What follows belongs to an exercise in optimizing a design on an open flow for small area, a short achievable clock period and few clock cycles; a production flow would make more cautious choices. RTL that was checked went through simulation tests only; none was proved equivalent to the original. Some runs may be left out. An edit can pass the tests and still lose a function that they never use. For runs 3, 5, 6 and 8, only the layout was checked, not whether the RTL still works.

### Finished layout with every layer on, run 1

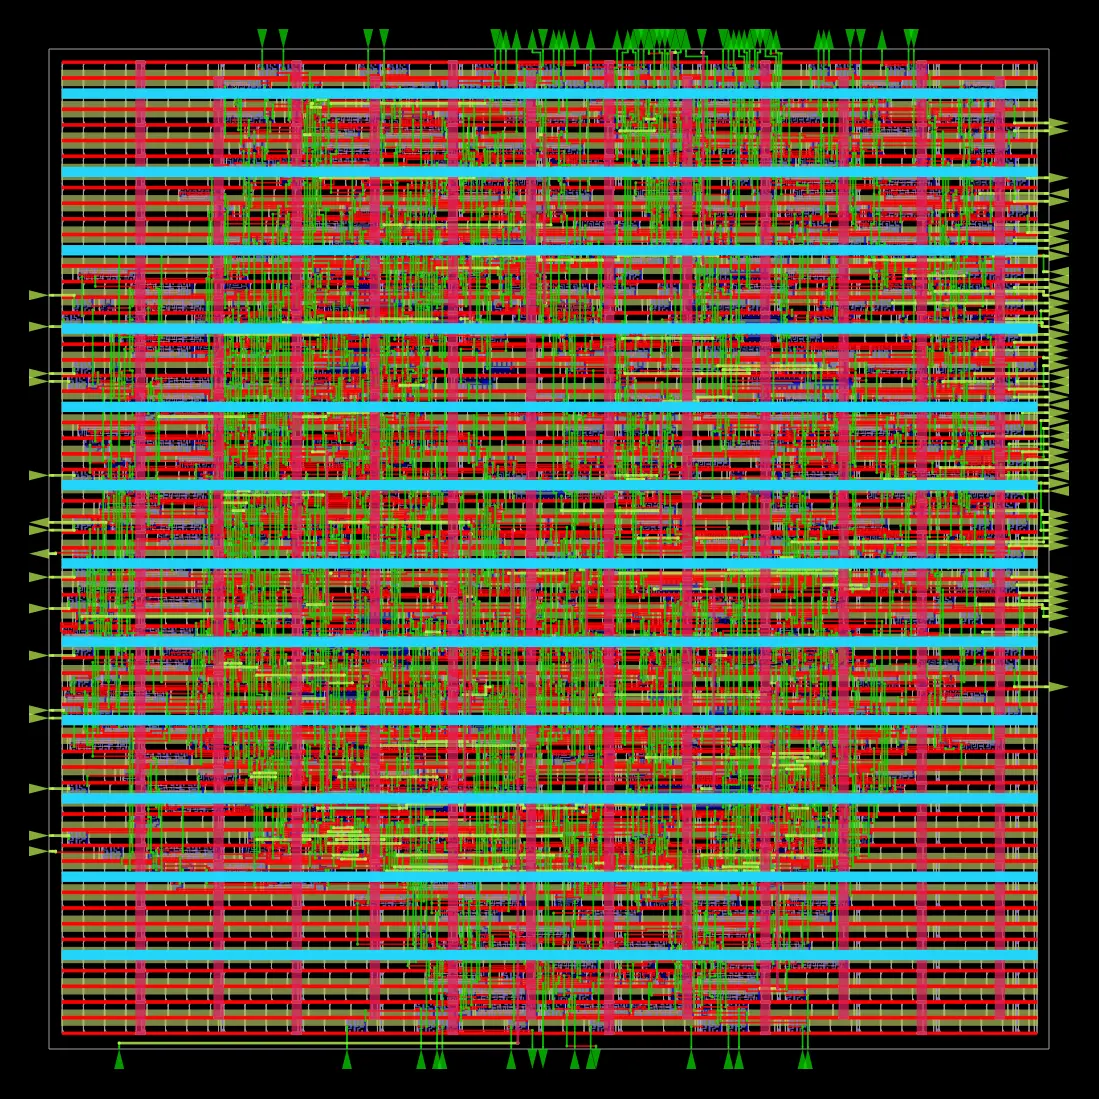
### Metal 1, run 1

Scale: 2 px per um. Supply wires on this layer in gray.
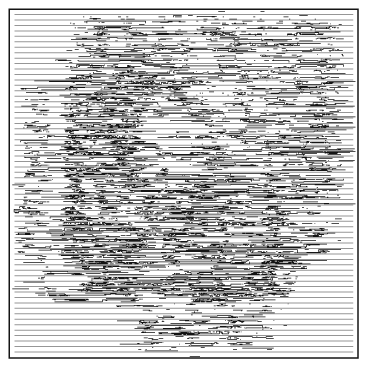
### Where the registers sit, run 1

Scale: 4 px per um.
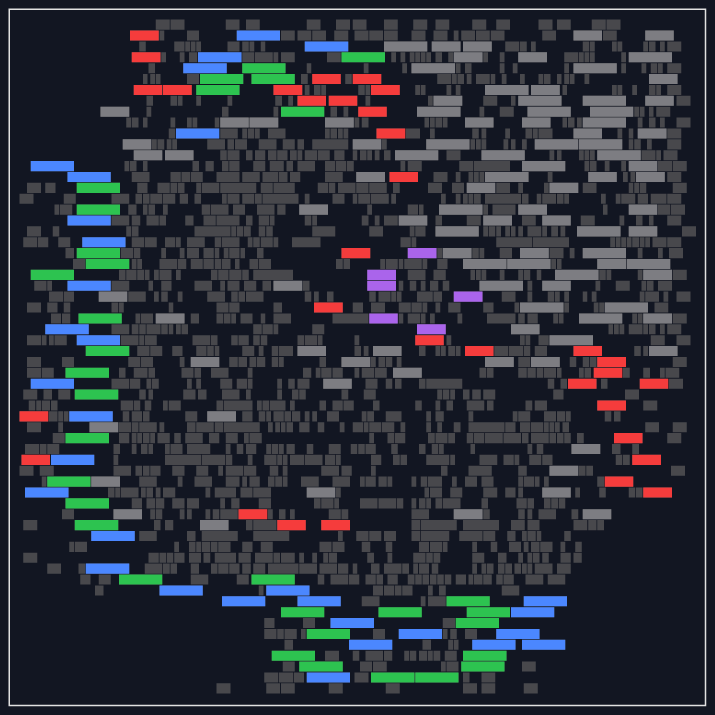
`flow/config.mk`:
```
export PLATFORM = sky130hd
export DESIGN_NAME = Mult
export DESIGN_NICKNAME = Mult
export VERILOG_FILES = /design/flow/design.v
export SDC_FILE = /design/flow/constraint.sdc
export NUM_CORES = 4
export LEC_CHECK = 0
export CAP_MARGIN = 20
export CORE_MARGIN = 2
export CORE_UTILIZATION = 40
export SLEW_MARGIN = 20
```
`flow/constraint.sdc`:
```
create_clock -name core_clock -period 4.0 [get_ports {clk}]
set_input_delay 0.8000 -clock core_clock [delete_from_list [all_inputs] [get_ports {clk}]]
set_output_delay 0.8000 -clock core_clock [all_outputs]
set_load 0.01 [all_outputs]
```
`flow/design.v`:
```
module Mult (
    input wire clk,                     
    input wire reset_total,            
    input wire reset_local,            
    input wire [31:0] operand_A_in,    
    input wire [31:0] operand_B_in,    
    output reg [31:0] product_Hi_out,  
    output reg [31:0] product_Lo_out,  
    output wire done                   
);
    reg [32:0] reg_M;                 
    reg [32:0] reg_A;                 
    reg [31:0] reg_Q;                 
    reg bit_Q0;                       
    reg [5:0] iteration_count;        
    reg [32:0] M_complement_two;      
    always @ (posedge clk) begin
        if (reset_total == 1'b1 || reset_local == 1'b1) begin
            reg_M = {operand_A_in[31], operand_A_in};               
            reg_Q = operand_B_in;                
            reg_A = 33'b0;                       
            bit_Q0 = 1'b0;                       
            iteration_count = 6'd32;             
            M_complement_two = ~reg_M + 1'b1;    
            product_Hi_out = 32'b0;              
            product_Lo_out = 32'b0;              
        end 
        else if (iteration_count != 6'd0) begin
            if (bit_Q0 == 1'b1 && reg_Q[0] == 1'b0) begin
                reg_A = reg_A + reg_M;
            end else if (bit_Q0 == 1'b0 && reg_Q[0] == 1'b1) begin
                reg_A = M_complement_two + reg_A;
            end
            {reg_A, reg_Q, bit_Q0} = {reg_A, reg_Q, bit_Q0} >>> 1'b1;
            if (reg_A[31] == 1'b1) begin
                reg_A[32] = 1'b1;
            end
            iteration_count = iteration_count - 1'b1;  
            if (iteration_count == 6'd0) begin
                product_Hi_out = reg_A[31:0];     
                product_Lo_out = reg_Q;      
            end
        end
    end
    assign done = (iteration_count == 6'd0);
endmodule
```
`flow/run.sh`:
```
#!/bin/bash
# synth_recipe.tcl (not shown) runs the flow's synth.tcl, then flattens the netlist and writes it again
# the make line also repeats each setting of config.mk as NAME=value (left out here)
make -C /OpenROAD-flow-scripts/flow DESIGN_CONFIG=/design/flow/config.mk WORK_HOME=/design/flow/orfs CLKGATE_MAP_FILE= SYNTH_SCRIPT=/design/flow/synth_recipe.tcl finish
```
==> run notes, run 1 <==
Critical Path Slowest Stage Cell=a222oi_1; Post-synth EDFFs=96; total global-route track usage=21.5%; ys async rst share=0%; CP max FO=4; worst hold-check path type=reg2reg; multi-input gates=1039; Setup TNS=0 ns; Fmax=0.310 GHz; Crit path depth=10; Non-clk invs=33; fin area=13900 sq um; largest net degree at the start of global routing=117; status=complete, no violations; DP HPWL=23.6 mm; top post-synthesis cells by count=nand2_1, a21oi_1, dfxtp_1, edfxtp_1, nor2_1; post-cts sizing count=0; family with the most delay on the worst path=compound AO/OA/AOI/OAI gates; area of the multi-input gates=6230 sq um; number of I/O port buffers=131; CP max stage delay=0.51 ns; simple-gate area share of the yosys netlist=18.8%; Avg Inst Size Synth=8.64 sq um; TritonCTS Buffers=17; # Taps=384; Worst R2R End=product_Hi_out[26]; cells on worst reg2reg path=10; NonClk Buf Share=10.6%; dpl cells=1804; Setup Viol. Count Final=0; library cells used by synthesis=78; vias in the first global route=9477; top-area cell type share of the netlist area=25.0%; Worst Setup End Kind=flop; clk buf depth=2
Testbench counts for the RTL of run 1, summed over its fixed seeds: cycles 105,600.
Notes on 'Finished layout with every layer on' above:
DIE AREA: 30200 sq um
Final Util: 48.7%
Horiz. Die Dim: 174 um
I/O pins: 132
Detailed Route WL: 32.5 mm

Notes on 'Metal 1' above:
main direction: horizontal
wire length on this layer: 15400 um
longest straight run: 56.4 um
grt met1 use: 30.1%
via count: 9948

Notes on 'Where the registers sit' above:
| name in the netlist | color | flops |
|---|---|---|
| `M_complement_two` | green | 33 |
| `reg_M` | blue | 31 |
| `iteration_count` | purple | 6 |
| `product_Hi_out` | red | 32 |
not colored: 97
Seq area share: 35.5%
Register Area: 4940 sq um

## run 1: registers in the layout (all words and copies together) (netlist names)
signal / cells
iteration_count: 6
reg_A: 32
bit_Q0: 1
M_complement_two: 33
reg_Q: 32
product_Hi_out: 32
product_Lo_out: 32
reg_M: 31
## run 1: through the flow
step / hold slack, ns / setup slack (ns)
after global routing: 0.479 / 0.555
after global placement: 0.441 / 0.293
after floorplan: 0.462 / 0.379
after CTS: 0.458 / 0.761
after detailed placement: 0.446 / 0.278
final: 0.457 / 0.771
## run 1: per-layer routing
layer,share of wire [%],vias up,track usage (%),wire [um]
met1,47,4641,30.1,15400
li1,-,5000,-,-
met4,1.6,0,5.53,523
met5,0,-,0,0
met2,46,275,34.5,14900
met3,5.1,32,3.90,1670
### Cell sizes after repair, run 1

Scale: 2 px per um.
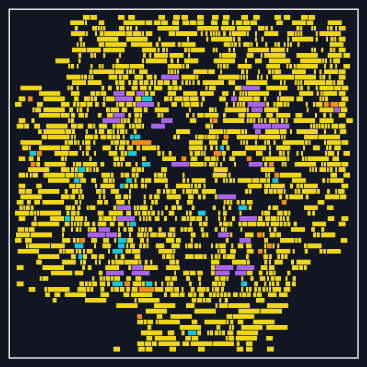

==> inputs of run 2 (changes only) <==
==> flow/design.v (replaced) <==
module Mult (
    input wire clk,
    input wire reset_total,
    input wire reset_local,
    input wire [31:0] operand_A_in,
    input wire [31:0] operand_B_in,
    output wire [31:0] product_Hi_out,
    output wire [31:0] product_Lo_out,
    output wire done
);
    localparam G  = 1;               
    localparam W  = 2 * G;           
    localparam NG = (32 + W - 1) / W;  
    localparam NW = W + 33;          
    localparam NU = 64 - NW;         
    reg  [63:0]   P;                 
    reg  [NG-1:0] R;                 
    reg           swap;              
    reg  [G-1:0]  d_one, d_two, d_neg;  
    wire start = reset_local;
    wire busy  = |R;
    wire [NG-1:0] TA, TB;
    assign TA[0] = |operand_A_in;
    assign TB[0] = |operand_B_in;
    genvar j, k;
    generate
        for (j = 1; j < NG; j = j + 1) begin : g_t
            wire [32-W*j:0] ha = operand_A_in[31:W*j-1];
            wire [32-W*j:0] hb = operand_B_in[31:W*j-1];
            assign TA[j] = ~(&ha | ~|ha);
            assign TB[j] = ~(&hb | ~|hb);
        end
    endgenerate
    wire [NG-1:0] T0    = TA & TB;
    wire          swap0 = |(TB & ~TA);
    wire [NG-1:0] Rn  = R >> 1;
    wire [NG-1:0] oh  = start ? (T0 & ~(T0 >> 1)) : (Rn & ~(Rn >> 1));
    wire [W*NG:0] ae  = {{(W*NG-32){operand_A_in[31]}}, operand_A_in, 1'b0};
    wire [W*NG:0] be  = {{(W*NG-32){operand_B_in[31]}}, operand_B_in, 1'b0};
    reg  [W:0]    ga, gb;
    integer i;
    always @(*) begin
        ga = {(W+1){1'b0}};
        gb = {(W+1){1'b0}};
        for (i = 0; i < NG; i = i + 1) begin
            ga = ga | ({(W+1){oh[i]}} & ae[W*i +: W+1]);
            gb = gb | ({(W+1){oh[i]}} & be[W*i +: W+1]);
        end
    end
    wire       sw  = start ? swap0 : swap;
    wire [W:0] grp = sw ? ga : gb;
    wire [G-1:0] n_one, n_two, n_neg;
    generate
        for (k = 0; k < G; k = k + 1) begin : g_dec
            wire b0 = grp[2*k], b1 = grp[2*k+1], b2 = grp[2*k+2];
            assign n_one[k] = b1 ^ b0;
            assign n_two[k] = (b2 & ~b1 & ~b0) | (~b2 & b1 & b0);
            assign n_neg[k] = b2;
        end
    endgenerate
    reg  [31:0] mcand;               
    wire [33:0] m1 = {{2{mcand[31]}}, mcand};
    wire [33:0] m2 = {mcand[31], mcand, 1'b0};
    wire [NW+1:0] xs [0:G-1];
    reg  [W-1:0]  negbits;
    generate
        for (k = 0; k < G; k = k + 1) begin : g_pp
            wire [33:0] x = (({34{d_one[k]}} & m1) | ({34{d_two[k]}} & m2)) ^ {34{d_neg[k]}};
            wire [NW+1:0] xe = {{(NW+2-34){x[33]}}, x};
            assign xs[k] = xe << (2 * k);
        end
    endgenerate
    always @(*) begin
        negbits = {W{1'b0}};
        for (i = 0; i < G; i = i + 1) negbits[2*i] = d_neg[i];
    end
    wire [NW+1:0] pl = {2'b00, P[NW-W-1:0], negbits};
    wire [NW+1:0] wsum;
    generate
        if (G == 1) begin : g_add1
            assign wsum = pl + xs[0];
        end else if (G == 2) begin : g_add2
            wire [NW+1:0] s = pl ^ xs[0] ^ xs[1];
            wire [NW+1:0] c = (pl & xs[0]) | (pl & xs[1]) | (xs[0] & xs[1]);
            assign wsum = s + {c[NW:0], 1'b0};
        end else begin : g_addn
            reg [NW+1:0] ops [0:G];
            reg [NW+1:0] s, c, t;
            integer n;
            always @(*) begin
                s = pl;
                c = xs[0];
                for (n = 1; n < G; n = n + 1) begin
                    t = s ^ c ^ xs[n];
                    c = ((s & c) | (s & xs[n]) | (c & xs[n])) << 1;
                    s = t;
                end
            end
            assign wsum = s + c;
        end
    endgenerate
    wire [NU-1:0] pu = P[63-W:NW-W];
    wire [1:0]    cw = wsum[NW+1:NW];
    wire [NU-1:0] pu_p1 = pu + 1'b1;
    wire [NU-1:0] pu_m1 = pu - 1'b1;
    reg  [NU-1:0] pu_n;
    always @(*) begin
        case (cw)
            2'b01:   pu_n = pu_p1;
            2'b11:   pu_n = pu_m1;
            default: pu_n = pu;
        endcase
    end
    always @(posedge clk) begin
        if (reset_total) begin
            R <= {NG{1'b0}};
        end else if (start) begin
            R <= T0;
        end else if (busy) begin
            R <= Rn;
        end
        if (start) begin
            P    <= 64'd0;
            swap <= swap0;
            mcand <= swap0 ? operand_B_in : operand_A_in;
        end else if (busy) begin
            P    <= {pu_n, wsum[NW-1:0]};
        end
        if (start | busy) begin
            d_one <= n_one;
            d_two <= n_two;
            d_neg <= n_neg;
        end
    end
    assign done = ~busy;
    assign product_Hi_out = P[63:32];
    assign product_Lo_out = P[31:0];
endmodule
### Cell sizes after repair, run 2

Scale: 2 px per um.
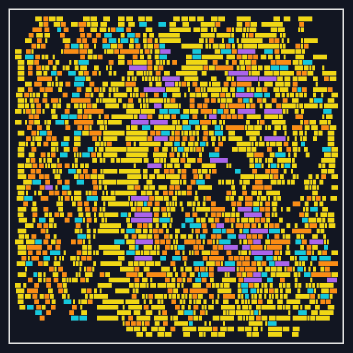
| size | color | cells | share | most used |
|---|---|---|---|---|
| drive 2 | cyan | 139 | 7.5% | mux2_2 |
| drive 3 to 4 | orange | 458 | 25% | buf_4 |
| drive 1 or less | yellow | 1221 | 66% | nand2_1 |
| drive 6 and up | purple | 42 | 2.3% | clkbuf_16 |
area growth from synthesis to layout: 59.0%
Final WS setup: -0.979 ns
Buffers excl. clock: 544
fin area: 16700 sq um

### Finished layout with every layer on, run 2

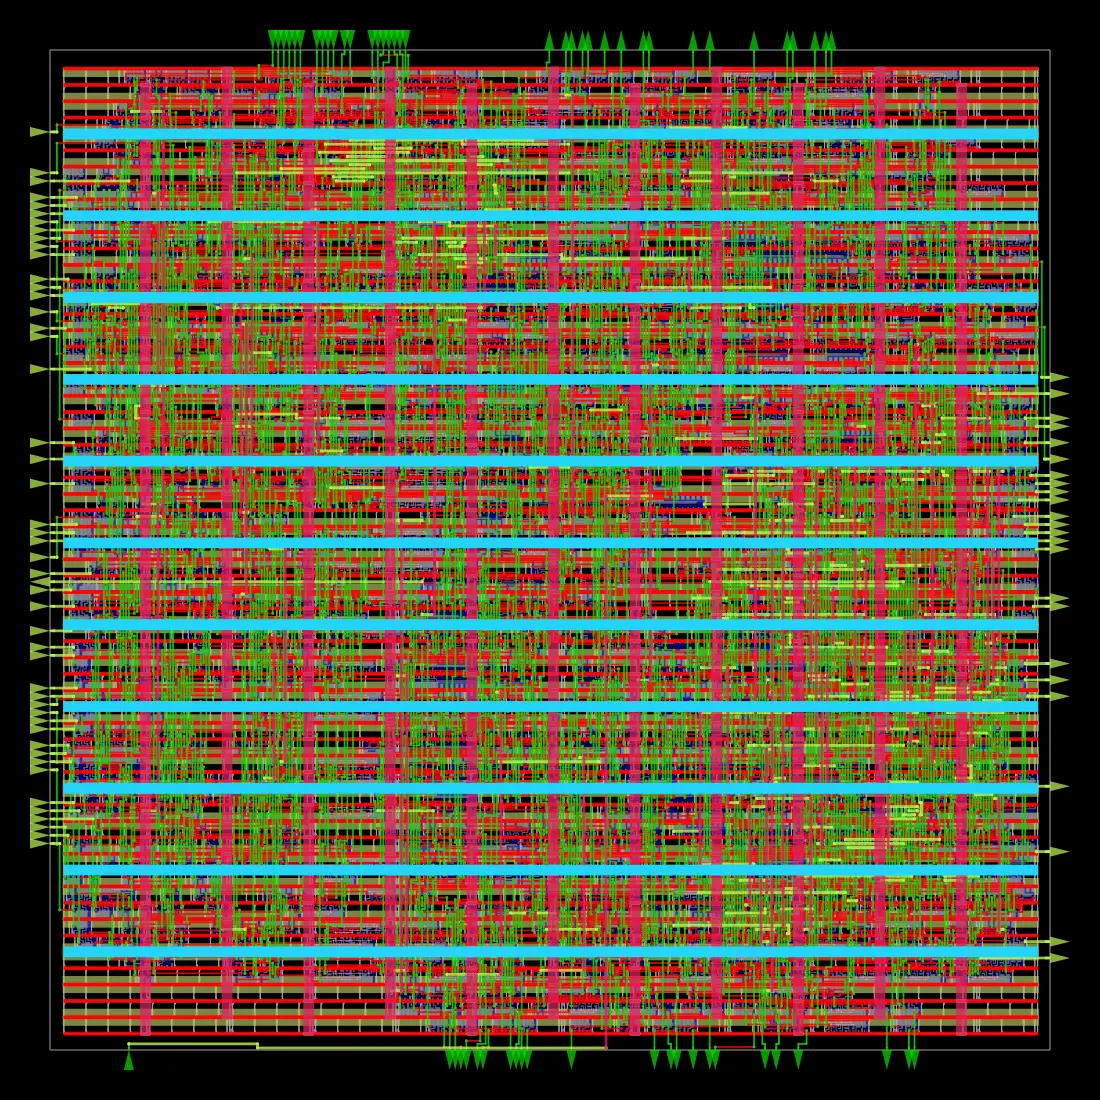
FP Rows: 59
Detailed Route WL: 42.2 mm
Final Util: 64.4%

==> run 2 against run 1 <==
Effect of this change: now fails the layout checks on negative setup slack; critical path depth rose by 13; first-iteration DRC count grew 47%; synthesized cell count up 2.6%; sequential share of layout area decreased by 20 points; via count rose by 30%; hold slack better by 0.016 ns; critical path type unchanged; critical endpoint is now P[53]; largest cell class unchanged.
==> run notes, run 2 <==
Avg Inst Size Synth=7.70 sq um; Horiz. Die Dim=166 um; violated checks=negative setup slack; met2 usage=50.9%; worst hold-check path type=reg2reg; CP max FO=5; Final WS setup=-0.979 ns; grt met1 use=35.8%; via count=12900; DP HPWL=31.4 mm; Post-synth EDFFs=35; status=finished with violations; final hold slack=0.473 ns; top routing layer in use=met4; startpoint types=flop; Fmax=0.201 GHz; leading cell type in the layout, fill and taps excluded=buf_4; ys async rst share=0%; post-place setup slack=-0.994 ns; vias in the first global route=12300; Tightest Pin Transition=0.908 ns; Setup Viol. Count Final=27; post-synthesis mux area share=3.68%; Setup TNS=-17.87 ns; family with the most delay on the worst path=simple AND/OR/NAND/NOR gates; number of I/O port buffers=131; total global-route track usage=28.9%; DIE AREA=27600 sq um; top-area cell type share of the netlist area=15.4%; biggest regs=P x64, mcand x32, R x16; I/O pins=132; share of layout cells above drive strength 1=34.4%; dpl cells=2115; max reg flops=64; max-cap violations=0; routed wl met2=20.9 mm; library cells used by synthesis=98; Critical Path Slowest Stage Cell=edfxtp_1; Core Region=26000 sq um; Worst Setup End Kind=flop; top post-synthesis cells by count=nand2_1, nor2_1, a21oi_1, dfxtp_1, o21ai_0; CP max stage delay=0.42 ns; GR Layer Usage met3=3.17%; clk buf depth=2; simple-gate area share of the yosys netlist=27.8%; TritonCTS Buffers=17; M1 WL=17.9 mm
Testbench counts for the RTL of run 2, summed over its fixed seeds: cycles 21,784.
[run 2: path summary, 6_finish.rpt]
| kind | endpoint | slack [ns] | cells past startpoint |
|---|---|---|---|
| hold reg to reg | R[11] | 0.47 | 2 |
| setup / recovery | P[53] | -0.98 | 23 |
| setup reg to reg | P[53] | -0.98 | 23 |
| hold / removal | R[11] | 0.47 | 2 |
[run 2: timing repair]
action,in CTS,in global routing
resized for setup,82,129
setup endpoints to repair,55,66
cloned,2,1
pin swaps,44,72
setup buffers,27,21
[run 2: layout make-up]
cell class	count	area, sq um	share of cell area, %
clock buffers	20	447	2.67
flip-flops and latches	116	2670	16.0
multi-input cells	1127	8250	49.3
inverters	41	154	0.919
well taps	335	419	2.50
clock inverters	12	204	1.22
repair buffers	544	4590	27.4
### Metal 1, run 2

Scale: 2 px per um. Supply wires on this layer in gray.
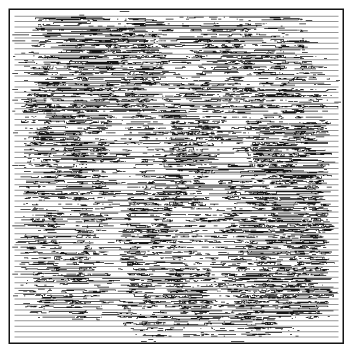

==> run 3: a larger rewrite; changed files in full <==
==> flow/design.v <==
module Mult (
    input wire clk,
    input wire reset_total,
    input wire reset_local,
    input wire [31:0] operand_A_in,
    input wire [31:0] operand_B_in,
    output wire [31:0] product_Hi_out,
    output wire [31:0] product_Lo_out,
    output wire done
);
    localparam G  = 4;                 
    localparam W  = 2 * G;             
    localparam NG = (32 + W - 1) / W;  
    localparam NW = W + 33;            
    localparam NU = 64 - NW;           
    localparam NS = NW + 3;            
    reg  [NU-1:0] U;                   
    reg  [NS-1:0] S, C;                
    reg  [NG-1:0] R;                   
    reg           fin;                 
    reg           swap;                
    reg  [31:0]   M;                   
    reg  [G-1:0]  d_one, d_two, d_neg;  
    wire start = reset_local;
    wire busy  = |R;
    wire last  = ~busy & fin;
    wire [NG-1:0] TA, TB;
    assign TA[0] = |operand_A_in;
    assign TB[0] = |operand_B_in;
    genvar j, k;
    generate
        for (j = 1; j < NG; j = j + 1) begin : g_t
            wire [32-W*j:0] ha = operand_A_in[31:W*j-1];
            wire [32-W*j:0] hb = operand_B_in[31:W*j-1];
            assign TA[j] = ~(&ha | ~|ha);
            assign TB[j] = ~(&hb | ~|hb);
        end
    endgenerate
    wire [NG-1:0] T0    = TA & TB;
    wire          swap0 = |(TB & ~TA);
    wire [NG-1:0] Rn  = R >> 1;
    wire [NG-1:0] oh  = start ? (T0 & ~(T0 >> 1)) : (Rn & ~(Rn >> 1));
    wire [W*NG:0] ae  = {{(W*NG-32){operand_A_in[31]}}, operand_A_in, 1'b0};
    wire [W*NG:0] be  = {{(W*NG-32){operand_B_in[31]}}, operand_B_in, 1'b0};
    reg  [W:0]    ga, gb;
    integer i;
    always @(*) begin
        ga = {(W+1){1'b0}};
        gb = {(W+1){1'b0}};
        for (i = 0; i < NG; i = i + 1) begin
            ga = ga | ({(W+1){oh[i]}} & ae[W*i +: W+1]);
            gb = gb | ({(W+1){oh[i]}} & be[W*i +: W+1]);
        end
    end
    wire       sw  = start ? swap0 : swap;
    wire [W:0] grp = sw ? ga : gb;
    wire [G-1:0] n_one, n_two, n_neg;
    generate
        for (k = 0; k < G; k = k + 1) begin : g_dec
            wire b0 = grp[2*k], b1 = grp[2*k+1], b2 = grp[2*k+2];
            assign n_one[k] = b1 ^ b0;
            assign n_two[k] = (b2 & ~b1 & ~b0) | (~b2 & b1 & b0);
            assign n_neg[k] = b2;
        end
    endgenerate
    wire [33:0] m1 = {{2{M[31]}}, M};
    wire [33:0] m2 = {M[31], M, 1'b0};
    wire [NS-1:0] xs [0:G-1];
    reg  [W-1:0]  negbits;
    generate
        for (k = 0; k < G; k = k + 1) begin : g_pp
            wire [33:0] x = (({34{d_one[k]}} & m1) | ({34{d_two[k]}} & m2)) ^ {34{d_neg[k]}};
            wire [NS-1:0] xe = {{(NS-34){x[33]}}, x};
            assign xs[k] = xe << (2 * k);
        end
    endgenerate
    always @(*) begin
        negbits = {W{1'b0}};
        for (i = 0; i < G; i = i + 1) negbits[2*i] = d_neg[i];
    end
    wire [NS-1:0] a0 = {{3{1'b0}}, S[NW-W-1:0], negbits};
    wire [NS-1:0] a1 = {{3{1'b0}}, C[NW-W-1:0], {W{1'b0}}};
    reg  [NS-1:0] ns, nc;
    function [2*NS-1:0] csa;
        input [NS-1:0] x, y, z;
        csa = {x ^ y ^ z, ((x & y) | (x & z) | (y & z)) << 1};
    endfunction
    generate
        if (G == 4) begin : g_t4
            always @(*) begin : b_t4
                reg [NS-1:0] s1, c1, s2, c2, s3, c3;
                {s1, c1} = csa(xs[0], xs[1], xs[2]);
                {s2, c2} = csa(xs[3], a0, a1);
                {s3, c3} = csa(s1, c1, s2);
                {ns, nc} = csa(s3, c3, c2);
            end
        end else if (G == 3) begin : g_t3
            always @(*) begin : b_t3
                reg [NS-1:0] s1, c1, s2, c2;
                {s1, c1} = csa(xs[0], xs[1], xs[2]);
                {s2, c2} = csa(s1, c1, a0);
                {ns, nc} = csa(s2, c2, a1);
            end
        end else begin : g_t2
            always @(*) begin : b_t2
                reg [NS-1:0] s1, c1;
                {s1, c1} = csa(a0, a1, xs[0]);
                {ns, nc} = csa(s1, c1, xs[1]);
            end
        end
    endgenerate
    wire [2:0]    q3  = S[NS-1:NW] + C[NS-1:NW];
    wire [NU-1:0] uq0 = U + {{(NU-3){q3[2]}}, q3};
    wire [NU-1:0] uq1 = uq0 + 1'b1;
    wire [W:0]    hs  = S[NW-1:NW-W] + C[NW-1:NW-W];
    wire [NU-1:0] u_it = {(hs[W] ? uq1[NU-W-1:0] : uq0[NU-W-1:0]), hs[W-1:0]};
    wire [NW:0]   z   = S[NW-1:0] + C[NW-1:0];
    wire [NU-1:0] u_fn = z[NW] ? uq1 : uq0;
    always @(posedge clk) begin
        if (reset_total) begin
            R   <= {NG{1'b0}};
            fin <= 1'b0;
        end else if (start) begin
            R   <= T0;
            fin <= |T0;
        end else if (busy) begin
            R   <= Rn;
        end else if (fin) begin
            fin <= 1'b0;
        end
        if (start) begin
            U    <= {NU{1'b0}};
            S    <= {NS{1'b0}};
            C    <= {NS{1'b0}};
            swap <= swap0;
            M    <= swap0 ? operand_B_in : operand_A_in;
        end else if (busy) begin
            U    <= u_it;
            S    <= ns;
            C    <= nc;
        end else if (fin) begin
            U    <= u_fn;
            S    <= {3'b000, z[NW-1:0]};
            C    <= {NS{1'b0}};
        end
        if (start | busy) begin
            d_one <= n_one;
            d_two <= n_two;
            d_neg <= n_neg;
        end
    end
    assign done = ~busy & ~fin;
    wire [63:0] P = {U, S[NW-1:0]};
    assign product_Hi_out = P[63:32];
    assign product_Lo_out = P[31:0];
endmodule
### Metal 1, run 3

Scale: 2 px per um. Supply wires on this layer in gray.
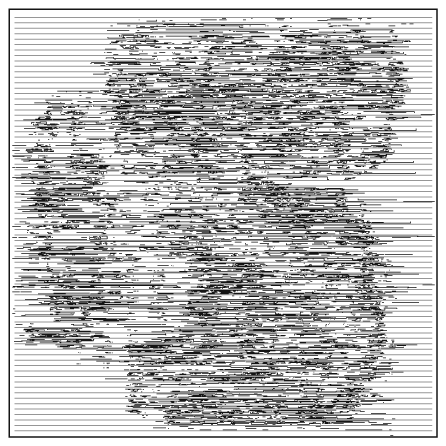
share of all routed wire: 46%
wire length on this layer: 27.7 mm
longest straight run: 60.7 um
main direction: horizontal
nets with wire on the layer: 2331
Detailed Route WL: 60.3 mm
grt met1 use: 38.5%

==> run 3 against run 2 <==
Effect of this change: still fails the layout checks on negative setup slack; register-to-register slack improved by 0.64 ns; via count increased by 27%; sequential cell count increased by 41; final area increased by 29%; clock skew increased by 0.0028 ns; sequential share of layout area increased by 0.61 points; wire length increased by 43%; critical path depth decreased by 6; highest routed layer unchanged.
==> run notes, run 3 <==
status=finished with violations; violated checks=negative setup slack; CTS tree=done; post-CTS setup buffer count=7; Setup Viol. Count Final=8; xor/xnor share of the synthesized area=10.2%; cells along the critical path=ha_4 > fa_2 > xor2_2 > xnor2_2 > inv_4 > buf_12 > ha_1 > or3_4 > or4_4 > o21ai_4 > o31ai_2 > xnor2_1 > buf_4 > nor4_4 > nand4_1 > or4_1 > and3_1; remaining antenna violation count=0; largest net degree at the start of global routing=72; library cells used by synthesis=85; worst hold-check path type=reg2reg; CP Capture Point=U[20]; CP Launch Point=C[41]; ys async rst share=0%; simple-gate area share of the yosys netlist=13.0%; relative slew slack=33.7%; Final Wtd Congestion=1.00; post-synth top area cell=fa_1; Post-synth EDFFs=44; startpoint types=flop; max reg flops=43; CP max stage delay=0.44 ns; biggest regs=S x43, C x41, M x32; initial antenna violation count=0; commonest non-fill, non-tap cells in the layout=buf_4, inv_1, xnor2_1, fa_1, clkdlybuf4s50_1; die height=213 um; hold depth=2; family with the most delay on the worst path=simple AND/OR/NAND/NOR gates; Avg Inst Size Synth=8.77 sq um; Adder-Cell Fraction of Synth Area=21.3%; post-synthesis register bit count=157; via count=16300; area of the multi-input gates=12800 sq um; Max Slew Vio Count=0; dpl cells=2762; post-synthesis mux area share=3.62%; top post-synthesis cells by count=inv_1, xnor2_1, fa_1, a22oi_1, dfxtp_1; Root Driver=clkbuf_16; CP Buf/Inv Count=3; Syn Inst Count=1994; Setup TNS=-1.97 ns; Fmax=0.230 GHz; minimum clock period=4.34 ns; Synth Area in Compound Gates=22.7%; post-place setup slack=-0.500 ns; fin area=21700 sq um; top-area cell type share of the netlist area=15.7%; met2 usage=42.1%; cells on worst reg2reg path=17; share of layout cells above drive strength 1=18.1%; flop2flop setup slack=-0.34 ns; Worst-path clk slew=0.07 ns; YS warnings=1; max-cap violations=0; hold_buf cts=0; DIE AREA=45400 sq um; Main synth FF type=dfxtp_1; end of the worst hold path=fin; leading cell type in the layout, fill and taps excluded=buf_4; final hold slack=0.480 ns; Tightest Pin Transition=0.994 ns; FP Rows=76; final setup skew=0.0152 ns; clk buf depth=2; Iteration-0 DRC Markers=1561; Horiz. Die Dim=213 um; Routed WL per cell=21.4 um; clock latency (worst-skew pair)=0.47 ns; sequential fraction of the synthesis area=20.5%; Final WS setup=-0.341 ns; largest family of logic cells by synthesized area=compound AO/OA/AOI/OAI gates; GR Layer Usage met3=3.32%; GR Overflow Total=0; worst min-delay path startpoint=fin; number of I/O port buffers=131; I/O pins=132; CP max FO=11; vias in the first global route=15900; Via density=5.80; Crit path depth=17; total global-route track usage=26.8%; largest cells by area after synthesis=fa_1, dfxtp_1, edfxtp_1; TritonCTS Buffers=17; Worst R2R End=U[20]; area growth from synthesis to layout=23.7%; DP HPWL=47.3 mm; Critical Path Slowest Stage Cell=or4_4; post-cts sizing count=30; layout net count=2497; Worst Setup End Kind=flop; placed cell area=20600 sq um; busiest layer in global routing=met2; Register Area=3590 sq um; critical path class=reg2reg
### Placed cells, one color a class, run 3

Scale: 2 px per um.
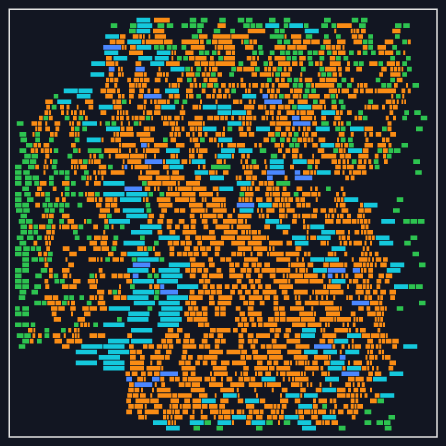
| class | color | cells |
|---|---|---|
| all other logic | orange | 1651 |
| other buffers and delay cells | green | 387 |
| flops | cyan | 157 |
| clock drivers and dummy loads | blue | 32 |
Core Region: 43200 sq um
Final Util: 50.2%

==> run 3: worst register-to-register path, delay by kind of cell (launching register included) <==
kind,cells,cell delay (ns)
AOI/OAI and AO/OA,2,0.18
xor gates and xnor gates,3,0.57
buffers and inverters,3,0.48
DFF,1,0.34
adders and majority gates,3,0.68
and+or+nand+nor,6,1.97
==> run 3: per-layer routing <==
layer / share of wire [%] / up-vias / wire length (um)
met5: 0 / - / 0
met4: 2.6 / 0 / 1560
met3: 6.3 / 80 / 3770
met2: 45 / 602 / 27200
met1: 46 / 8052 / 27700
li1: - / 7567 / -
==> run 3: layout make-up <==
type	instances	share of cell area [%]
clock buffer	18	2.03
sequential	157	16.6
tap	585	3.38
clock inverter	14	0.566
timing repair buffer	387	15.2
multi-input combinational	1484	59.3
inverter	167	2.91
### Where the registers sit, run 3

Scale: 3 px per um.
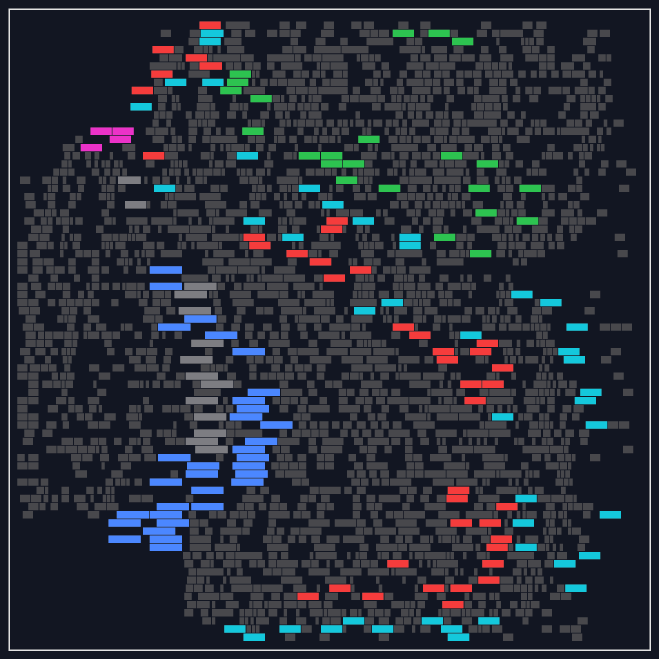

==> inputs of run 4 (changes only) <==
--- a/flow/design.v
+++ b/flow/design.v
@@ -110,11 +110,31 @@
         end
     endgenerate
     wire [2:0]    q3  = S[NS-1:NW] + C[NS-1:NW];
-    wire [NU-1:0] uq0 = U + {{(NU-3){q3[2]}}, q3};
-    wire [NU-1:0] uq1 = uq0 + 1'b1;
-    wire [W:0]    hs  = S[NW-1:NW-W] + C[NW-1:NW-W];
+    wire [NU-5:0] uh  = U[NU-1:4];
+    wire [NU-5:0] uhp = uh + 1'b1;
+    wire [NU-5:0] uhm = uh - 1'b1;
+    wire [NU-1:0] cand [0:5];
+    generate
+        for (k = 0; k < 6; k = k + 1) begin : g_cand
+            wire [5:0] t = {2'b00, U[3:0]} + (k - 2);
+            assign cand[k] = {(t[5] ? uhm : t[4] ? uhp : uh), t[3:0]};
+        end
+    endgenerate
+    reg [NU-1:0] uq0, uq1;
+    always @(*) begin
+        case (q3)
+            3'b110:  begin uq0 = cand[0]; uq1 = cand[1]; end
+            3'b111:  begin uq0 = cand[1]; uq1 = cand[2]; end
+            3'b001:  begin uq0 = cand[3]; uq1 = cand[4]; end
+            3'b010:  begin uq0 = cand[4]; uq1 = cand[5]; end
+            default: begin uq0 = cand[2]; uq1 = cand[3]; end
+        endcase
+    end
+    wire [W:0]    hs;
+    ks_add #(.N(W)) u_hs (.a(S[NW-1:NW-W]), .b(C[NW-1:NW-W]), .y(hs));
     wire [NU-1:0] u_it = {(hs[W] ? uq1[NU-W-1:0] : uq0[NU-W-1:0]), hs[W-1:0]};
-    wire [NW:0]   z   = S[NW-1:0] + C[NW-1:0];
+    wire [NW:0]   z;
+    ks_add #(.N(NW)) u_z (.a(S[NW-1:0]), .b(C[NW-1:0]), .y(z));
     wire [NU-1:0] u_fn = z[NW] ? uq1 : uq0;
     always @(posedge clk) begin
         if (reset_total) begin
@@ -154,3 +174,26 @@
     assign product_Hi_out = P[63:32];
     assign product_Lo_out = P[31:0];
 endmodule
+module ks_add #(parameter N = 8) (
+    input  wire [N-1:0] a,
+    input  wire [N-1:0] b,
+    output wire [N:0]   y
+);
+    reg [N-1:0] g, p, g2, p2;
+    integer i, d;
+    always @(*) begin
+        g = a & b;
+        p = a | b;
+        for (d = 1; d < N; d = d * 2) begin
+            g2 = g;
+            p2 = p;
+            for (i = d; i < N; i = i + 1) begin
+                g2[i] = g[i] | (p[i] & g[i-d]);
+                p2[i] = p[i] & p[i-d];
+            end
+            g = g2;
+            p = p2;
+        end
+    end
+    assign y = {g[N-1], (a ^ b) ^ {g[N-2:0], 1'b0}};
+endmodule
### Where the registers sit, run 4

Scale: 3 px per um.
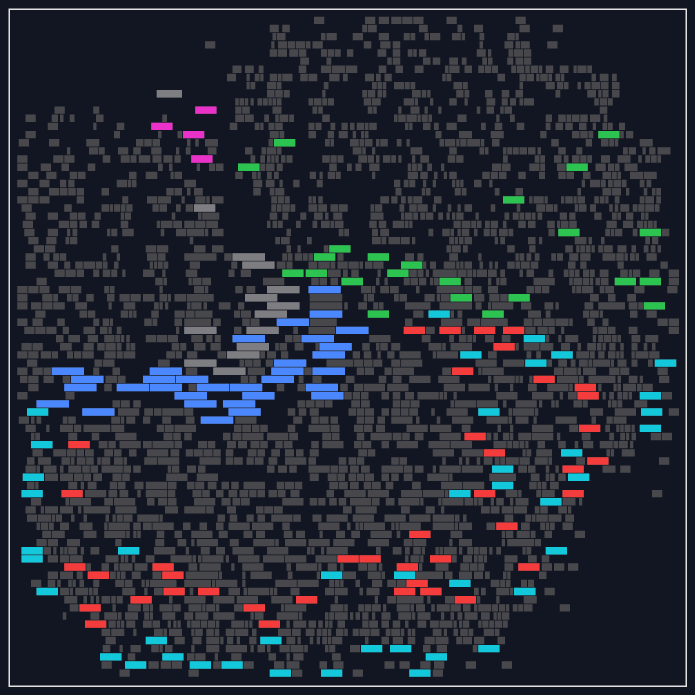
Final Util: 46.4%
Seq area share: 15.9%

### Clock nets, run 4

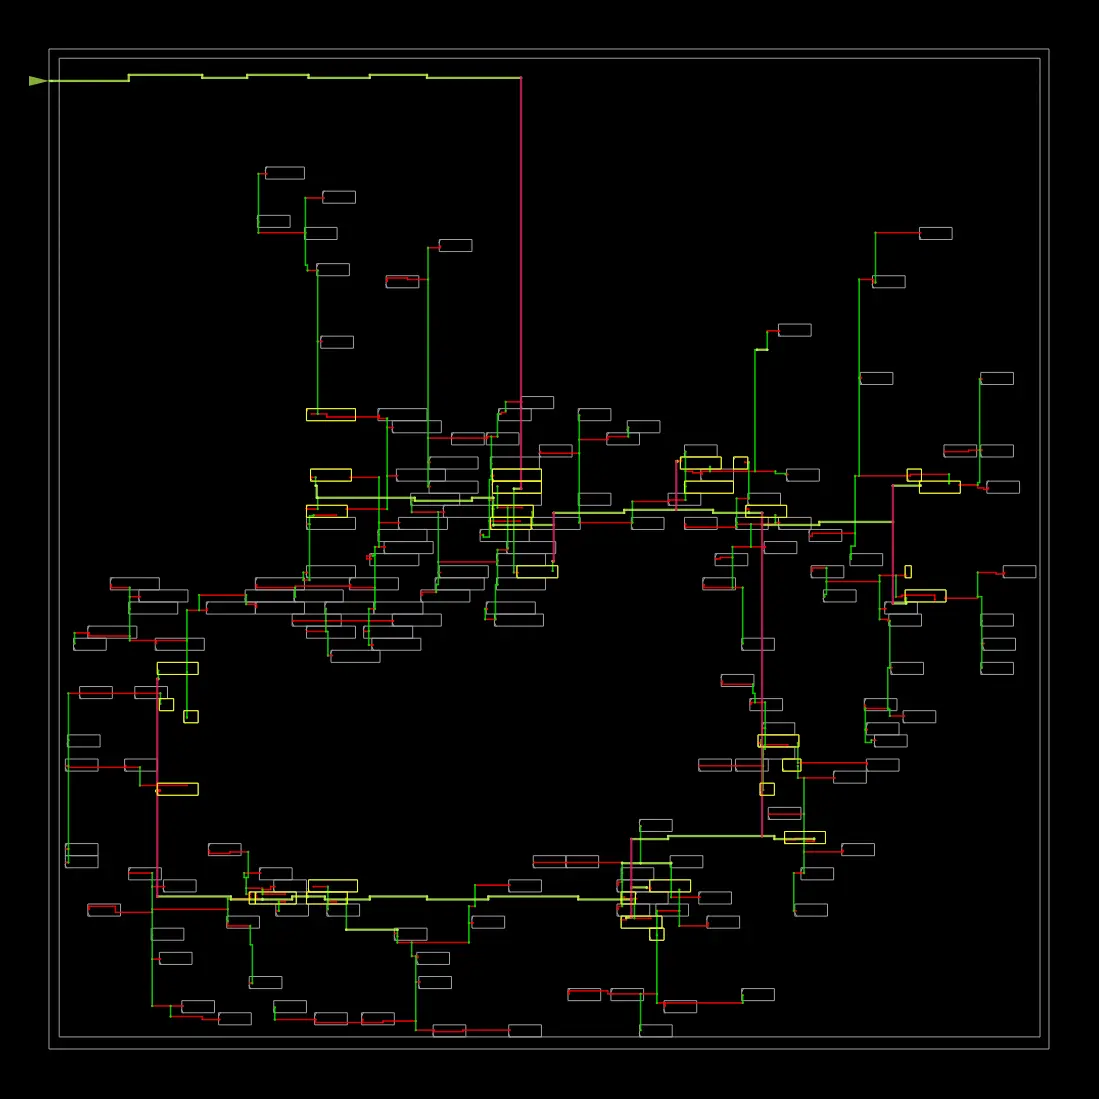
TritonCTS Buffers: 17
final setup skew: 0.0148 ns
FFs & Latches: 157
Clock buffer cells: 17

==> run 4 against run 3 <==
Effect of this change: now clean on timing, DRC and antenna; fmax is 13% higher; synthesized cell count increased by 17%; final area rose by 4.2%; synthesized area increased by 12%; worst setup slack better by 0.51 ns; critical path type unchanged; largest cell class unchanged.
==> run notes, run 4 <==
Setup TNS=0 ns; worst min-delay path startpoint=S[41]; Final WS setup=0.167 ns; grt met1 use=42.0%; Setup Viol. Count Final=0; Syn Inst Count=2328; post-synthesis mux area share=4.38%; remaining antenna violation count=0; CP max FO=7; CTS tree=done; xor/xnor share of the synthesized area=9.64%; dpl cells=3015; hold_buf cts=0; Crit path depth=13; Fmax=0.261 GHz; share of layout cells above drive strength 1=11.6%; worst r2r src=S[26]; sequential fraction of the synthesis area=18.3%; initial antenna violation count=1; status=complete, no violations; Via density=6.15; largest cells by area after synthesis=fa_1, dfxtp_1, edfxtp_1; DP HPWL=56.5 mm; placed cell area=21900 sq um; area growth from synthesis to layout=15.3%; cells on worst reg2reg path=13; cells along the critical path=inv_1 > ha_1 > or3_1 > or4_1 > nor2_1 > o21ai_2 > a31oi_1 > buf_4 > o21a_2 > buf_4 > o211ai_1 > a32oi_1 > a211oi_2; Worst R2R End=U[17]; Max Slew Vio Count=0; CP Capture Point=U[17]; Final Wtd Congestion=0.991; I/O pins=132; family with the most delay on the worst path=compound AO/OA/AOI/OAI gates; minimum clock period=3.83 ns; Main synth FF type=dfxtp_1; post-synth top area cell=fa_1; leading cell type in the layout, fill and taps excluded=inv_1; CP Launch Point=S[26]; DIE AREA=50700 sq um; largest net degree at the start of global routing=80; Tightest Pin Transition=0.936 ns; Iteration-0 DRC Markers=2023; busiest layer in global routing=met2; Worst-path clk slew=0.07 ns; startpoint types=flop; Root Driver=clkbuf_16; Worst Setup End Kind=flop; post-synthesis register bit count=157; die height=225 um; Synth Area in Compound Gates=24.6%; layout net count=2717; post-place setup slack=0.0340 ns; Core Region=48600 sq um; Post-synth EDFFs=44; CP max stage delay=0.54 ns; clk buf depth=2; Horiz. Die Dim=225 um; biggest regs=S x43, C x41, M x32; simple-gate area share of the yosys netlist=13.3%; via count=18700; max reg flops=43; final hold slack=0.478 ns; top-area cell type share of the netlist area=13.9%; number of I/O port buffers=131; critical path class=reg2reg; max-cap violations=0; commonest non-fill, non-tap cells in the layout=inv_1, buf_4, nand2_1; worst hold-check path type=reg2reg; CP Buf/Inv Count=3; Routed WL per cell=24.1 um
Testbench counts for the RTL of run 4, summed over its fixed seeds: cycles 11,993.
-- run 4: cell count changes after synthesis, moves of 20 or more --
cell,before,now
a21oi_1,85,119
clkbuf_1,95,129
ha_1,79,101
inv_1,164,193
mux2i_1,25,45
nand2_1,97,148
nor2_1,109,144
-- run 4: repair_timing --
action                                  CTS  global route
resized for setup                         0             4
endpoints found under the setup margin    0             6
buffers inserted                          0             1
-- run 4: area by class of cell --
type / count / area [sq um]
Clock buffer: 17 / 425
Clock inverter: 15 / 230
Fill cell: 4763 / 26100
Inverter: 195 / 732
Multi-Input combinational cell: 1741 / 14200
Sequential cell: 157 / 3590
Tap cell: 622 / 778
Timing Repair Buffer: 301 / 2620
-- run 4: layer usage --
layer  up-vias  wire, um  share of wire (%)
li1       8478         -                  -
met1      9225     33100                 45
met2       909     33200                 45
met3       128      5280                7.2
met4         2      1850                2.5
met5         -        59              0.080
### Cell sizes after repair, run 4

Scale: 1.5 px per um.
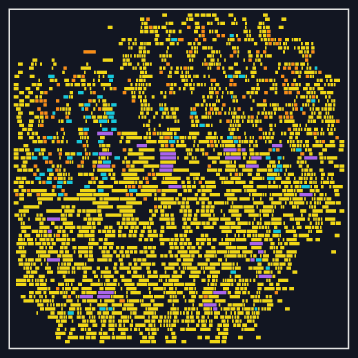

==> inputs of run 5 (changes only) <==
--- a/flow/design.v
+++ b/flow/design.v
@@ -63,6 +63,8 @@
             assign n_neg[k] = b2;
         end
     endgenerate
+    localparam [63:0] KC64 = 64'd0 - ((((64'd1 << (2 * G)) + 64'd8) / 64'd3) << 33);
+    localparam [NS-1:0] KC = KC64[NS-1:0];
     wire [33:0] m1 = {{2{M[31]}}, M};
     wire [33:0] m2 = {M[31], M, 1'b0};
     wire [NS-1:0] xs [0:G-1];
@@ -70,8 +72,12 @@
     generate
         for (k = 0; k < G; k = k + 1) begin : g_pp
             wire [33:0] x = (({34{d_one[k]}} & m1) | ({34{d_two[k]}} & m2)) ^ {34{d_neg[k]}};
-            wire [NS-1:0] xe = {{(NS-34){x[33]}}, x};
-            assign xs[k] = xe << (2 * k);
+            if (k == 0) begin : g_first
+                assign xs[k] = KC | {{(NS-36){1'b0}}, ~x[33], x[33], x[33], x[32:0]};
+            end else begin : g_rest
+                wire [NS-1:0] xe = {{(NS-34){1'b0}}, ~x[33], x[32:0]};
+                assign xs[k] = xe << (2 * k);
+            end
         end
     endgenerate
     always @(*) begin
### Cell sizes after repair, run 5

Scale: 1.5 px per um.
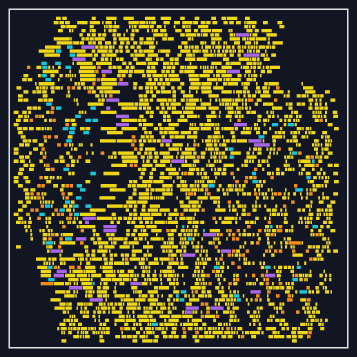
fin area: 22500 sq um
area growth from synthesis to layout: 15.6%

### Metal 1, run 5

Scale: 1.5 px per um. Supply wires on this layer in gray.
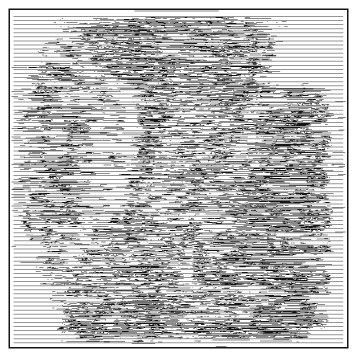
wire length on this layer: 31.9 mm
longest straight run: 65.8 um
nets with wire on the layer: 2507
share of all routed wire: 43%
main direction: horizontal
grt met1 use: 39.2%
Detailed Route WL: 75.0 mm
via count: 18700

==> run 5 against run 4 <==
Effect of this change: via count about the same; register-to-register slack better by 0.13 ns; hold slack better by 0.0035 ns; die area down 0.47%; critical endpoint is now U[19].
==> run notes, run 5 <==
status=complete, no violations; post-place setup slack=0.0823 ns; final hold slack=0.481 ns; top post-synthesis cells by count=inv_1, nor2_1, xnor2_1, a21oi_1, a22oi_1; layout net count=2738; critical path class=reg2reg; Avg Inst Size Synth=8.25 sq um; largest net degree at the start of global routing=85; placed cell area=21900 sq um; Syn Inst Count=2359; Final Util=47.0%; CTS tree=done; M1 WL=31.9 mm; CP Capture Point=U[19]; library cells used by synthesis=89; Register Area=3570 sq um; vias in the first global route=18600; clock latency (worst-skew pair)=0.47 ns; clk buf depth=2; post-synth top area cell=fa_1; DP HPWL=57.9 mm; I/O pins=132; cells on worst reg2reg path=15; number of I/O port buffers=131; Core Region=47800 sq um; top-area cell type share of the netlist area=13.1%; minimum clock period=3.70 ns; relative slew slack=38.1%; Setup Viol. Count Final=0; share of layout cells above drive strength 1=10.9%; commonest non-fill, non-tap cells in the layout=inv_1, nor2_1, xnor2_1; busiest layer in global routing=met2; total global-route track usage=29.7%; Worst Setup End Kind=flop; met2 usage=48.5%; Worst R2R End=U[19]; GR Layer Usage met3=4.26%; FP Rows=80; die height=225 um; worst hold-check path type=reg2reg; Horiz. Die Dim=225 um; YS warnings=3; hold_buf cts=0; Tightest Pin Transition=0.929 ns; max reg flops=43; leading cell type in the layout, fill and taps excluded=inv_1; post-synthesis register bit count=156; Required @ worst endpoint=4.38 ns; ys async rst share=0%; area of the multi-input gates=14200 sq um; Final WS setup=0.297 ns; CP Launch Point=C[41]; Critical Path Slowest Stage Cell=fa_1; DIE AREA=50400 sq um; largest cells by area after synthesis=fa_1, dfxtp_1, xnor2_1; max-cap violations=0; final setup skew=0.0156 ns; flop2flop setup slack=0.30 ns; Routed WL per cell=24.4 um; remaining antenna violation count=0; CP max FO=9; # fillers=4716; biggest regs=S x43, C x40, M x32; CP max stage delay=0.69 ns; Max Slew Vio Count=0; post-CTS setup buffer count=0; Root Driver=clkbuf_16; initial antenna violation count=0; Post-synth EDFFs=44; Iteration-0 DRC Markers=1837; top routing layer in use=met4; routed wl met2=35.0 mm; WP data arrival=4.09 ns; cells along the critical path=ha_1 > fa_1 > nor2b_1 > buf_4 > nand2_1 > buf_4 > o21ai_0 > buf_4 > a21oi_1 > a21oi_1 > a221o_1 > nor2_1 > a21oi_1 > a211oi_1 > a211oi_2; met3 wire len=5.05 mm; Main synth FF type=dfxtp_1; dpl cells=3038; worst r2r src=C[41]
## run 5: critical path, delay by kind of cell (launching register included)
kind	cells	cell delay [ns]
fa+ha+maj	2	0.90
buf+inv	3	0.70
flops	1	0.33
simple gates	3	0.48
compound gates	7	1.21
## run 5: what timing repair did
item                                    4_1_cts  5_1_grt
endpoints found under the setup margin        0        1
endpoints found under the hold margin         0        0
resized for setup                             0        2
## run 5: worst min path at each step
stage,start,endpoint,slack [ns],cells past startpoint
CTS,S[0],S[0],0.48,2
detailed placement,S[41],S[41],0.45,2
global route,S[0],S[0],0.50,2
floorplan,S[41],S[41],0.43,2
finish,S[0],S[0],0.48,2
global placement,S[41],S[41],0.45,2
## run 5: cell type report
class	count	share of cell area, %
multi-input combinational	1783	62.9
sequential	156	15.9
timing repair buffer	299	12.0
tap	615	3.42
inverter	185	3.09
clock buffer	22	2.21
clock inverter	9	0.473
## run 5: cell families after synthesis
kind of cell,after synthesis,share of synthesized area [%]
adders and majority gates,231,19.7
AOI/OAI and AO/OA,707,24.9
xor gates and xnor gates,227,10.2
and+or+nand+nor,539,13.4
buffers and inverters,420,9.19
muxes,79,4.31
DFF,156,18.3
### Placed cells, one color a class, run 5

Scale: 2 px per um.
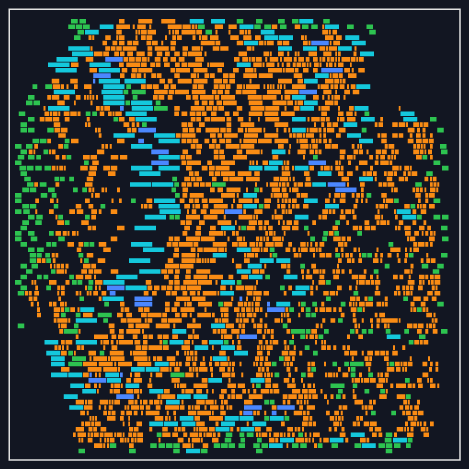

==> inputs of run 6 (changes only) <==
--- a/flow/design.v
+++ b/flow/design.v
@@ -17,13 +17,11 @@
     reg  [NU-1:0] U;                   
     reg  [NS-1:0] S, C;                
     reg  [NG-1:0] R;                   
-    reg           fin;                 
     reg           swap;                
     reg  [31:0]   M;                   
     reg  [G-1:0]  d_one, d_two, d_neg;  
     wire start = reset_local;
     wire busy  = |R;
-    wire last  = ~busy & fin;
     wire [NG-1:0] TA, TB;
     assign TA[0] = |operand_A_in;
     assign TB[0] = |operand_B_in;
@@ -145,14 +143,10 @@
     always @(posedge clk) begin
         if (reset_total) begin
             R   <= {NG{1'b0}};
-            fin <= 1'b0;
         end else if (start) begin
             R   <= T0;
-            fin <= |T0;
         end else if (busy) begin
             R   <= Rn;
-        end else if (fin) begin
-            fin <= 1'b0;
         end
         if (start) begin
             U    <= {NU{1'b0}};
@@ -164,10 +158,6 @@
             U    <= u_it;
             S    <= ns;
             C    <= nc;
-        end else if (fin) begin
-            U    <= u_fn;
-            S    <= {3'b000, z[NW-1:0]};
-            C    <= {NS{1'b0}};
         end
         if (start | busy) begin
             d_one <= n_one;
@@ -175,8 +165,8 @@
             d_neg <= n_neg;
         end
     end
-    assign done = ~busy & ~fin;
-    wire [63:0] P = {U, S[NW-1:0]};
+    assign done = ~busy;
+    wire [63:0] P = {u_fn, z[NW-1:0]};
     assign product_Hi_out = P[63:32];
     assign product_Lo_out = P[31:0];
 endmodule
### Placed cells, one color a class, run 6

Scale: 2 px per um.
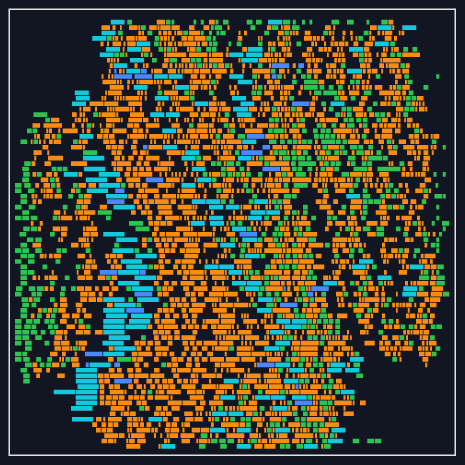
FP Rows: 79
Seq area share: 13.6%
fin area: 26400 sq um
Final Util: 56.5%
Core Region: 46800 sq um

==> run 6 against run 5 <==
Effect of this change: now fails the layout checks on negative setup slack; sequential share of layout area decreased by 2.3 points; synthesized cell count increased by 2.1%; fmax decreased by 13%; via count increased by 7.4%; largest cell class unchanged; highest routed layer unchanged.
==> run notes, run 6 <==
grt met1 use=37.7%; FFs & Latches=155; NonClk Buf Share=20.1%; clock latency (worst-skew pair)=0.47 ns; family with the most delay on the worst path=compound AO/OA/AOI/OAI gates; largest cells by area after synthesis=fa_1, dfxtp_1, edfxtp_1; Final Wtd Congestion=1.02; max-cap violations=0; Root Driver=clkbuf_16; Worst Setup End Kind=output pin; Post-synth EDFFs=44; GR Overflow Total=0; cells along the critical path=inv_2 > ha_4 > and3b_2 > o21ai_2 > a2111o_1 > nand3_2 > a211o_4 > buf_6 > a31oi_4 > o31ai_4 > buf_4 > a221oi_4 > nor4b_2 > a211oi_2 > buf_2; Final WS setup=-0.254 ns; library cells used by synthesis=105; critical path class=reg2out; # fillers=4198; sequential fraction of the synthesis area=18.6%; area of the multi-input gates=15300 sq um; ys async rst share=0%; Register Area=3590 sq um; Clock buffer cells=21; status=finished with violations; leading cell type in the layout, fill and taps excluded=buf_4; met3 wire len=4.70 mm; TritonCTS Buffers=17; remaining antenna violation count=0; Setup Viol. Count Final=17; biggest regs=S x43, C x40, M x32; worst hold-check path type=reg2reg; Max Slew Vio Count=0; startpoint types=flop; minimum clock period=4.25 ns; YS warnings=3; CP Buf/Inv Count=4; M1 WL=30.8 mm; Via density=5.76; # Taps=607; clk buf depth=2; Tightest Pin Transition=0.931 ns; CTS tree=done; violated checks=negative setup slack; Required @ worst endpoint=3.20 ns; Critical Path Slowest Stage Cell=a211o_4; CP max stage delay=0.41 ns; max reg flops=43; multi-input combinational area share=57.8%; Main synth FF type=dfxtp_1; met2 usage=49.1%; Iteration-0 DRC Markers=1924; Avg Inst Size Synth=7.91 sq um; final hold slack=0.465 ns
### Finished layout with every layer on, run 6

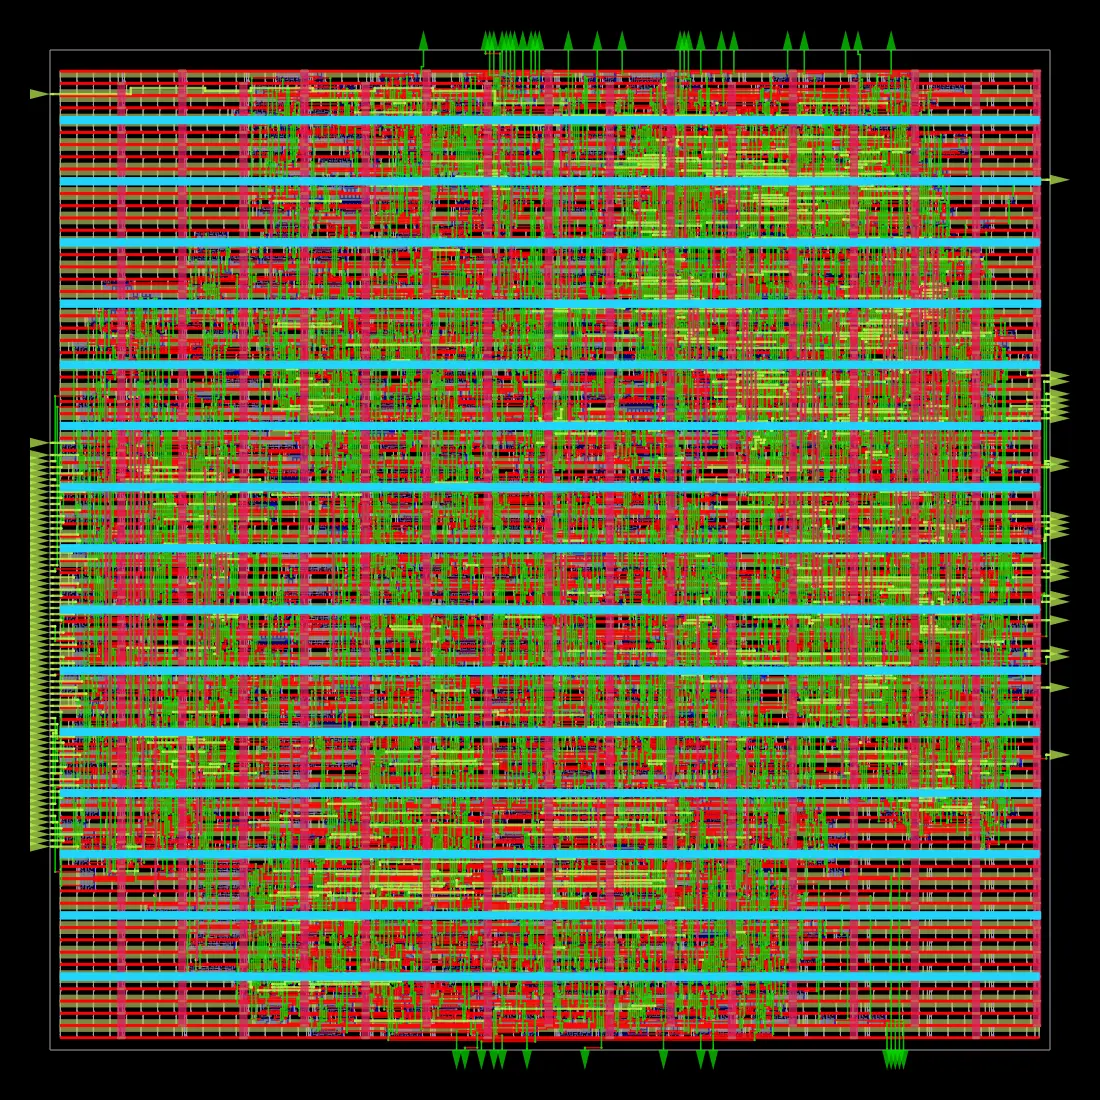
Detailed Route WL: 73.9 mm
Horiz. Die Dim: 222 um
die height: 222 um
Non-Filler Instances: 3497
DIE AREA: 49400 sq um

run 6: timing repair:
action	4_1_cts	5_1_grt
setup buffers	54	37
pin swaps	80	96
resized for setup	410	167
setup endpoints to repair	50	45
gates cloned	1	1
run 6: metrics by stage:
stage                     TNS (ns)  setup slack [ns]  instances  instance area, sq um
after floorplan                  0             0.241       2409                 19100
after global placement       -4.81            -0.363       3385                 23700
after detailed placement     -6.67            -0.451       3385                 23700
after CTS                    -2.77            -0.268       3469                 25600
after global routing         -4.75            -0.418       3497                 26400
final                        -1.98            -0.254       3497                 26400
run 6: cells by family after synthesis:
| family | share of synthesized area, % |
|---|---|
| AO/OA/AOI/OAI | 22.3 |
| XOR/XNOR | 10.5 |
| adder cells (fa/ha/maj) | 20.1 |
| buffers and inverters | 9.00 |
| flip-flops | 18.6 |
| multiplexers | 2.65 |
| AND/OR/NAND/NOR | 17.0 |
run 6: path summary, 6_finish.rpt:
check,startpoint,to,slack (ns),depth (start not counted)
setup / recovery,C[4],product_Hi_out[7],-0.25,15
hold / removal,C[8],C[8],0.46,2
setup reg to reg,S[33],U[15],0.31,13
hold reg to reg,C[8],C[8],0.46,2
### Metal 1, run 6

Scale: 1.5 px per um. Supply wires on this layer in gray.
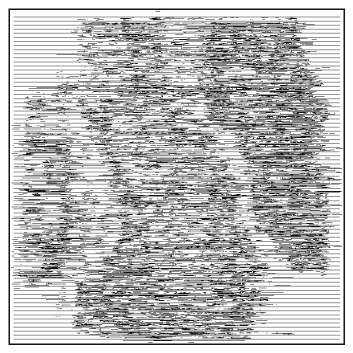

==> inputs of run 7 (changes only) <==
--- a/flow/design.v
+++ b/flow/design.v
@@ -137,8 +137,14 @@
     wire [W:0]    hs;
     ks_add #(.N(W)) u_hs (.a(S[NW-1:NW-W]), .b(C[NW-1:NW-W]), .y(hs));
     wire [NU-1:0] u_it = {(hs[W] ? uq1[NU-W-1:0] : uq0[NU-W-1:0]), hs[W-1:0]};
-    wire [NW:0]   z;
-    ks_add #(.N(NW)) u_z (.a(S[NW-1:0]), .b(C[NW-1:0]), .y(z));
+    localparam NL = NW / 2;
+    localparam NH = NW - NL;
+    wire [NL:0]   zl;
+    wire [NH:0]   zh0, zh1;
+    ks_add #(.N(NL)) u_zl (.a(S[NL-1:0]), .b(C[NL-1:0]), .y(zl));
+    ks_add #(.N(NH)) u_zh0 (.a(S[NW-1:NL]), .b(C[NW-1:NL]), .y(zh0));
+    ks_add1 #(.N(NH)) u_zh1 (.a(S[NW-1:NL]), .b(C[NW-1:NL]), .y(zh1));
+    wire [NW:0]   z = {(zl[NL] ? zh1 : zh0), zl[NL-1:0]};
     wire [NU-1:0] u_fn = z[NW] ? uq1 : uq0;
     always @(posedge clk) begin
         if (reset_total) begin
@@ -193,3 +199,26 @@
     end
     assign y = {g[N-1], (a ^ b) ^ {g[N-2:0], 1'b0}};
 endmodule
+module ks_add1 #(parameter N = 8) (
+    input  wire [N-1:0] a,
+    input  wire [N-1:0] b,
+    output wire [N:0]   y
+);
+    reg [N-1:0] g, p, g2, p2;
+    integer i, d;
+    always @(*) begin
+        g = (a & b) | {{(N-1){1'b0}}, a[0] | b[0]};
+        p = a | b;
+        for (d = 1; d < N; d = d * 2) begin
+            g2 = g;
+            p2 = p;
+            for (i = d; i < N; i = i + 1) begin
+                g2[i] = g[i] | (p[i] & g[i-d]);
+                p2[i] = p[i] & p[i-d];
+            end
+            g = g2;
+            p = p2;
+        end
+    end
+    assign y = {g[N-1], (a ^ b) ^ {g[N-2:0], 1'b1}};
+endmodule
--- a/flow/config.mk
+++ b/flow/config.mk
@@ -5,6 +5,7 @@
 export SDC_FILE = /design/flow/constraint.sdc
 export NUM_CORES = 4
 export LEC_CHECK = 0
+export ABC_AREA = 1
 export CAP_MARGIN = 20
 export CORE_MARGIN = 2
 export CORE_UTILIZATION = 40
### Metal 1, run 7

Scale: 1.5 px per um. Supply wires on this layer in gray.
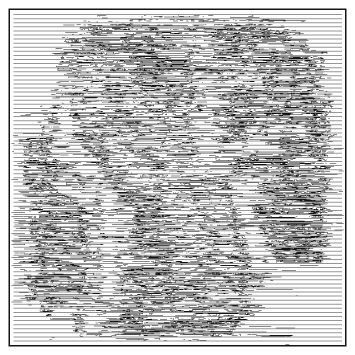
longest straight run: 62.1 um
nets with wire on the layer: 2943
main direction: horizontal
share of all routed wire: 42%
wire length on this layer: 29.1 mm
Detailed Route WL: 68.8 mm
via count: 19300
grt met1 use: 35.8%

==> run 7 against run 6 <==
Effect of this change: now clean on timing, DRC and antenna; critical path depth is 3 higher; first-iteration DRC count shrank 18%; sequential share of layout area up 2.1 points; worst setup slack gained 0.34 ns; die area is 0.98% higher; clock skew increased by 0.0097 ns; sequential cell count unchanged; non-clock buffer count fell by 405; utilization fell by 9.0 points.
==> run notes, run 7 <==
status=complete, no violations; vias in the first global route=19000; library cells used by synthesis=60; post-synth top area cell=fa_1; Worst Setup End Kind=output pin; worst min-delay path startpoint=S[41]; final hold slack=0.491 ns; Clock buffer cells=23; CTS tree=done; CP Launch Point=C[2]; Syn Inst Count=2759; Worst-path clk slew=0.07 ns; GR Overflow Total=0; max-cap violations=0; clk cell area share=2.91%; top-area cell type share of the netlist area=13.2%; FFs & Latches=155; post-synthesis register bit count=155; Final WS setup=0.0828 ns; Setup TNS=0 ns; Tightest Pin Transition=0.677 ns; # Taps=615; worst hold-check path type=reg2reg; cells along the critical path=ha_1 > ha_1 > nand3_1 > nand2_2 > a21oi_4 > inv_2 > nand2_1 > nand2_4 > nand2_8 > nand2_8 > nand2_2 > nand4_2 > nand2_4 > buf_12 > buf_6 > o211ai_1 > nand2_1 > dlygate4sd2_1; hold_buf cts=0; startpoint types=flop; critical path class=reg2out; Via density=5.50; multi-input gates=2042; CP Buf/Inv Count=4; clk buf depth=2; minimum clock period=3.92 ns; die height=223 um; Critical Path Slowest Stage Cell=dfxtp_1; total global-route track usage=27.7%; top post-synthesis cells by count=nand2_1, inv_1, nor2_1, o21ai_0, xor2_1; Fmax=0.255 GHz; TritonCTS Buffers=17; family with the most delay on the worst path=simple AND/OR/NAND/NOR gates; number of I/O port buffers=131; biggest regs=S x43, C x40, M x32; xor/xnor share of the synthesized area=9.23%; Setup Viol. Count Final=0; Non-clk invs=438; WP data arrival=3.12 ns; Root Driver=clkbuf_16; Horiz. Die Dim=223 um; Post-synth EDFFs=44; largest cells by area after synthesis=fa_1, dfxtp_1, nand2_1; Adder-Cell Fraction of Synth Area=19.8%; Main synth FF type=dfxtp_1; Required @ worst endpoint=3.20 ns; # fillers=4852
Testbench counts for the RTL of run 7, summed over its fixed seeds: cycles 9,022.
### Where the registers sit, run 7

Scale: 3 px per um.
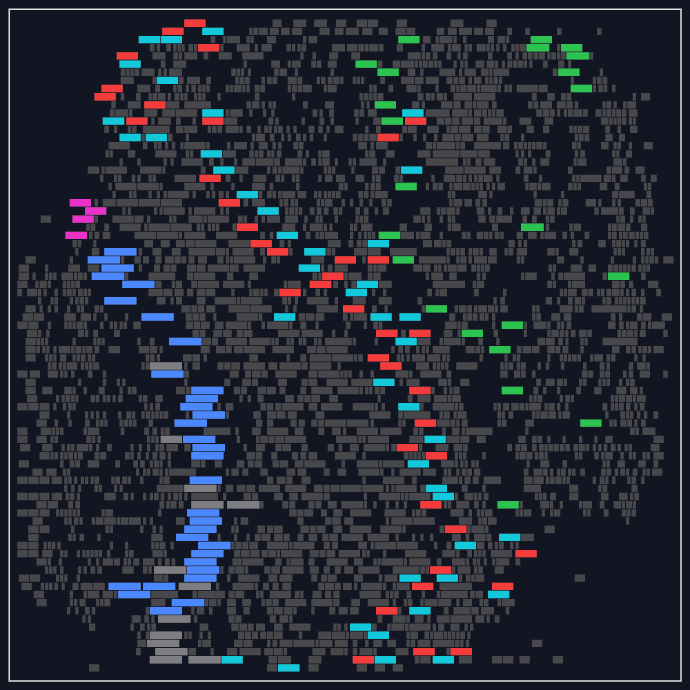
Final Util: 47.5%
Seq area share: 15.7%
Register Area: 3550 sq um

-- run 7: cell types whose count changed after synthesis, sizes merged, moves of 87 or more --
cell and change:
a21oi -87, nand2 +286, o22ai +123, nor2 +106, inv +192, a22oi -125
o21ai +133
-- run 7: per-stage QoR --
stage                     area (sq um)  instances
after floorplan                  19300       2759
after global placement           21400       3462
after detailed placement         21400       3462
after CTS                        22300       3504
after global routing             22600       3519
final                            22600       3520
-- run 7: routing by layer --
layer	share of wire (%)	routed length [um]	up-vias	GRT usage, %
met4	3.8	2590	0	10.0
met1	42	29100	9194	35.8
li1	-	-	9169	-
met5	0	0	-	0
met2	48	32700	839	47.2
met3	6.4	4380	147	3.67
-- run 7: timing repair --
action,in CTS,in global routing
setup endpoints to repair,36,38
setup buffers,8,14
pin swaps,9,14
cloned,2,1
resized for setup,82,78
-- run 7: path summary, 6_finish.rpt --
| path | endpoint | depth (start not counted) |
|---|---|---|
| max reg2reg | S[21] | 10 |
| min reg2reg | S[41] | 2 |
| min | S[41] | 2 |
| max | product_Hi_out[29] | 18 |
-- run 7: worst min-delay path, cell delays in order (launching register included) --
cell and delay (ns):
dfxtp_1 0.34, nand2_1 0.06, o21ai_0 0.06
### Placed cells, one color a class, run 7

Scale: 2 px per um.
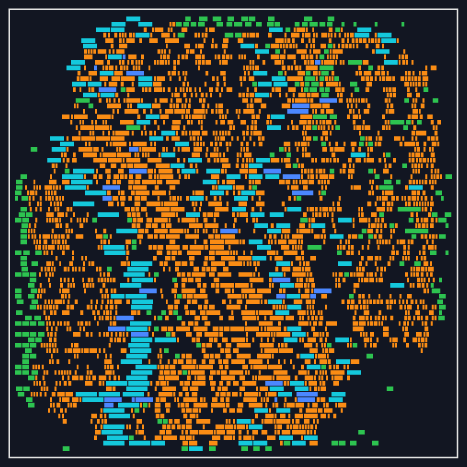

==> inputs of run 8 (changes only) <==
--- a/flow/design.v
+++ b/flow/design.v
@@ -15,10 +15,10 @@
     localparam NU = 64 - NW;           
     localparam NS = NW + 3;            
     reg  [NU-1:0] U;                   
-    reg  [NS-1:0] S, C;                
+    reg  [NW-1:0] S, C;                
+    reg  [2:0]    q;                   
     reg  [NG-1:0] R;                   
     reg           swap;                
-    reg  [31:0]   M;                   
     reg  [G-1:0]  d_one, d_two, d_neg;  
     wire start = reset_local;
     wire busy  = |R;
@@ -63,6 +63,7 @@
     endgenerate
     localparam [63:0] KC64 = 64'd0 - ((((64'd1 << (2 * G)) + 64'd8) / 64'd3) << 33);
     localparam [NS-1:0] KC = KC64[NS-1:0];
+    wire [31:0] M  = swap ? operand_B_in : operand_A_in;  
     wire [33:0] m1 = {{2{M[31]}}, M};
     wire [33:0] m2 = {M[31], M, 1'b0};
     wire [NS-1:0] xs [0:G-1];
@@ -84,6 +85,8 @@
     end
     wire [NS-1:0] a0 = {{3{1'b0}}, S[NW-W-1:0], negbits};
     wire [NS-1:0] a1 = {{3{1'b0}}, C[NW-W-1:0], {W{1'b0}}};
+    wire [2:0]    nq;                  
+    assign        nq = ns[NS-1:NW] + nc[NS-1:NW];
     reg  [NS-1:0] ns, nc;
     function [2*NS-1:0] csa;
         input [NS-1:0] x, y, z;
@@ -113,27 +116,13 @@
             end
         end
     endgenerate
-    wire [2:0]    q3  = S[NS-1:NW] + C[NS-1:NW];
     wire [NU-5:0] uh  = U[NU-1:4];
     wire [NU-5:0] uhp = uh + 1'b1;
     wire [NU-5:0] uhm = uh - 1'b1;
-    wire [NU-1:0] cand [0:5];
-    generate
-        for (k = 0; k < 6; k = k + 1) begin : g_cand
-            wire [5:0] t = {2'b00, U[3:0]} + (k - 2);
-            assign cand[k] = {(t[5] ? uhm : t[4] ? uhp : uh), t[3:0]};
-        end
-    endgenerate
-    reg [NU-1:0] uq0, uq1;
-    always @(*) begin
-        case (q3)
-            3'b110:  begin uq0 = cand[0]; uq1 = cand[1]; end
-            3'b111:  begin uq0 = cand[1]; uq1 = cand[2]; end
-            3'b001:  begin uq0 = cand[3]; uq1 = cand[4]; end
-            3'b010:  begin uq0 = cand[4]; uq1 = cand[5]; end
-            default: begin uq0 = cand[2]; uq1 = cand[3]; end
-        endcase
-    end
+    wire [5:0]    t0  = {2'b00, U[3:0]} + {{3{q[2]}}, q};
+    wire [5:0]    t1  = {2'b00, U[3:0]} + {{3{q[2]}}, q} + 6'd1;
+    wire [NU-1:0] uq0 = {(t0[5] ? uhm : t0[4] ? uhp : uh), t0[3:0]};
+    wire [NU-1:0] uq1 = {(t1[5] ? uhm : t1[4] ? uhp : uh), t1[3:0]};
     wire [W:0]    hs;
     ks_add #(.N(W)) u_hs (.a(S[NW-1:NW-W]), .b(C[NW-1:NW-W]), .y(hs));
     wire [NU-1:0] u_it = {(hs[W] ? uq1[NU-W-1:0] : uq0[NU-W-1:0]), hs[W-1:0]};
@@ -156,14 +145,15 @@
         end
         if (start) begin
             U    <= {NU{1'b0}};
-            S    <= {NS{1'b0}};
-            C    <= {NS{1'b0}};
+            S    <= {NW{1'b0}};
+            C    <= {NW{1'b0}};
+            q    <= 3'd0;
             swap <= swap0;
-            M    <= swap0 ? operand_B_in : operand_A_in;
         end else if (busy) begin
             U    <= u_it;
-            S    <= ns;
-            C    <= nc;
+            S    <= ns[NW-1:0];
+            C    <= nc[NW-1:0];
+            q    <= nq;
         end
         if (start | busy) begin
             d_one <= n_one;
### Placed cells, one color a class, run 8

Scale: 2 px per um.
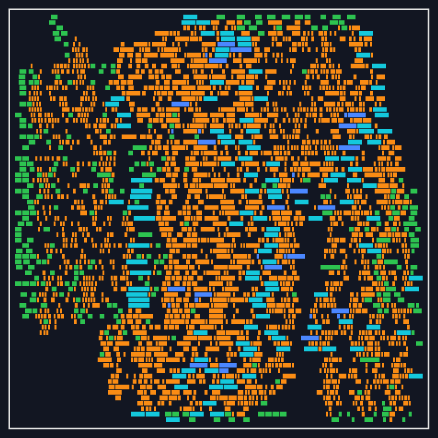
| class | color | cells |
|---|---|---|
| all other logic | orange | 2197 |
| flops | cyan | 121 |
| clock drivers and dummy loads | blue | 31 |
| other buffers and delay cells | green | 293 |
Seq area share: 12.5%
fin area: 20400 sq um

### Cell sizes after repair, run 8

Scale: 2 px per um.
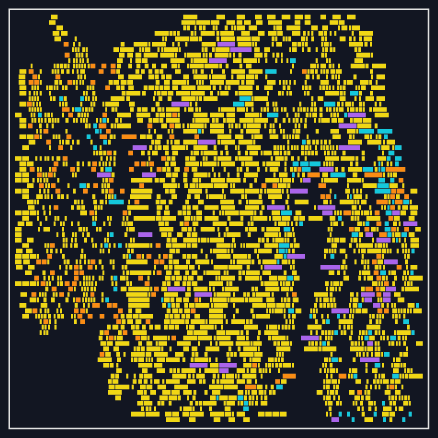
| size | color | cells | share | most used |
|---|---|---|---|---|
| drive 6 and up | purple | 42 | 1.6% | clkbuf_16 |
| drive 3 to 4 | orange | 167 | 6.3% | buf_4 |
| drive 2 | cyan | 116 | 4.4% | nand2_2 |
| drive 1 or less | yellow | 2317 | 88% | inv_1 |
Buffers excl. clock: 293
area growth from synthesis to layout: 21.6%
Final WS setup: 0.100 ns

==> run 8 against run 7 <==
Effect of this change: first-iteration DRC count decreased by 34%; register-to-register slack got worse by 0.29 ns; sequential cell count decreased by 34; via count decreased by 15%; clock skew decreased by 0.0049 ns; global-route usage decreased by 1.4 points; critical path depth decreased by 1; sequential share of layout area decreased by 3.2 points; cell count decreased by 9.6%; non-clock buffer count increased by 56.
==> run notes, run 8 <==
largest net degree at the start of global routing=109; sequential fraction of the synthesis area=15.1%; Worst Setup End Kind=output pin; CP Capture Point=product_Hi_out[16]; die height=209 um; worst r2r src=swap; minimum clock period=3.90 ns; Routed WL per cell=17.8 um; remaining antenna violation count=0; largest cells by area after synthesis=fa_1, dfxtp_1, xor2_1; Fmax=0.256 GHz; GR Overflow Total=0; I/O pins=132; Critical Path Slowest Stage Cell=fa_2; biggest regs=S x41, C x38, U x23; Max Slew Vio Count=0; hold depth=2; commonest non-fill, non-tap cells in the layout=inv_1, nand2_1, nor2_1; worst hold-check path type=reg2reg; layout net count=2926; Worst-path clk slew=0.06 ns; post-synthesis mux area share=0.0596%; Syn Inst Count=2423; Iteration-0 DRC Markers=1045; Detailed Route WL=56.7 mm; DP HPWL=45.6 mm; flop2flop setup slack=0.32 ns; clk buf depth=2; post-CTS setup buffer count=11; top-area cell type share of the netlist area=15.1%; family with the most delay on the worst path=simple AND/OR/NAND/NOR gates; cells on worst reg2reg path=11; number of I/O port buffers=131; top post-synthesis cells by count=inv_1, nand2_1, nor2_1, xor2_1, a21oi_1; Core Region=41700 sq um; library cells used by synthesis=59; leading cell type in the layout, fill and taps excluded=inv_1; relative slew slack=31.4%; YS warnings=5; Non-Filler Instances=3181; Crit path depth=17; placed cell area=19400 sq um; worst min-delay path startpoint=C[39]; Adder-Cell Fraction of Synth Area=22.7%; TritonCTS Buffers=17; post-synth top area cell=fa_1; Avg Inst Size Synth=6.93 sq um; post-cts sizing count=67; total global-route track usage=26.2%; final hold slack=0.484 ns; Final Wtd Congestion=0.980; via count=16400; Via density=5.17; CP Launch Point=q[0]; Horiz. Die Dim=209 um; xor/xnor share of the synthesized area=11.2%; Setup Viol. Count Final=0; Worst R2R End=S[36]; WP data arrival=3.10 ns; CP max FO=6; # fillers=4238; post-synthesis register bit count=121; status=complete, no violations; Main synth FF type=dfxtp_1; simple-gate area share of the yosys netlist=19.5%; CP max stage delay=0.41 ns; Required @ worst endpoint=3.20 ns; max reg flops=41; cells along the critical path=ha_4 > inv_2 > fa_2 > xnor2_2 > inv_2 > nor3_4 > nand2_1 > o21ai_2 > nand2_2 > buf_6 > inv_6 > buf_4 > nand2_1 > nand2_2 > nand2_1 > nand2_2 > buf_2; FP Rows=75; Root Driver=clkbuf_16; max-cap violations=0; initial antenna violation count=0; ys async rst share=0%; end of the worst hold path=C[39]; Post-synth EDFFs=12; dpl cells=3124; CTS tree=done; post-place setup slack=-0.0815 ns; share of layout cells above drive strength 1=12.3%; largest family of logic cells by synthesized area=adder cells; hold_buf cts=0; startpoint types=flop; critical path class=reg2out; Synth Area in Compound Gates=17.9%; clock latency (worst-skew pair)=0.44 ns; vias in the first global route=16700; CP Buf/Inv Count=6; DIE AREA=43600 sq um
-- run 8: cell types whose count changed after synthesis, moves of 11 or more --
cell       change
nand2_1      -189
nor2_1        -22
nand3_1       -40
inv_1         +47
o2111ai_1     -11
edfxtp_1      -32
o21ai_0       -53
a21oi_1       +50
inv_2         -21
nand4_1       -11
buf_2         -18
mux2_2        -15
-- run 8: layer usage --
layer	vias up	share of wire, %	track usage [%]
met5	-	0	0
met2	480	50	47.7
met4	0	2.2	7.00
met1	7748	43	33.3
met3	78	4.1	2.24
li1	8141	-	-
-- run 8: per-stage QoR --
step	TNS [ns]	utilization (%)
floorplan	0	-
global placement	-0.216	46.5
detailed placement	-0.471	46.5
CTS	-0.546	48.4
global route	-0.353	49.0
finish	0	49.0
-- run 8: cell type report --
| cell class | instances | area, sq um | area share [%] |
|---|---|---|---|
| clock buffer | 21 | 450 | 2.21 |
| multi-input combinational | 1734 | 12200 | 59.9 |
| tap | 539 | 674 | 3.30 |
| inverter | 462 | 1750 | 8.57 |
| timing repair inverter | 1 | 8.76 | 0.0429 |
| clock inverter | 10 | 101 | 0.497 |
| timing repair buffer | 293 | 2660 | 13.0 |
| sequential | 121 | 2550 | 12.5 |
### Finished layout with every layer on, run 8

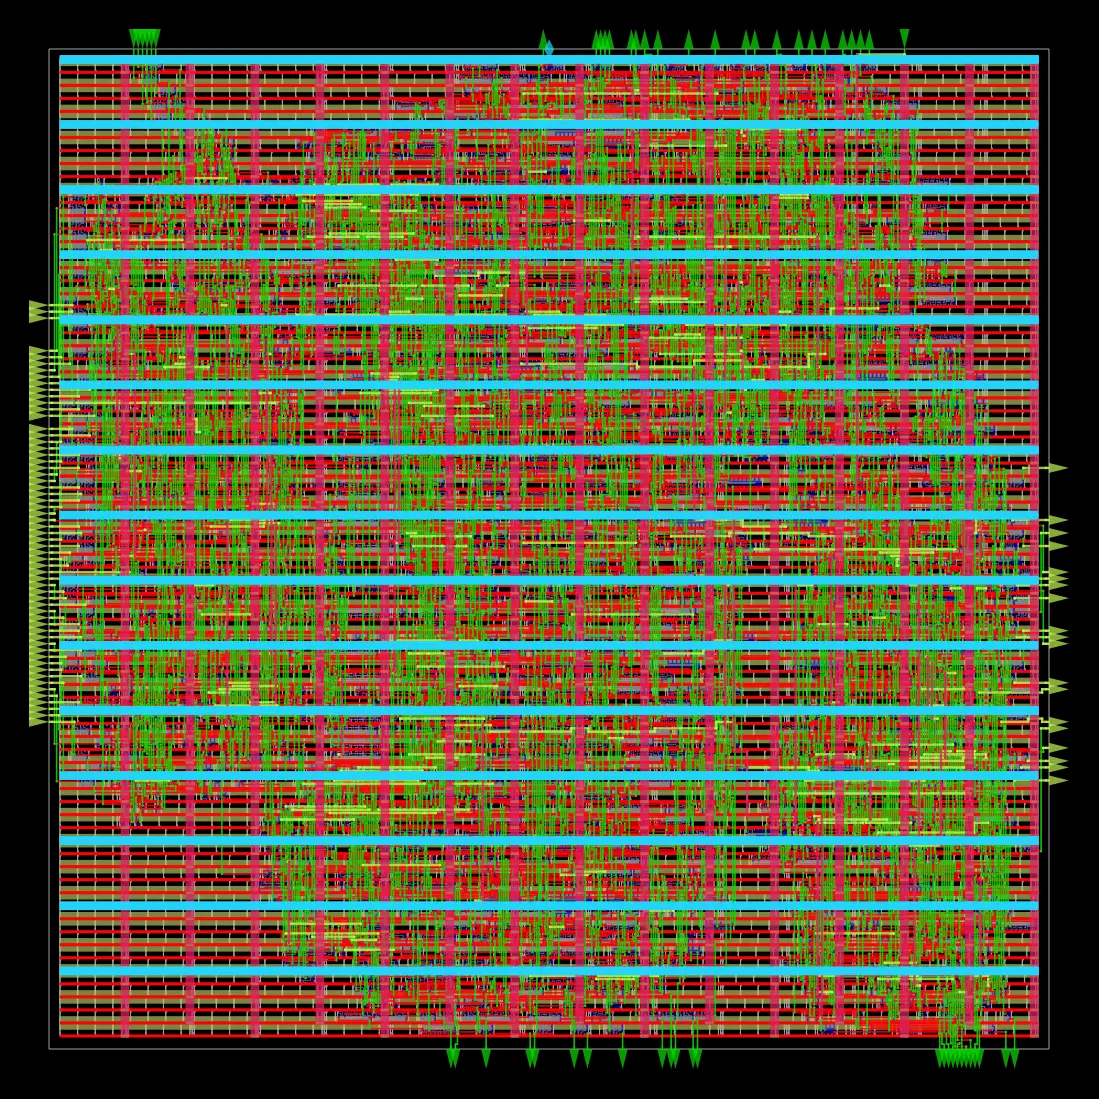

==> inputs of run 9 (changes only) <==
--- a/flow/design.v
+++ b/flow/design.v
@@ -119,10 +119,20 @@
     wire [NU-5:0] uh  = U[NU-1:4];
     wire [NU-5:0] uhp = uh + 1'b1;
     wire [NU-5:0] uhm = uh - 1'b1;
-    wire [5:0]    t0  = {2'b00, U[3:0]} + {{3{q[2]}}, q};
-    wire [5:0]    t1  = {2'b00, U[3:0]} + {{3{q[2]}}, q} + 6'd1;
-    wire [NU-1:0] uq0 = {(t0[5] ? uhm : t0[4] ? uhp : uh), t0[3:0]};
-    wire [NU-1:0] uq1 = {(t1[5] ? uhm : t1[4] ? uhp : uh), t1[3:0]};
+    wire [3:0]    ul  = U[3:0];
+    wire          qm2 = (q == 3'b110);
+    wire          qm1 = (q == 3'b111);
+    wire          qz  = (q == 3'b000);
+    wire          qp1 = (q == 3'b001);
+    wire          qp2 = (q == 3'b010);
+    wire          b0  = (qm1 & (ul == 4'd0)) | (qm2 & (ul <= 4'd1));
+    wire          c0  = (qp1 & (ul == 4'd15)) | (qp2 & (ul >= 4'd14));
+    wire          b1  = qm2 & (ul == 4'd0);
+    wire          c1  = (qz & (ul == 4'd15)) | (qp1 & (ul >= 4'd14)) | (qp2 & (ul >= 4'd13));
+    wire [3:0]    l0  = ul + {q[2], q};
+    wire [3:0]    l1  = ul + {q[2], q} + 4'd1;
+    wire [NU-1:0] uq0 = {(b0 ? uhm : c0 ? uhp : uh), l0};
+    wire [NU-1:0] uq1 = {(b1 ? uhm : c1 ? uhp : uh), l1};
     wire [W:0]    hs;
     ks_add #(.N(W)) u_hs (.a(S[NW-1:NW-W]), .b(C[NW-1:NW-W]), .y(hs));
     wire [NU-1:0] u_it = {(hs[W] ? uq1[NU-W-1:0] : uq0[NU-W-1:0]), hs[W-1:0]};
--- a/flow/config.mk
+++ b/flow/config.mk
@@ -9,4 +9,5 @@
 export CAP_MARGIN = 20
 export CORE_MARGIN = 2
 export CORE_UTILIZATION = 40
+export SETUP_SLACK_MARGIN = 0.3
 export SLEW_MARGIN = 20
### Finished layout with every layer on, run 9

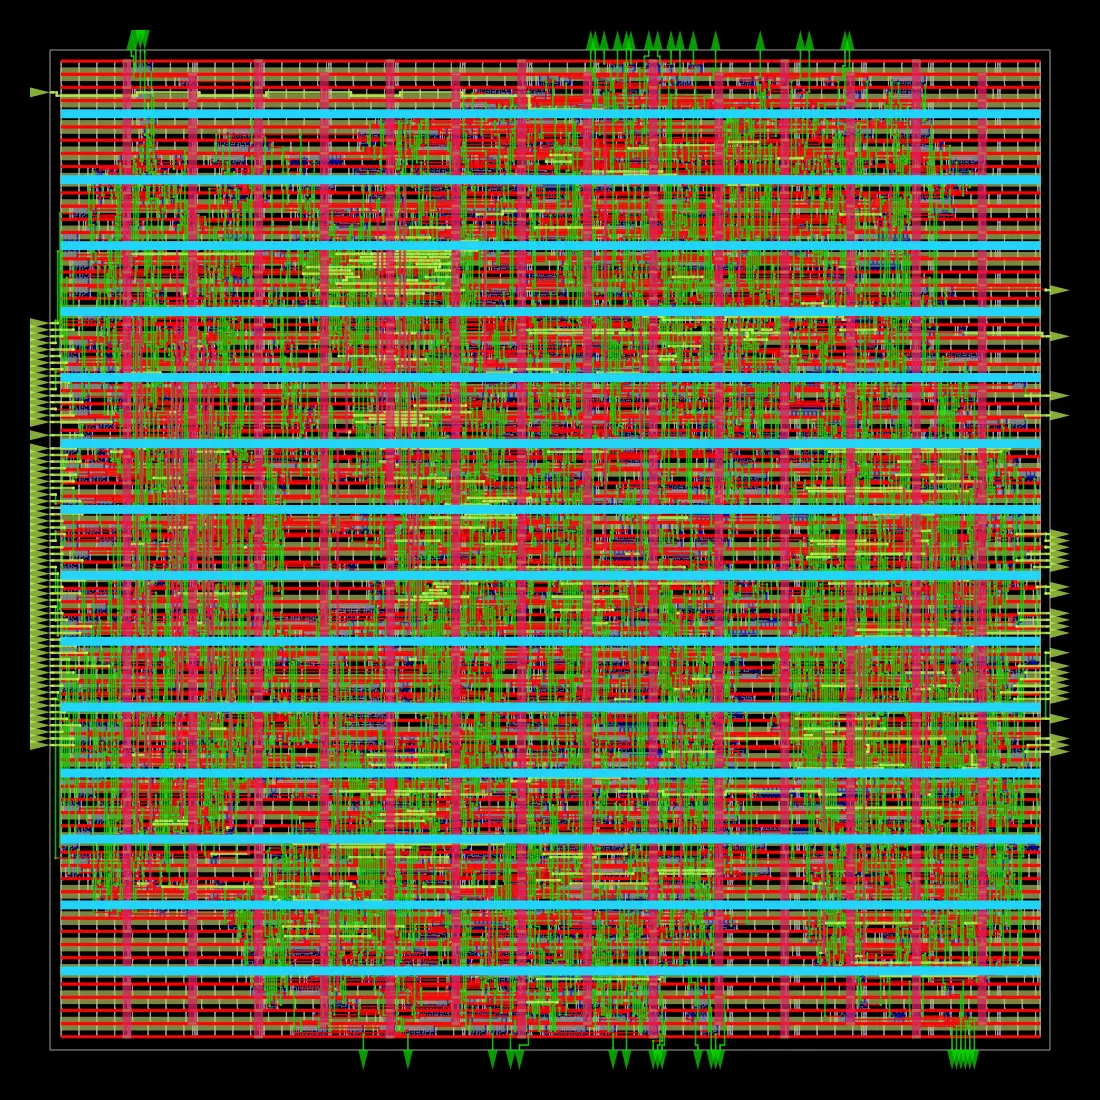
Final Util: 49.9%
FP Rows: 74

==> run 9 against run 8 <==
Effect of this change: global-route usage rose by 1.1 points; via count shrank 2.1%; critical endpoint is now product_Hi_out[13]; sequential cell count is the same; synthesized area down 2.5%; cell count fell by 2.2%; clock-buffer cell count fell by 1; clock skew barely moved; critical path type unchanged; still clean on timing, DRC and antenna; worst setup slack improved by 0.18 ns; final area down 0.59%.
==> run notes, run 9 <==
status=complete, no violations; initial antenna violation count=0; area growth from synthesis to layout=24.0%; CTS tree=done; CP max FO=7; cells along the critical path=inv_2 > ha_4 > inv_4 > a21oi_2 > nand2_2 > a21oi_4 > inv_2 > nand2_2 > nand2_4 > nand2_4 > nand2_8 > buf_12 > o211ai_4 > nand4_4 > buf_12 > buf_12 > buf_16 > buf_6 > nand3b_1 > nand2_1 > buf_2; simple-gate area share of the yosys netlist=21.0%; met2 usage=47.2%; met3 wire len=2.69 mm; largest net degree at the start of global routing=107; DIE AREA=42600 sq um; Worst-path clk slew=0.06 ns; commonest non-fill, non-tap cells in the layout=inv_1, nand2_1, nor2_1; I/O pins=132; die height=206 um; Syn Inst Count=2355; relative slew slack=27.0%; post-synthesis mux area share=0.428%; startpoint types=flop; TritonCTS Buffers=17; Post-synth EDFFs=12; critical path class=reg2out; busiest layer in global routing=met2; post-synthesis register bit count=121; GR Layer Usage met3=3.06%; remaining antenna violation count=0; Avg Inst Size Synth=6.95 sq um; worst hold-check path type=reg2reg; Setup Viol. Count Final=0; Root Driver=clkbuf_16; largest family of logic cells by synthesized area=adder cells; placed cell area=18800 sq um; clk buf depth=2; routed wl met2=27.5 mm; Required @ worst endpoint=3.20 ns; Iteration-0 DRC Markers=1019; Via density=5.18; GR Overflow Total=0; Horiz. Die Dim=206 um; # fillers=4092; layout net count=2861; minimum clock period=3.72 ns; max-cap violations=0; grt met1 use=34.8%; DP HPWL=45.2 mm; final setup skew=0.0129 ns; Tightest Pin Transition=1.09 ns; hold_buf cts=0; top post-synthesis cells by count=inv_1, nand2_1, nor2_1, xor2_1, o22ai_1; CP Buf/Inv Count=9; Max Slew Vio Count=0; largest cells by area after synthesis=fa_1, dfxtp_1, xor2_1; total global-route track usage=27.4%; Final Wtd Congestion=0.955; leading cell type in the layout, fill and taps excluded=inv_1; Critical Path Slowest Stage Cell=dfxtp_2; number of I/O port buffers=131; post-synth top area cell=fa_1; library cells used by synthesis=54; biggest regs=S x41, C x38, U x23; xor/xnor share of the synthesized area=10.9%; Setup TNS=0 ns; Main synth FF type=dfxtp_1; CP max stage delay=0.32 ns
Testbench counts for the RTL of run 9, summed over its fixed seeds: cycles 9,022.
### Placed cells, one color a class, run 9

Scale: 2 px per um.
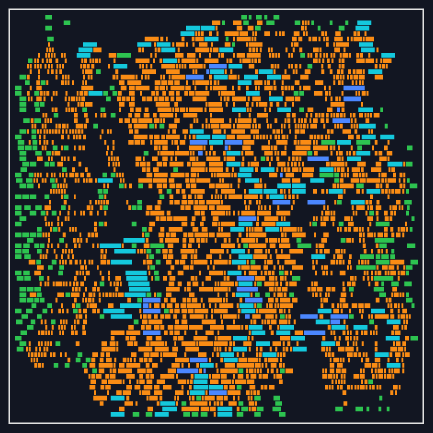
fin area: 20300 sq um
Core Region: 40600 sq um

==> run 9: repair_timing <==
item                                    4_1_cts  5_1_grt
endpoints found under the setup margin       52       57
setup buffers                                25       13
pin swaps                                    15       27
cloned                                        5        0
resized for setup                           205       88
==> run 9: worst paths after layout <==
path,start,end,slack (ns),cells past startpoint
max,S[5],product_Hi_out[13],0.28,21
min,C[35],C[35],0.50,2
max reg2reg,d_neg[3],S[34],0.59,9
min reg2reg,C[35],C[35],0.50,2
==> run 9: final cells by class <==
cell class,instances,area (sq um),share of cell area (%)
clock buffer,20,468,2.31
clock inverter,12,194,0.956
inverter,456,1730,8.51
multi-input combinational,1684,12100,59.8
sequential,121,2560,12.6
tap,532,666,3.28
timing repair buffer,287,2550,12.6
==> run 9: stage by stage <==
stage | hold slack (ns) | std cells | util (%) | worst slack (ns)
6_report | 0.499 | 3112 | 49.9 | 0.277
4_1_cts | 0.500 | 3099 | 49.2 | 0.217
5_1_grt | 0.517 | 3112 | 49.9 | 0.139
2_1_floorplan | 0.457 | 2355 | - | 0.477
3_3_place_gp | 0.478 | 3037 | 46.3 | -0.189
3_5_place_dp | 0.489 | 3037 | 46.3 | -0.228
### Metal 1, run 9

Scale: 2 px per um. Supply wires on this layer in gray.
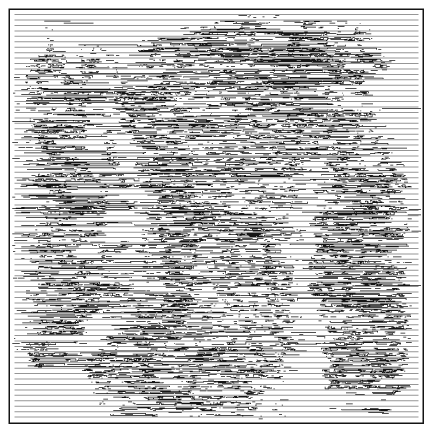

==> inputs of run 10 (changes only) <==
--- a/flow/config.mk
+++ b/flow/config.mk
@@ -5,9 +5,7 @@
 export SDC_FILE = /design/flow/constraint.sdc
 export NUM_CORES = 4
 export LEC_CHECK = 0
-export ABC_AREA = 1
 export CAP_MARGIN = 20
 export CORE_MARGIN = 2
 export CORE_UTILIZATION = 40
-export SETUP_SLACK_MARGIN = 0.3
 export SLEW_MARGIN = 20
### Metal 1, run 10

Scale: 2 px per um. Supply wires on this layer in gray.
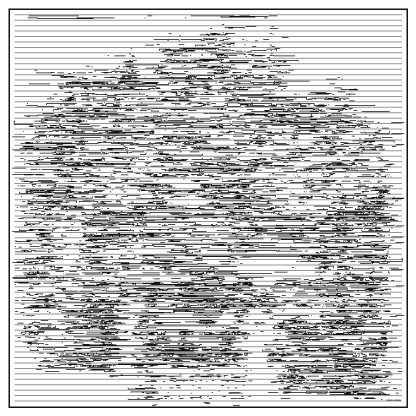
wire length on this layer: 20.7 mm
longest straight run: 52.2 um
via count: 14300
grt met1 use: 31.3%
Detailed Route WL: 49.4 mm

### Clock nets, run 10

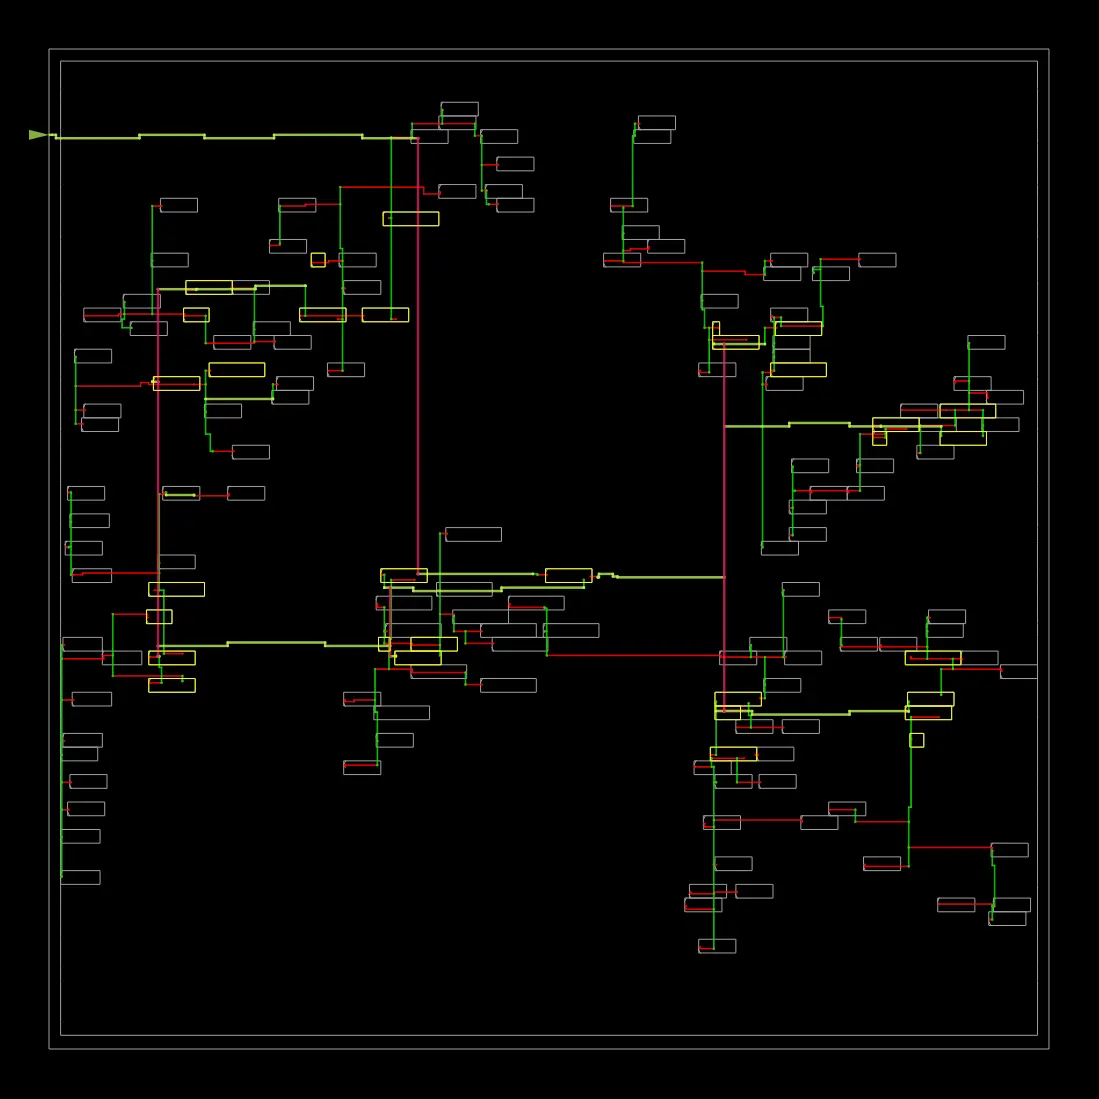
Clock Sinks: 121
Clock buffer cells: 22
clock latency (worst-skew pair): 0.44 ns
final setup skew: 0.00817 ns

==> run 10 against run 9 <==
Effect of this change: now fails the layout checks on negative setup slack; hold slack worse by 0.028 ns; largest cell class unchanged; critical path type unchanged; clock skew shrank 0.0047 ns; worst setup slack lost 0.97 ns.
==> run notes, run 10 <==
area growth from synthesis to layout=34.5%; DP HPWL=38.7 mm; TritonCTS Buffers=17; post-cts sizing count=276; die height=198 um; total global-route track usage=25.5%; Final WS setup=-0.697 ns; worst min-delay path startpoint=S[4]; Core Region=37400 sq um; Final Util=54.3%; worst r2r src=swap; GR Overflow Total=0; CP max FO=4; CP max stage delay=0.38 ns; vias in the first global route=14900; YS warnings=5; DIE AREA=39300 sq um; Syn Inst Count=1846; Tightest Pin Transition=0.753 ns; Root Driver=clkbuf_16; number of I/O port buffers=131; violated checks=negative setup slack; largest cells by area after synthesis=fa_1, dfxtp_1, ha_1; biggest regs=S x41, C x38, U x23; # fillers=3504; Non-Filler Instances=2736; sequential fraction of the synthesis area=16.8%; Worst R2R End=S[12]; Horiz. Die Dim=198 um; Setup Viol. Count Final=37; cells on worst reg2reg path=10; end of the worst hold path=S[4]; relative slew slack=49.4%; share of layout cells above drive strength 1=24.4%; status=finished with violations; hold depth=2; FP Rows=71; Main synth FF type=dfxtp_1; fin area=20300 sq um; max reg flops=41; Fmax=0.213 GHz; post-synth top area cell=fa_1; initial antenna violation count=1; placed cell area=18800 sq um; library cells used by synthesis=80
-- run 10: changes by cell type in the layout (fill, tap and decap cells not counted), moves of 103 or more --
cell     previous run  this run
a22oi_1             4       137
buf_4             141       305
inv_1             414       254
nand2_1           401       218
nor2_1            204        82
o22ai_1           141        17
xnor2_1            13       122
xor2_1            184        81
-- run 10: layout make-up --
class	instances	share of cell area [%]
clock buffer	22	2.44
tap	511	3.15
sequential	121	12.6
inverter	262	4.85
multi-input combinational	1350	57.4
clock inverter	10	1.03
timing repair buffer	460	18.5
-- run 10: layer usage --
metal | GRT usage (%) | part of all wire, % | vias to the layer above
li1 | - | - | 6919
met1 | 31.3 | 42 | 6882
met2 | 45.0 | 50 | 415
met3 | 3.54 | 4.8 | 109
met4 | 10.2 | 3.6 | 2
met5 | 0 | 0.036 | -
-- run 10: kinds of logic after synthesis --
logic type	Yosys count	synth area share, %
compound gates	404	18.3
xor+xnor	212	12.3
buf+inv	375	9.44
mux	69	4.93
flops	121	16.8
fa+ha+maj	228	25.2
simple gates	437	13.0
### Where the registers sit, run 10

Scale: 3 px per um.
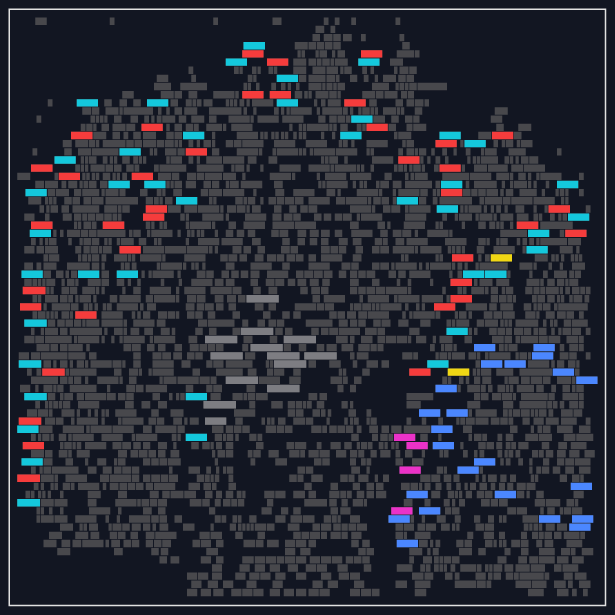

==> inputs of run 11 (changes only) <==
--- a/flow/config.mk
+++ b/flow/config.mk
@@ -5,6 +5,7 @@
 export SDC_FILE = /design/flow/constraint.sdc
 export NUM_CORES = 4
 export LEC_CHECK = 0
+export ABC_AREA = 1
 export CAP_MARGIN = 20
 export CORE_MARGIN = 2
 export CORE_UTILIZATION = 40
### Where the registers sit, run 11

Scale: 3 px per um.
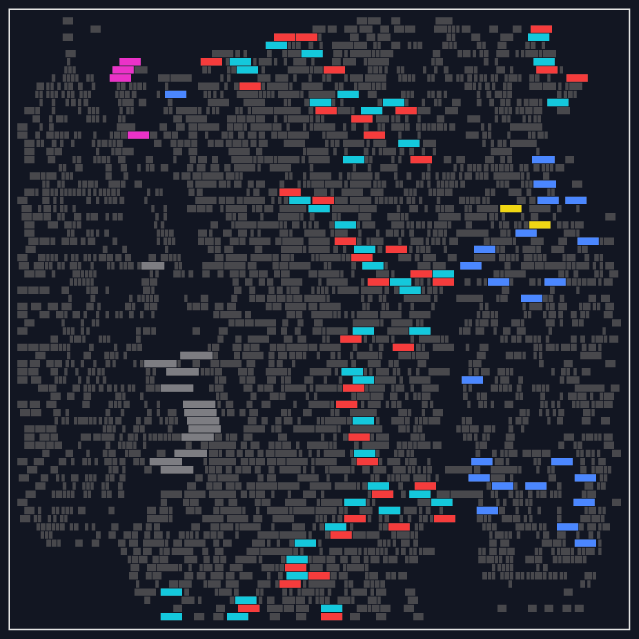
Final Util: 48.3%
Register Area: 2550 sq um
Seq area share: 13.0%

==> run 11 against run 10 <==
Effect of this change: now clean on timing, DRC and antenna; final area decreased by 3.2%; clock skew increased by 0.0040 ns; via count increased by 11%; worst setup slack improved by 0.87 ns; sequential share of layout area increased by 0.38 points; non-clock buffer count decreased by 211; cell count increased by 12%; synthesized area increased by 8.5%; largest cell class unchanged.
==> run notes, run 11 <==
Clock Sinks=121; post-synthesis mux area share=0.428%; antenna cells=0; startpoint types=flop; flop2flop setup slack=0.42 ns; CP Buf/Inv Count=5; Avg Inst Size Synth=6.95 sq um; end of the worst hold path=C[35]; top routing layer in use=met4; final setup skew=0.0122 ns; DP HPWL=45.2 mm; met3 wire len=2.96 mm; multi-input gates=1683; Leading cell kind=multi-input combinational cells; routed wl met2=26.9 mm; Post-synth EDFFs=12; grt met1 use=34.4%; final hold slack=0.500 ns; Iteration-0 DRC Markers=1019; Worst-path clk slew=0.06 ns; biggest regs=S x41, C x38, U x23; YS warnings=5; hold_buf cts=0; status=complete, no violations; multi-input combinational area share=60.0%; DIE AREA=42600 sq um; layout net count=2822; leading cell type in the layout, fill and taps excluded=inv_1; initial antenna violation count=0; Clock buffer cells=20; post-place setup slack=-0.228 ns; Fmax=0.261 GHz; clk buf depth=2; Synth Area in Compound Gates=15.8%; post-synthesis register bit count=121; largest family of logic cells by synthesized area=adder cells; vias in the first global route=16000; TritonCTS Buffers=17; Critical Path Slowest Stage Cell=dfxtp_1; critical path class=reg2out; fin area=19700 sq um; largest net degree at the start of global routing=107; commonest non-fill, non-tap cells in the layout=inv_1, nand2_1, nor2_1; Core Region=40600 sq um; cells on worst reg2reg path=14; sequential fraction of the synthesis area=15.5%; Max Slew Vio Count=0; Root Driver=clkbuf_16; max reg flops=41; clk cell area share=3.37%; top-area cell type share of the netlist area=15.5%; ys async rst share=0%; share of layout cells above drive strength 1=9.25%; WP data arrival=3.03 ns; Worst R2R End=S[33]; Final WS setup=0.169 ns; placed cell area=18800 sq um; Required @ worst endpoint=3.20 ns; max-cap violations=0; GR Overflow Total=0; Setup Viol. Count Final=0; worst min-delay path startpoint=C[35]; Adder-Cell Fraction of Synth Area=23.2%; Main synth FF type=dfxtp_1; busiest layer in global routing=met2; number of I/O port buffers=131; Setup TNS=0 ns; M1 WL=24.3 mm; # fillers=4155; via count=15900; CP max stage delay=0.32 ns; Detailed Route WL=56.0 mm; simple-gate area share of the yosys netlist=21.0%; worst r2r src=swap; CTS tree=done; relative slew slack=27.6%; family with the most delay on the worst path=simple AND/OR/NAND/NOR gates; Syn Inst Count=2355; Worst Setup End Kind=output pin; cells along the critical path=ha_2 > ha_1 > nand3_1 > nand2_2 > a21oi_4 > inv_2 > nand2_1 > nand2_4 > nand2_4 > nand2_8 > clkinv_4 > o211ai_4 > nand4_4 > buf_12 > buf_12 > nand3_1 > nand2_1 > dlygate4sd2_1; FFs & Latches=121; largest cells by area after synthesis=fa_1, dfxtp_1, xor2_1; xor/xnor share of the synthesized area=10.9%; total global-route track usage=26.9%; worst hold-check path type=reg2reg; FP Rows=74; dpl cells=3037; top post-synthesis cells by count=inv_1, nand2_1, nor2_1, xor2_1, o22ai_1; library cells used by synthesis=54; clock latency (worst-skew pair)=0.44 ns; I/O pins=132; Non-clk invs=456; GR Layer Usage met3=2.93%; remaining antenna violation count=0; Tightest Pin Transition=1.09 ns; # Taps=532; CP max FO=12; Via density=5.18
### Finished layout with every layer on, run 11

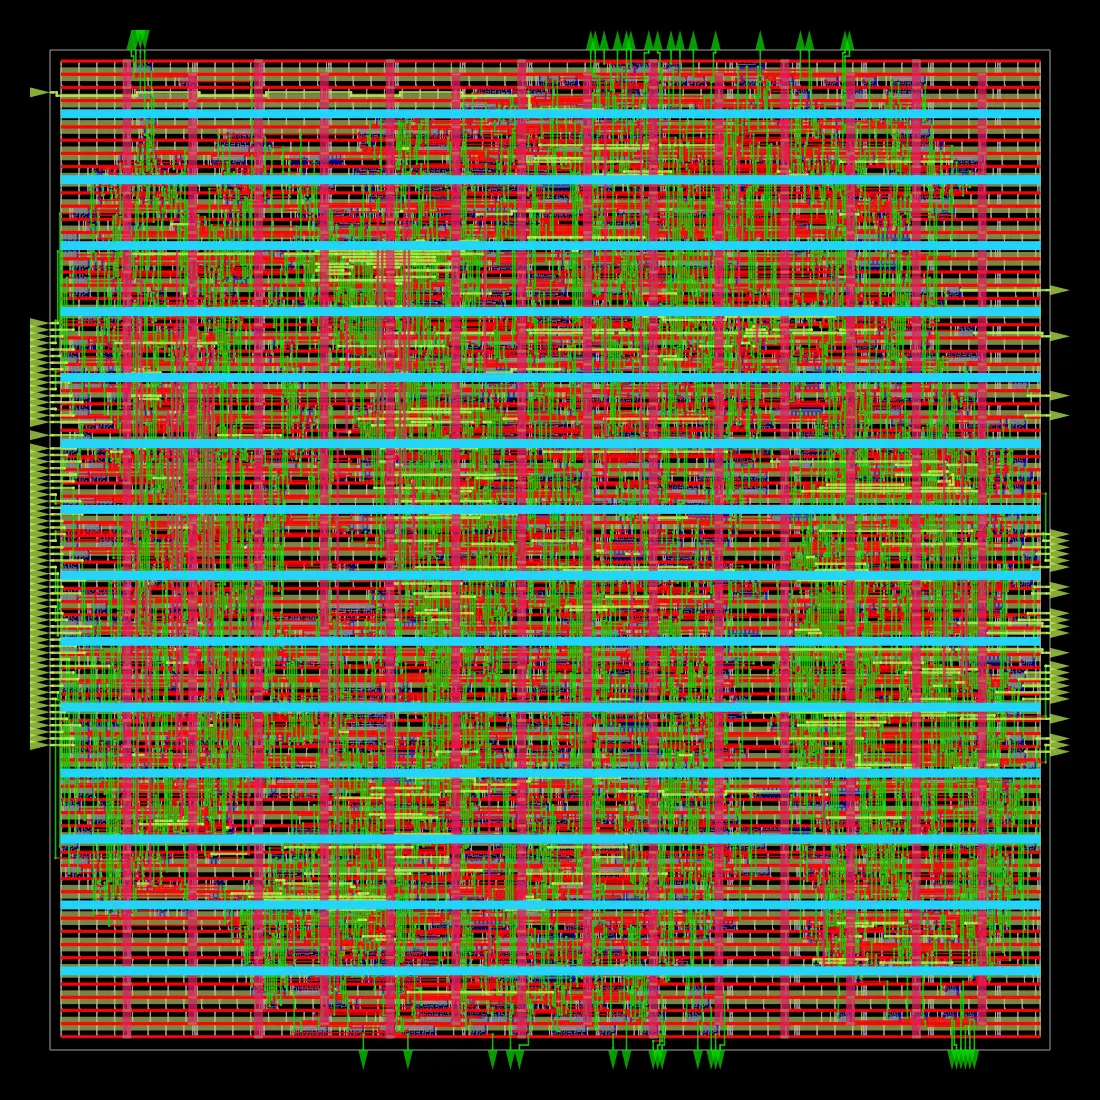
Non-Filler Instances: 3073
Horiz. Die Dim: 206 um

[run 11: changes by cell type in the layout (fill, tap and decap cells not counted), sizes merged, moves of 30 or more]
cell,before,now
dlygate4sd2,1,31
a21oi,133,94
nand2,218,434
inv,263,453
o21ai,19,146
nand3,24,96
xnor2,129,16
xor2,83,188
a22oi,137,4
buf,376,118
mux2,43,0
nor2,88,223
o22ai,17,143
[run 11: worst max path at each step]
stage               slack (ns)             start  cells past startpoint                  to
floorplan                 0.48  operand_A_in[31]                     12               S[35]
global placement         -0.19  operand_A_in[31]                     13               S[32]
detailed placement       -0.23  operand_A_in[31]                     13               S[32]
CTS                       0.01              C[2]                     16   product_Hi_out[5]
global route             -0.04             C[14]                     13   product_Hi_out[5]
finish                    0.17              C[2]                     18  product_Hi_out[20]
[run 11: what timing repair did]
item,4_1_cts,5_1_grt
setup buffers,2,0
resized for setup,52,19
cloned,2,0
endpoints found under the setup margin,43,35
pin swaps,2,3
### Placed cells, one color a class, run 11

Scale: 2 px per um.
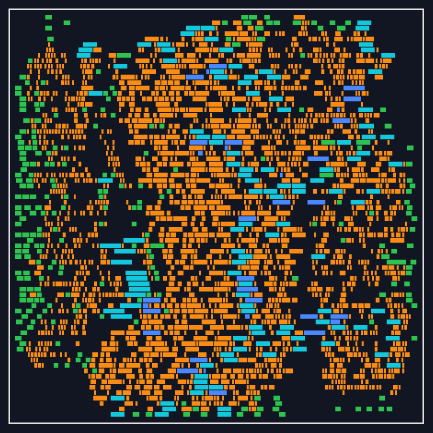

==> inputs of run 12 (changes only) <==
--- a/flow/config.mk
+++ b/flow/config.mk
@@ -8,5 +8,5 @@
 export ABC_AREA = 1
 export CAP_MARGIN = 20
 export CORE_MARGIN = 2
-export CORE_UTILIZATION = 40
+export CORE_UTILIZATION = 60
 export SLEW_MARGIN = 20
### Placed cells, one color a class, run 12

Scale: 3 px per um.
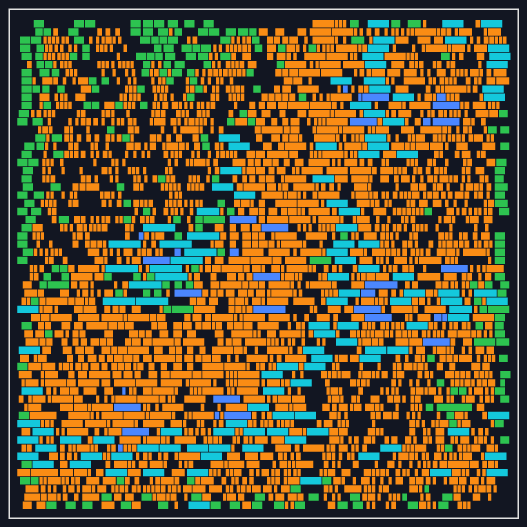
| class | color | cells |
|---|---|---|
| all other logic | orange | 2140 |
| other buffers and delay cells | green | 243 |
| flops | cyan | 121 |
| clock drivers and dummy loads | blue | 32 |
fin area: 19300 sq um
Final Util: 72.0%
Core Region: 26900 sq um

### Clock nets, run 12

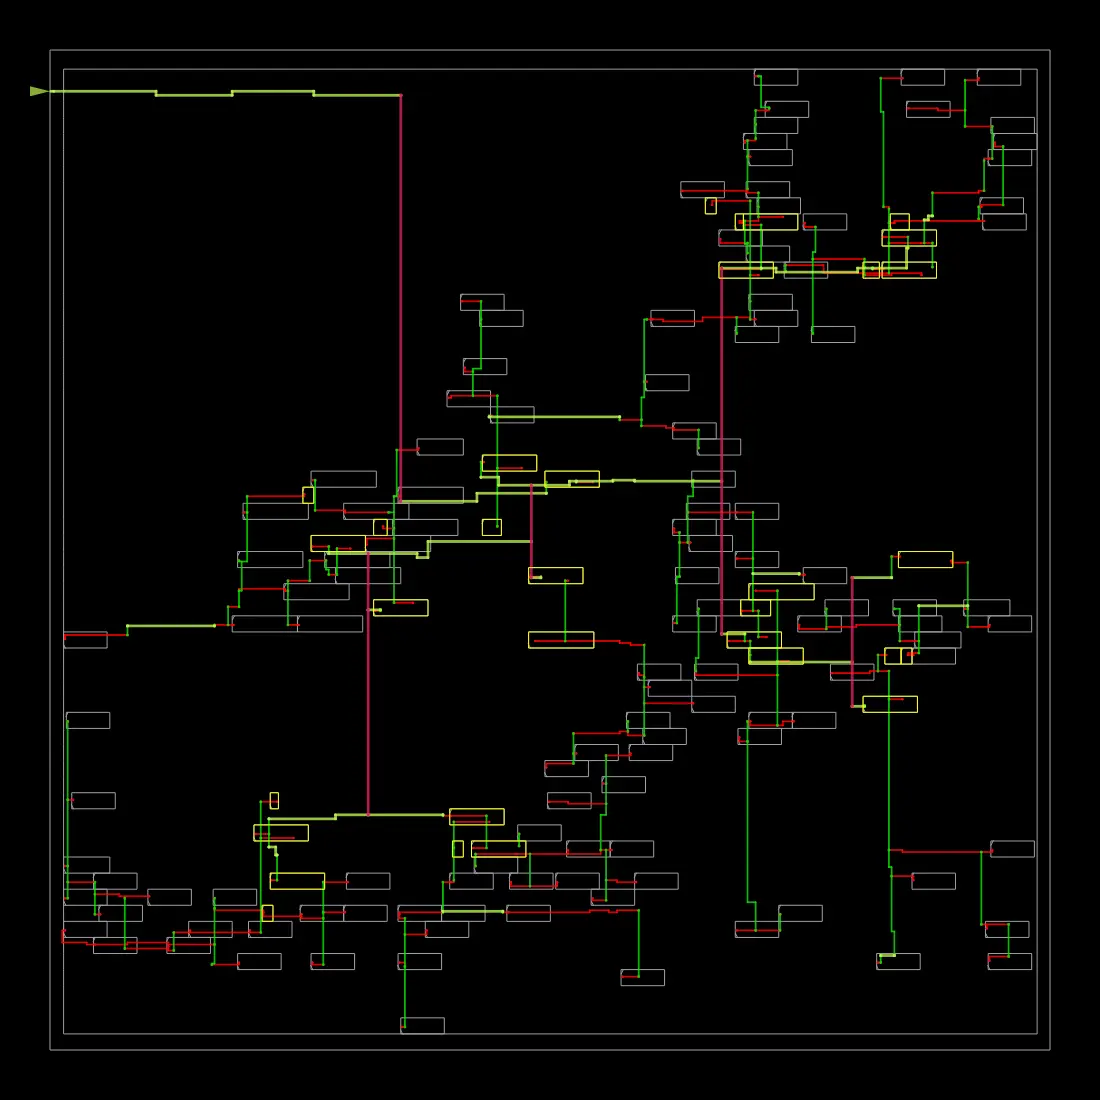
FFs & Latches: 121
Clock buffer cells: 20
final setup skew: 0.0112 ns

==> run 12 against run 11 <==
Effect of this change: highest routed layer unchanged; clock-buffer cell count stayed put; die area is 33% lower; still clean on timing, DRC and antenna; critical path type unchanged; synthesized cell count stayed put; critical endpoint is now product_Hi_out[16].
==> run notes, run 12 <==
status=complete, no violations; CP max FO=11; max reg flops=41; CP Buf/Inv Count=5; via count=16400; die height=169 um; Via density=5.71; number of I/O port buffers=131; leading cell type in the layout, fill and taps excluded=inv_1; library cells used by synthesis=54; DIE AREA=28600 sq um; I/O pins=132; Final Wtd Congestion=1.08; GR Overflow Total=0; CTS tree=done; Clock Sinks=121; area growth from synthesis to layout=18.1%; Crit path depth=18; vias in the first global route=16100; share of layout cells above drive strength 1=9.35%; largest net degree at the start of global routing=101; CP max stage delay=0.37 ns; WP data arrival=3.08 ns; critical path class=reg2out; placed cell area=18500 sq um; largest cells by area after synthesis=fa_1, dfxtp_1, xor2_1; cells on worst reg2reg path=12; antenna cells=0; hold_buf cts=0; Routed WL per cell=18.2 um; startpoint types=flop; Worst-path clk slew=0.06 ns; worst r2r src=swap; layout net count=2817; worst min-delay path startpoint=C[38]; YS warnings=5; family with the most delay on the worst path=buffers and inverters; top-area cell type share of the netlist area=15.5%; DP HPWL=40.8 mm; Tightest Pin Transition=0.738 ns; post-cts sizing count=56; remaining antenna violation count=0; commonest non-fill, non-tap cells in the layout=inv_1, nand2_1, nor2_1; Detailed Route WL=52.2 mm; Setup Viol. Count Final=0; flop2flop setup slack=0.54 ns; Non-Filler Instances=2877; Max Slew Vio Count=0; TritonCTS Buffers=17; # fillers=2300; Root Driver=clkbuf_16; ys async rst share=0%; relative slew slack=50.7%; total global-route track usage=36.5%; biggest regs=S x41, C x38, U x23; sequential fraction of the synthesis area=15.5%; post-synth top area cell=fa_1; initial antenna violation count=0; Final WS setup=0.118 ns; cells along the critical path=ha_4 > ha_2 > nand3_1 > nand2_2 > a21oi_4 > inv_2 > nand2_2 > nand2_4 > nand2_4 > nand2_8 > clkinv_4 > o211ai_4 > nand4_4 > buf_4 > bufbuf_16 > nand3b_1 > nand2_1 > dlygate4sd2_1; dpl cells=2834; Main synth FF type=dfxtp_1; Fmax=0.258 GHz; Iteration-0 DRC Markers=1579; top post-synthesis cells by count=inv_1, nand2_1, nor2_1, xor2_1, o22ai_1
==> run 12: per-layer routing <==
layer / up-vias / wire length [um] / global-route usage [%]
li1: 7819 / - / -
met1: 7646 / 21100 / 46.8
met2: 795 / 25400 / 62.9
met3: 154 / 3580 / 4.59
met4: 0 / 2120 / 14.0
met5: - / 0 / 0
==> run 12: worst max path at each step <==
stage,endpoint,from
finish,product_Hi_out[16],C[2]
global route,product_Hi_out[22],C[5]
detailed placement,S[10],operand_A_in[6]
floorplan,S[35],operand_A_in[31]
CTS,product_Hi_out[31],C[2]
global placement,S[33],operand_B_in[31]
==> run 12: kinds of logic after synthesis <==
group / Yosys count / synth area share (%)
AND/OR/NAND/NOR: 804 / 21.0
buffers and inverters: 552 / 13.2
AO/OA/AOI/OAI: 440 / 15.8
adder cells (fa/ha/maj): 227 / 23.2
XOR/XNOR: 204 / 10.9
flip-flops: 121 / 15.5
multiplexers: 7 / 0.428
==> run 12: cell type report <==
type                       instances  area, sq um  area share, %
multi-input combinational       1684        11800           61.3
sequential                       121         2550           13.2
timing repair buffer             243         2230           11.5
inverter                         456         1720           8.88
clock buffer                      20          447           2.31
tap                              341          427           2.21
clock inverter                    12          124          0.641

re-timing with driven ports:
The results above use ideal ports. As a check the final layouts listed here were re-extracted and re-timed, cells and wires unchanged.
Step 1 (the two cells are an assumption about what drives the block):
set clk [get_ports {clk}]
set_driving_cell -lib_cell sky130_fd_sc_hd__clkbuf_16 $clk
set_driving_cell -lib_cell sky130_fd_sc_hd__buf_2 [delete_from_list [all_inputs] $clk]
Step 2 moves the port delays by t, midway between the first and last clock arrival at a register: inputs arrive t later, outputs are due t later. That takes back most of the time a late clock gives input paths.
a / b / c = ideal / step 1 / step 2; a / b = the first two.
run | shift t [ns] | slack for setup (ns) | worst register clock-pin slew, ns
run 1 | 0.496 | 0.771 / 0.771 / 0.303 | 0.10 / 0.10
run 2 | 0.472 | -0.979 / -0.979 / -0.979 | 0.06 / 0.06
run 3 | 0.518 | -0.341 / -0.341 / -0.341 | 0.08 / 0.08
run 4 | 0.516 | 0.167 / 0.167 / -0.054 | 0.07 / 0.07
run 5 | 0.516 | 0.297 / 0.297 / 0.084 | 0.07 / 0.07
run 6 | 0.523 | -0.254 / -0.315 / -0.126 | 0.07 / 0.07
run 7 | 0.516 | 0.083 / 0.026 / 0.467 | 0.08 / 0.08
run 8 | 0.490 | 0.100 / 0.049 / -0.179 | 0.06 / 0.06
run 9 | 0.489 | 0.277 / 0.221 / -0.023 | 0.06 / 0.06
run 10 | 0.485 | -0.697 / -0.750 / -0.318 | 0.06 / 0.06
run 11 | 0.490 | 0.169 / 0.112 / -0.190 | 0.06 / 0.06
run 12 | 0.483 | 0.118 / 0.067 / -0.001 | 0.06 / 0.06
Met with ideal ports but missed after step 2: setup timing in 5 of these runs. The setup slack of run 1, which loses most, moves by 0.000 ns with the drivers and by -0.468 ns with both steps.
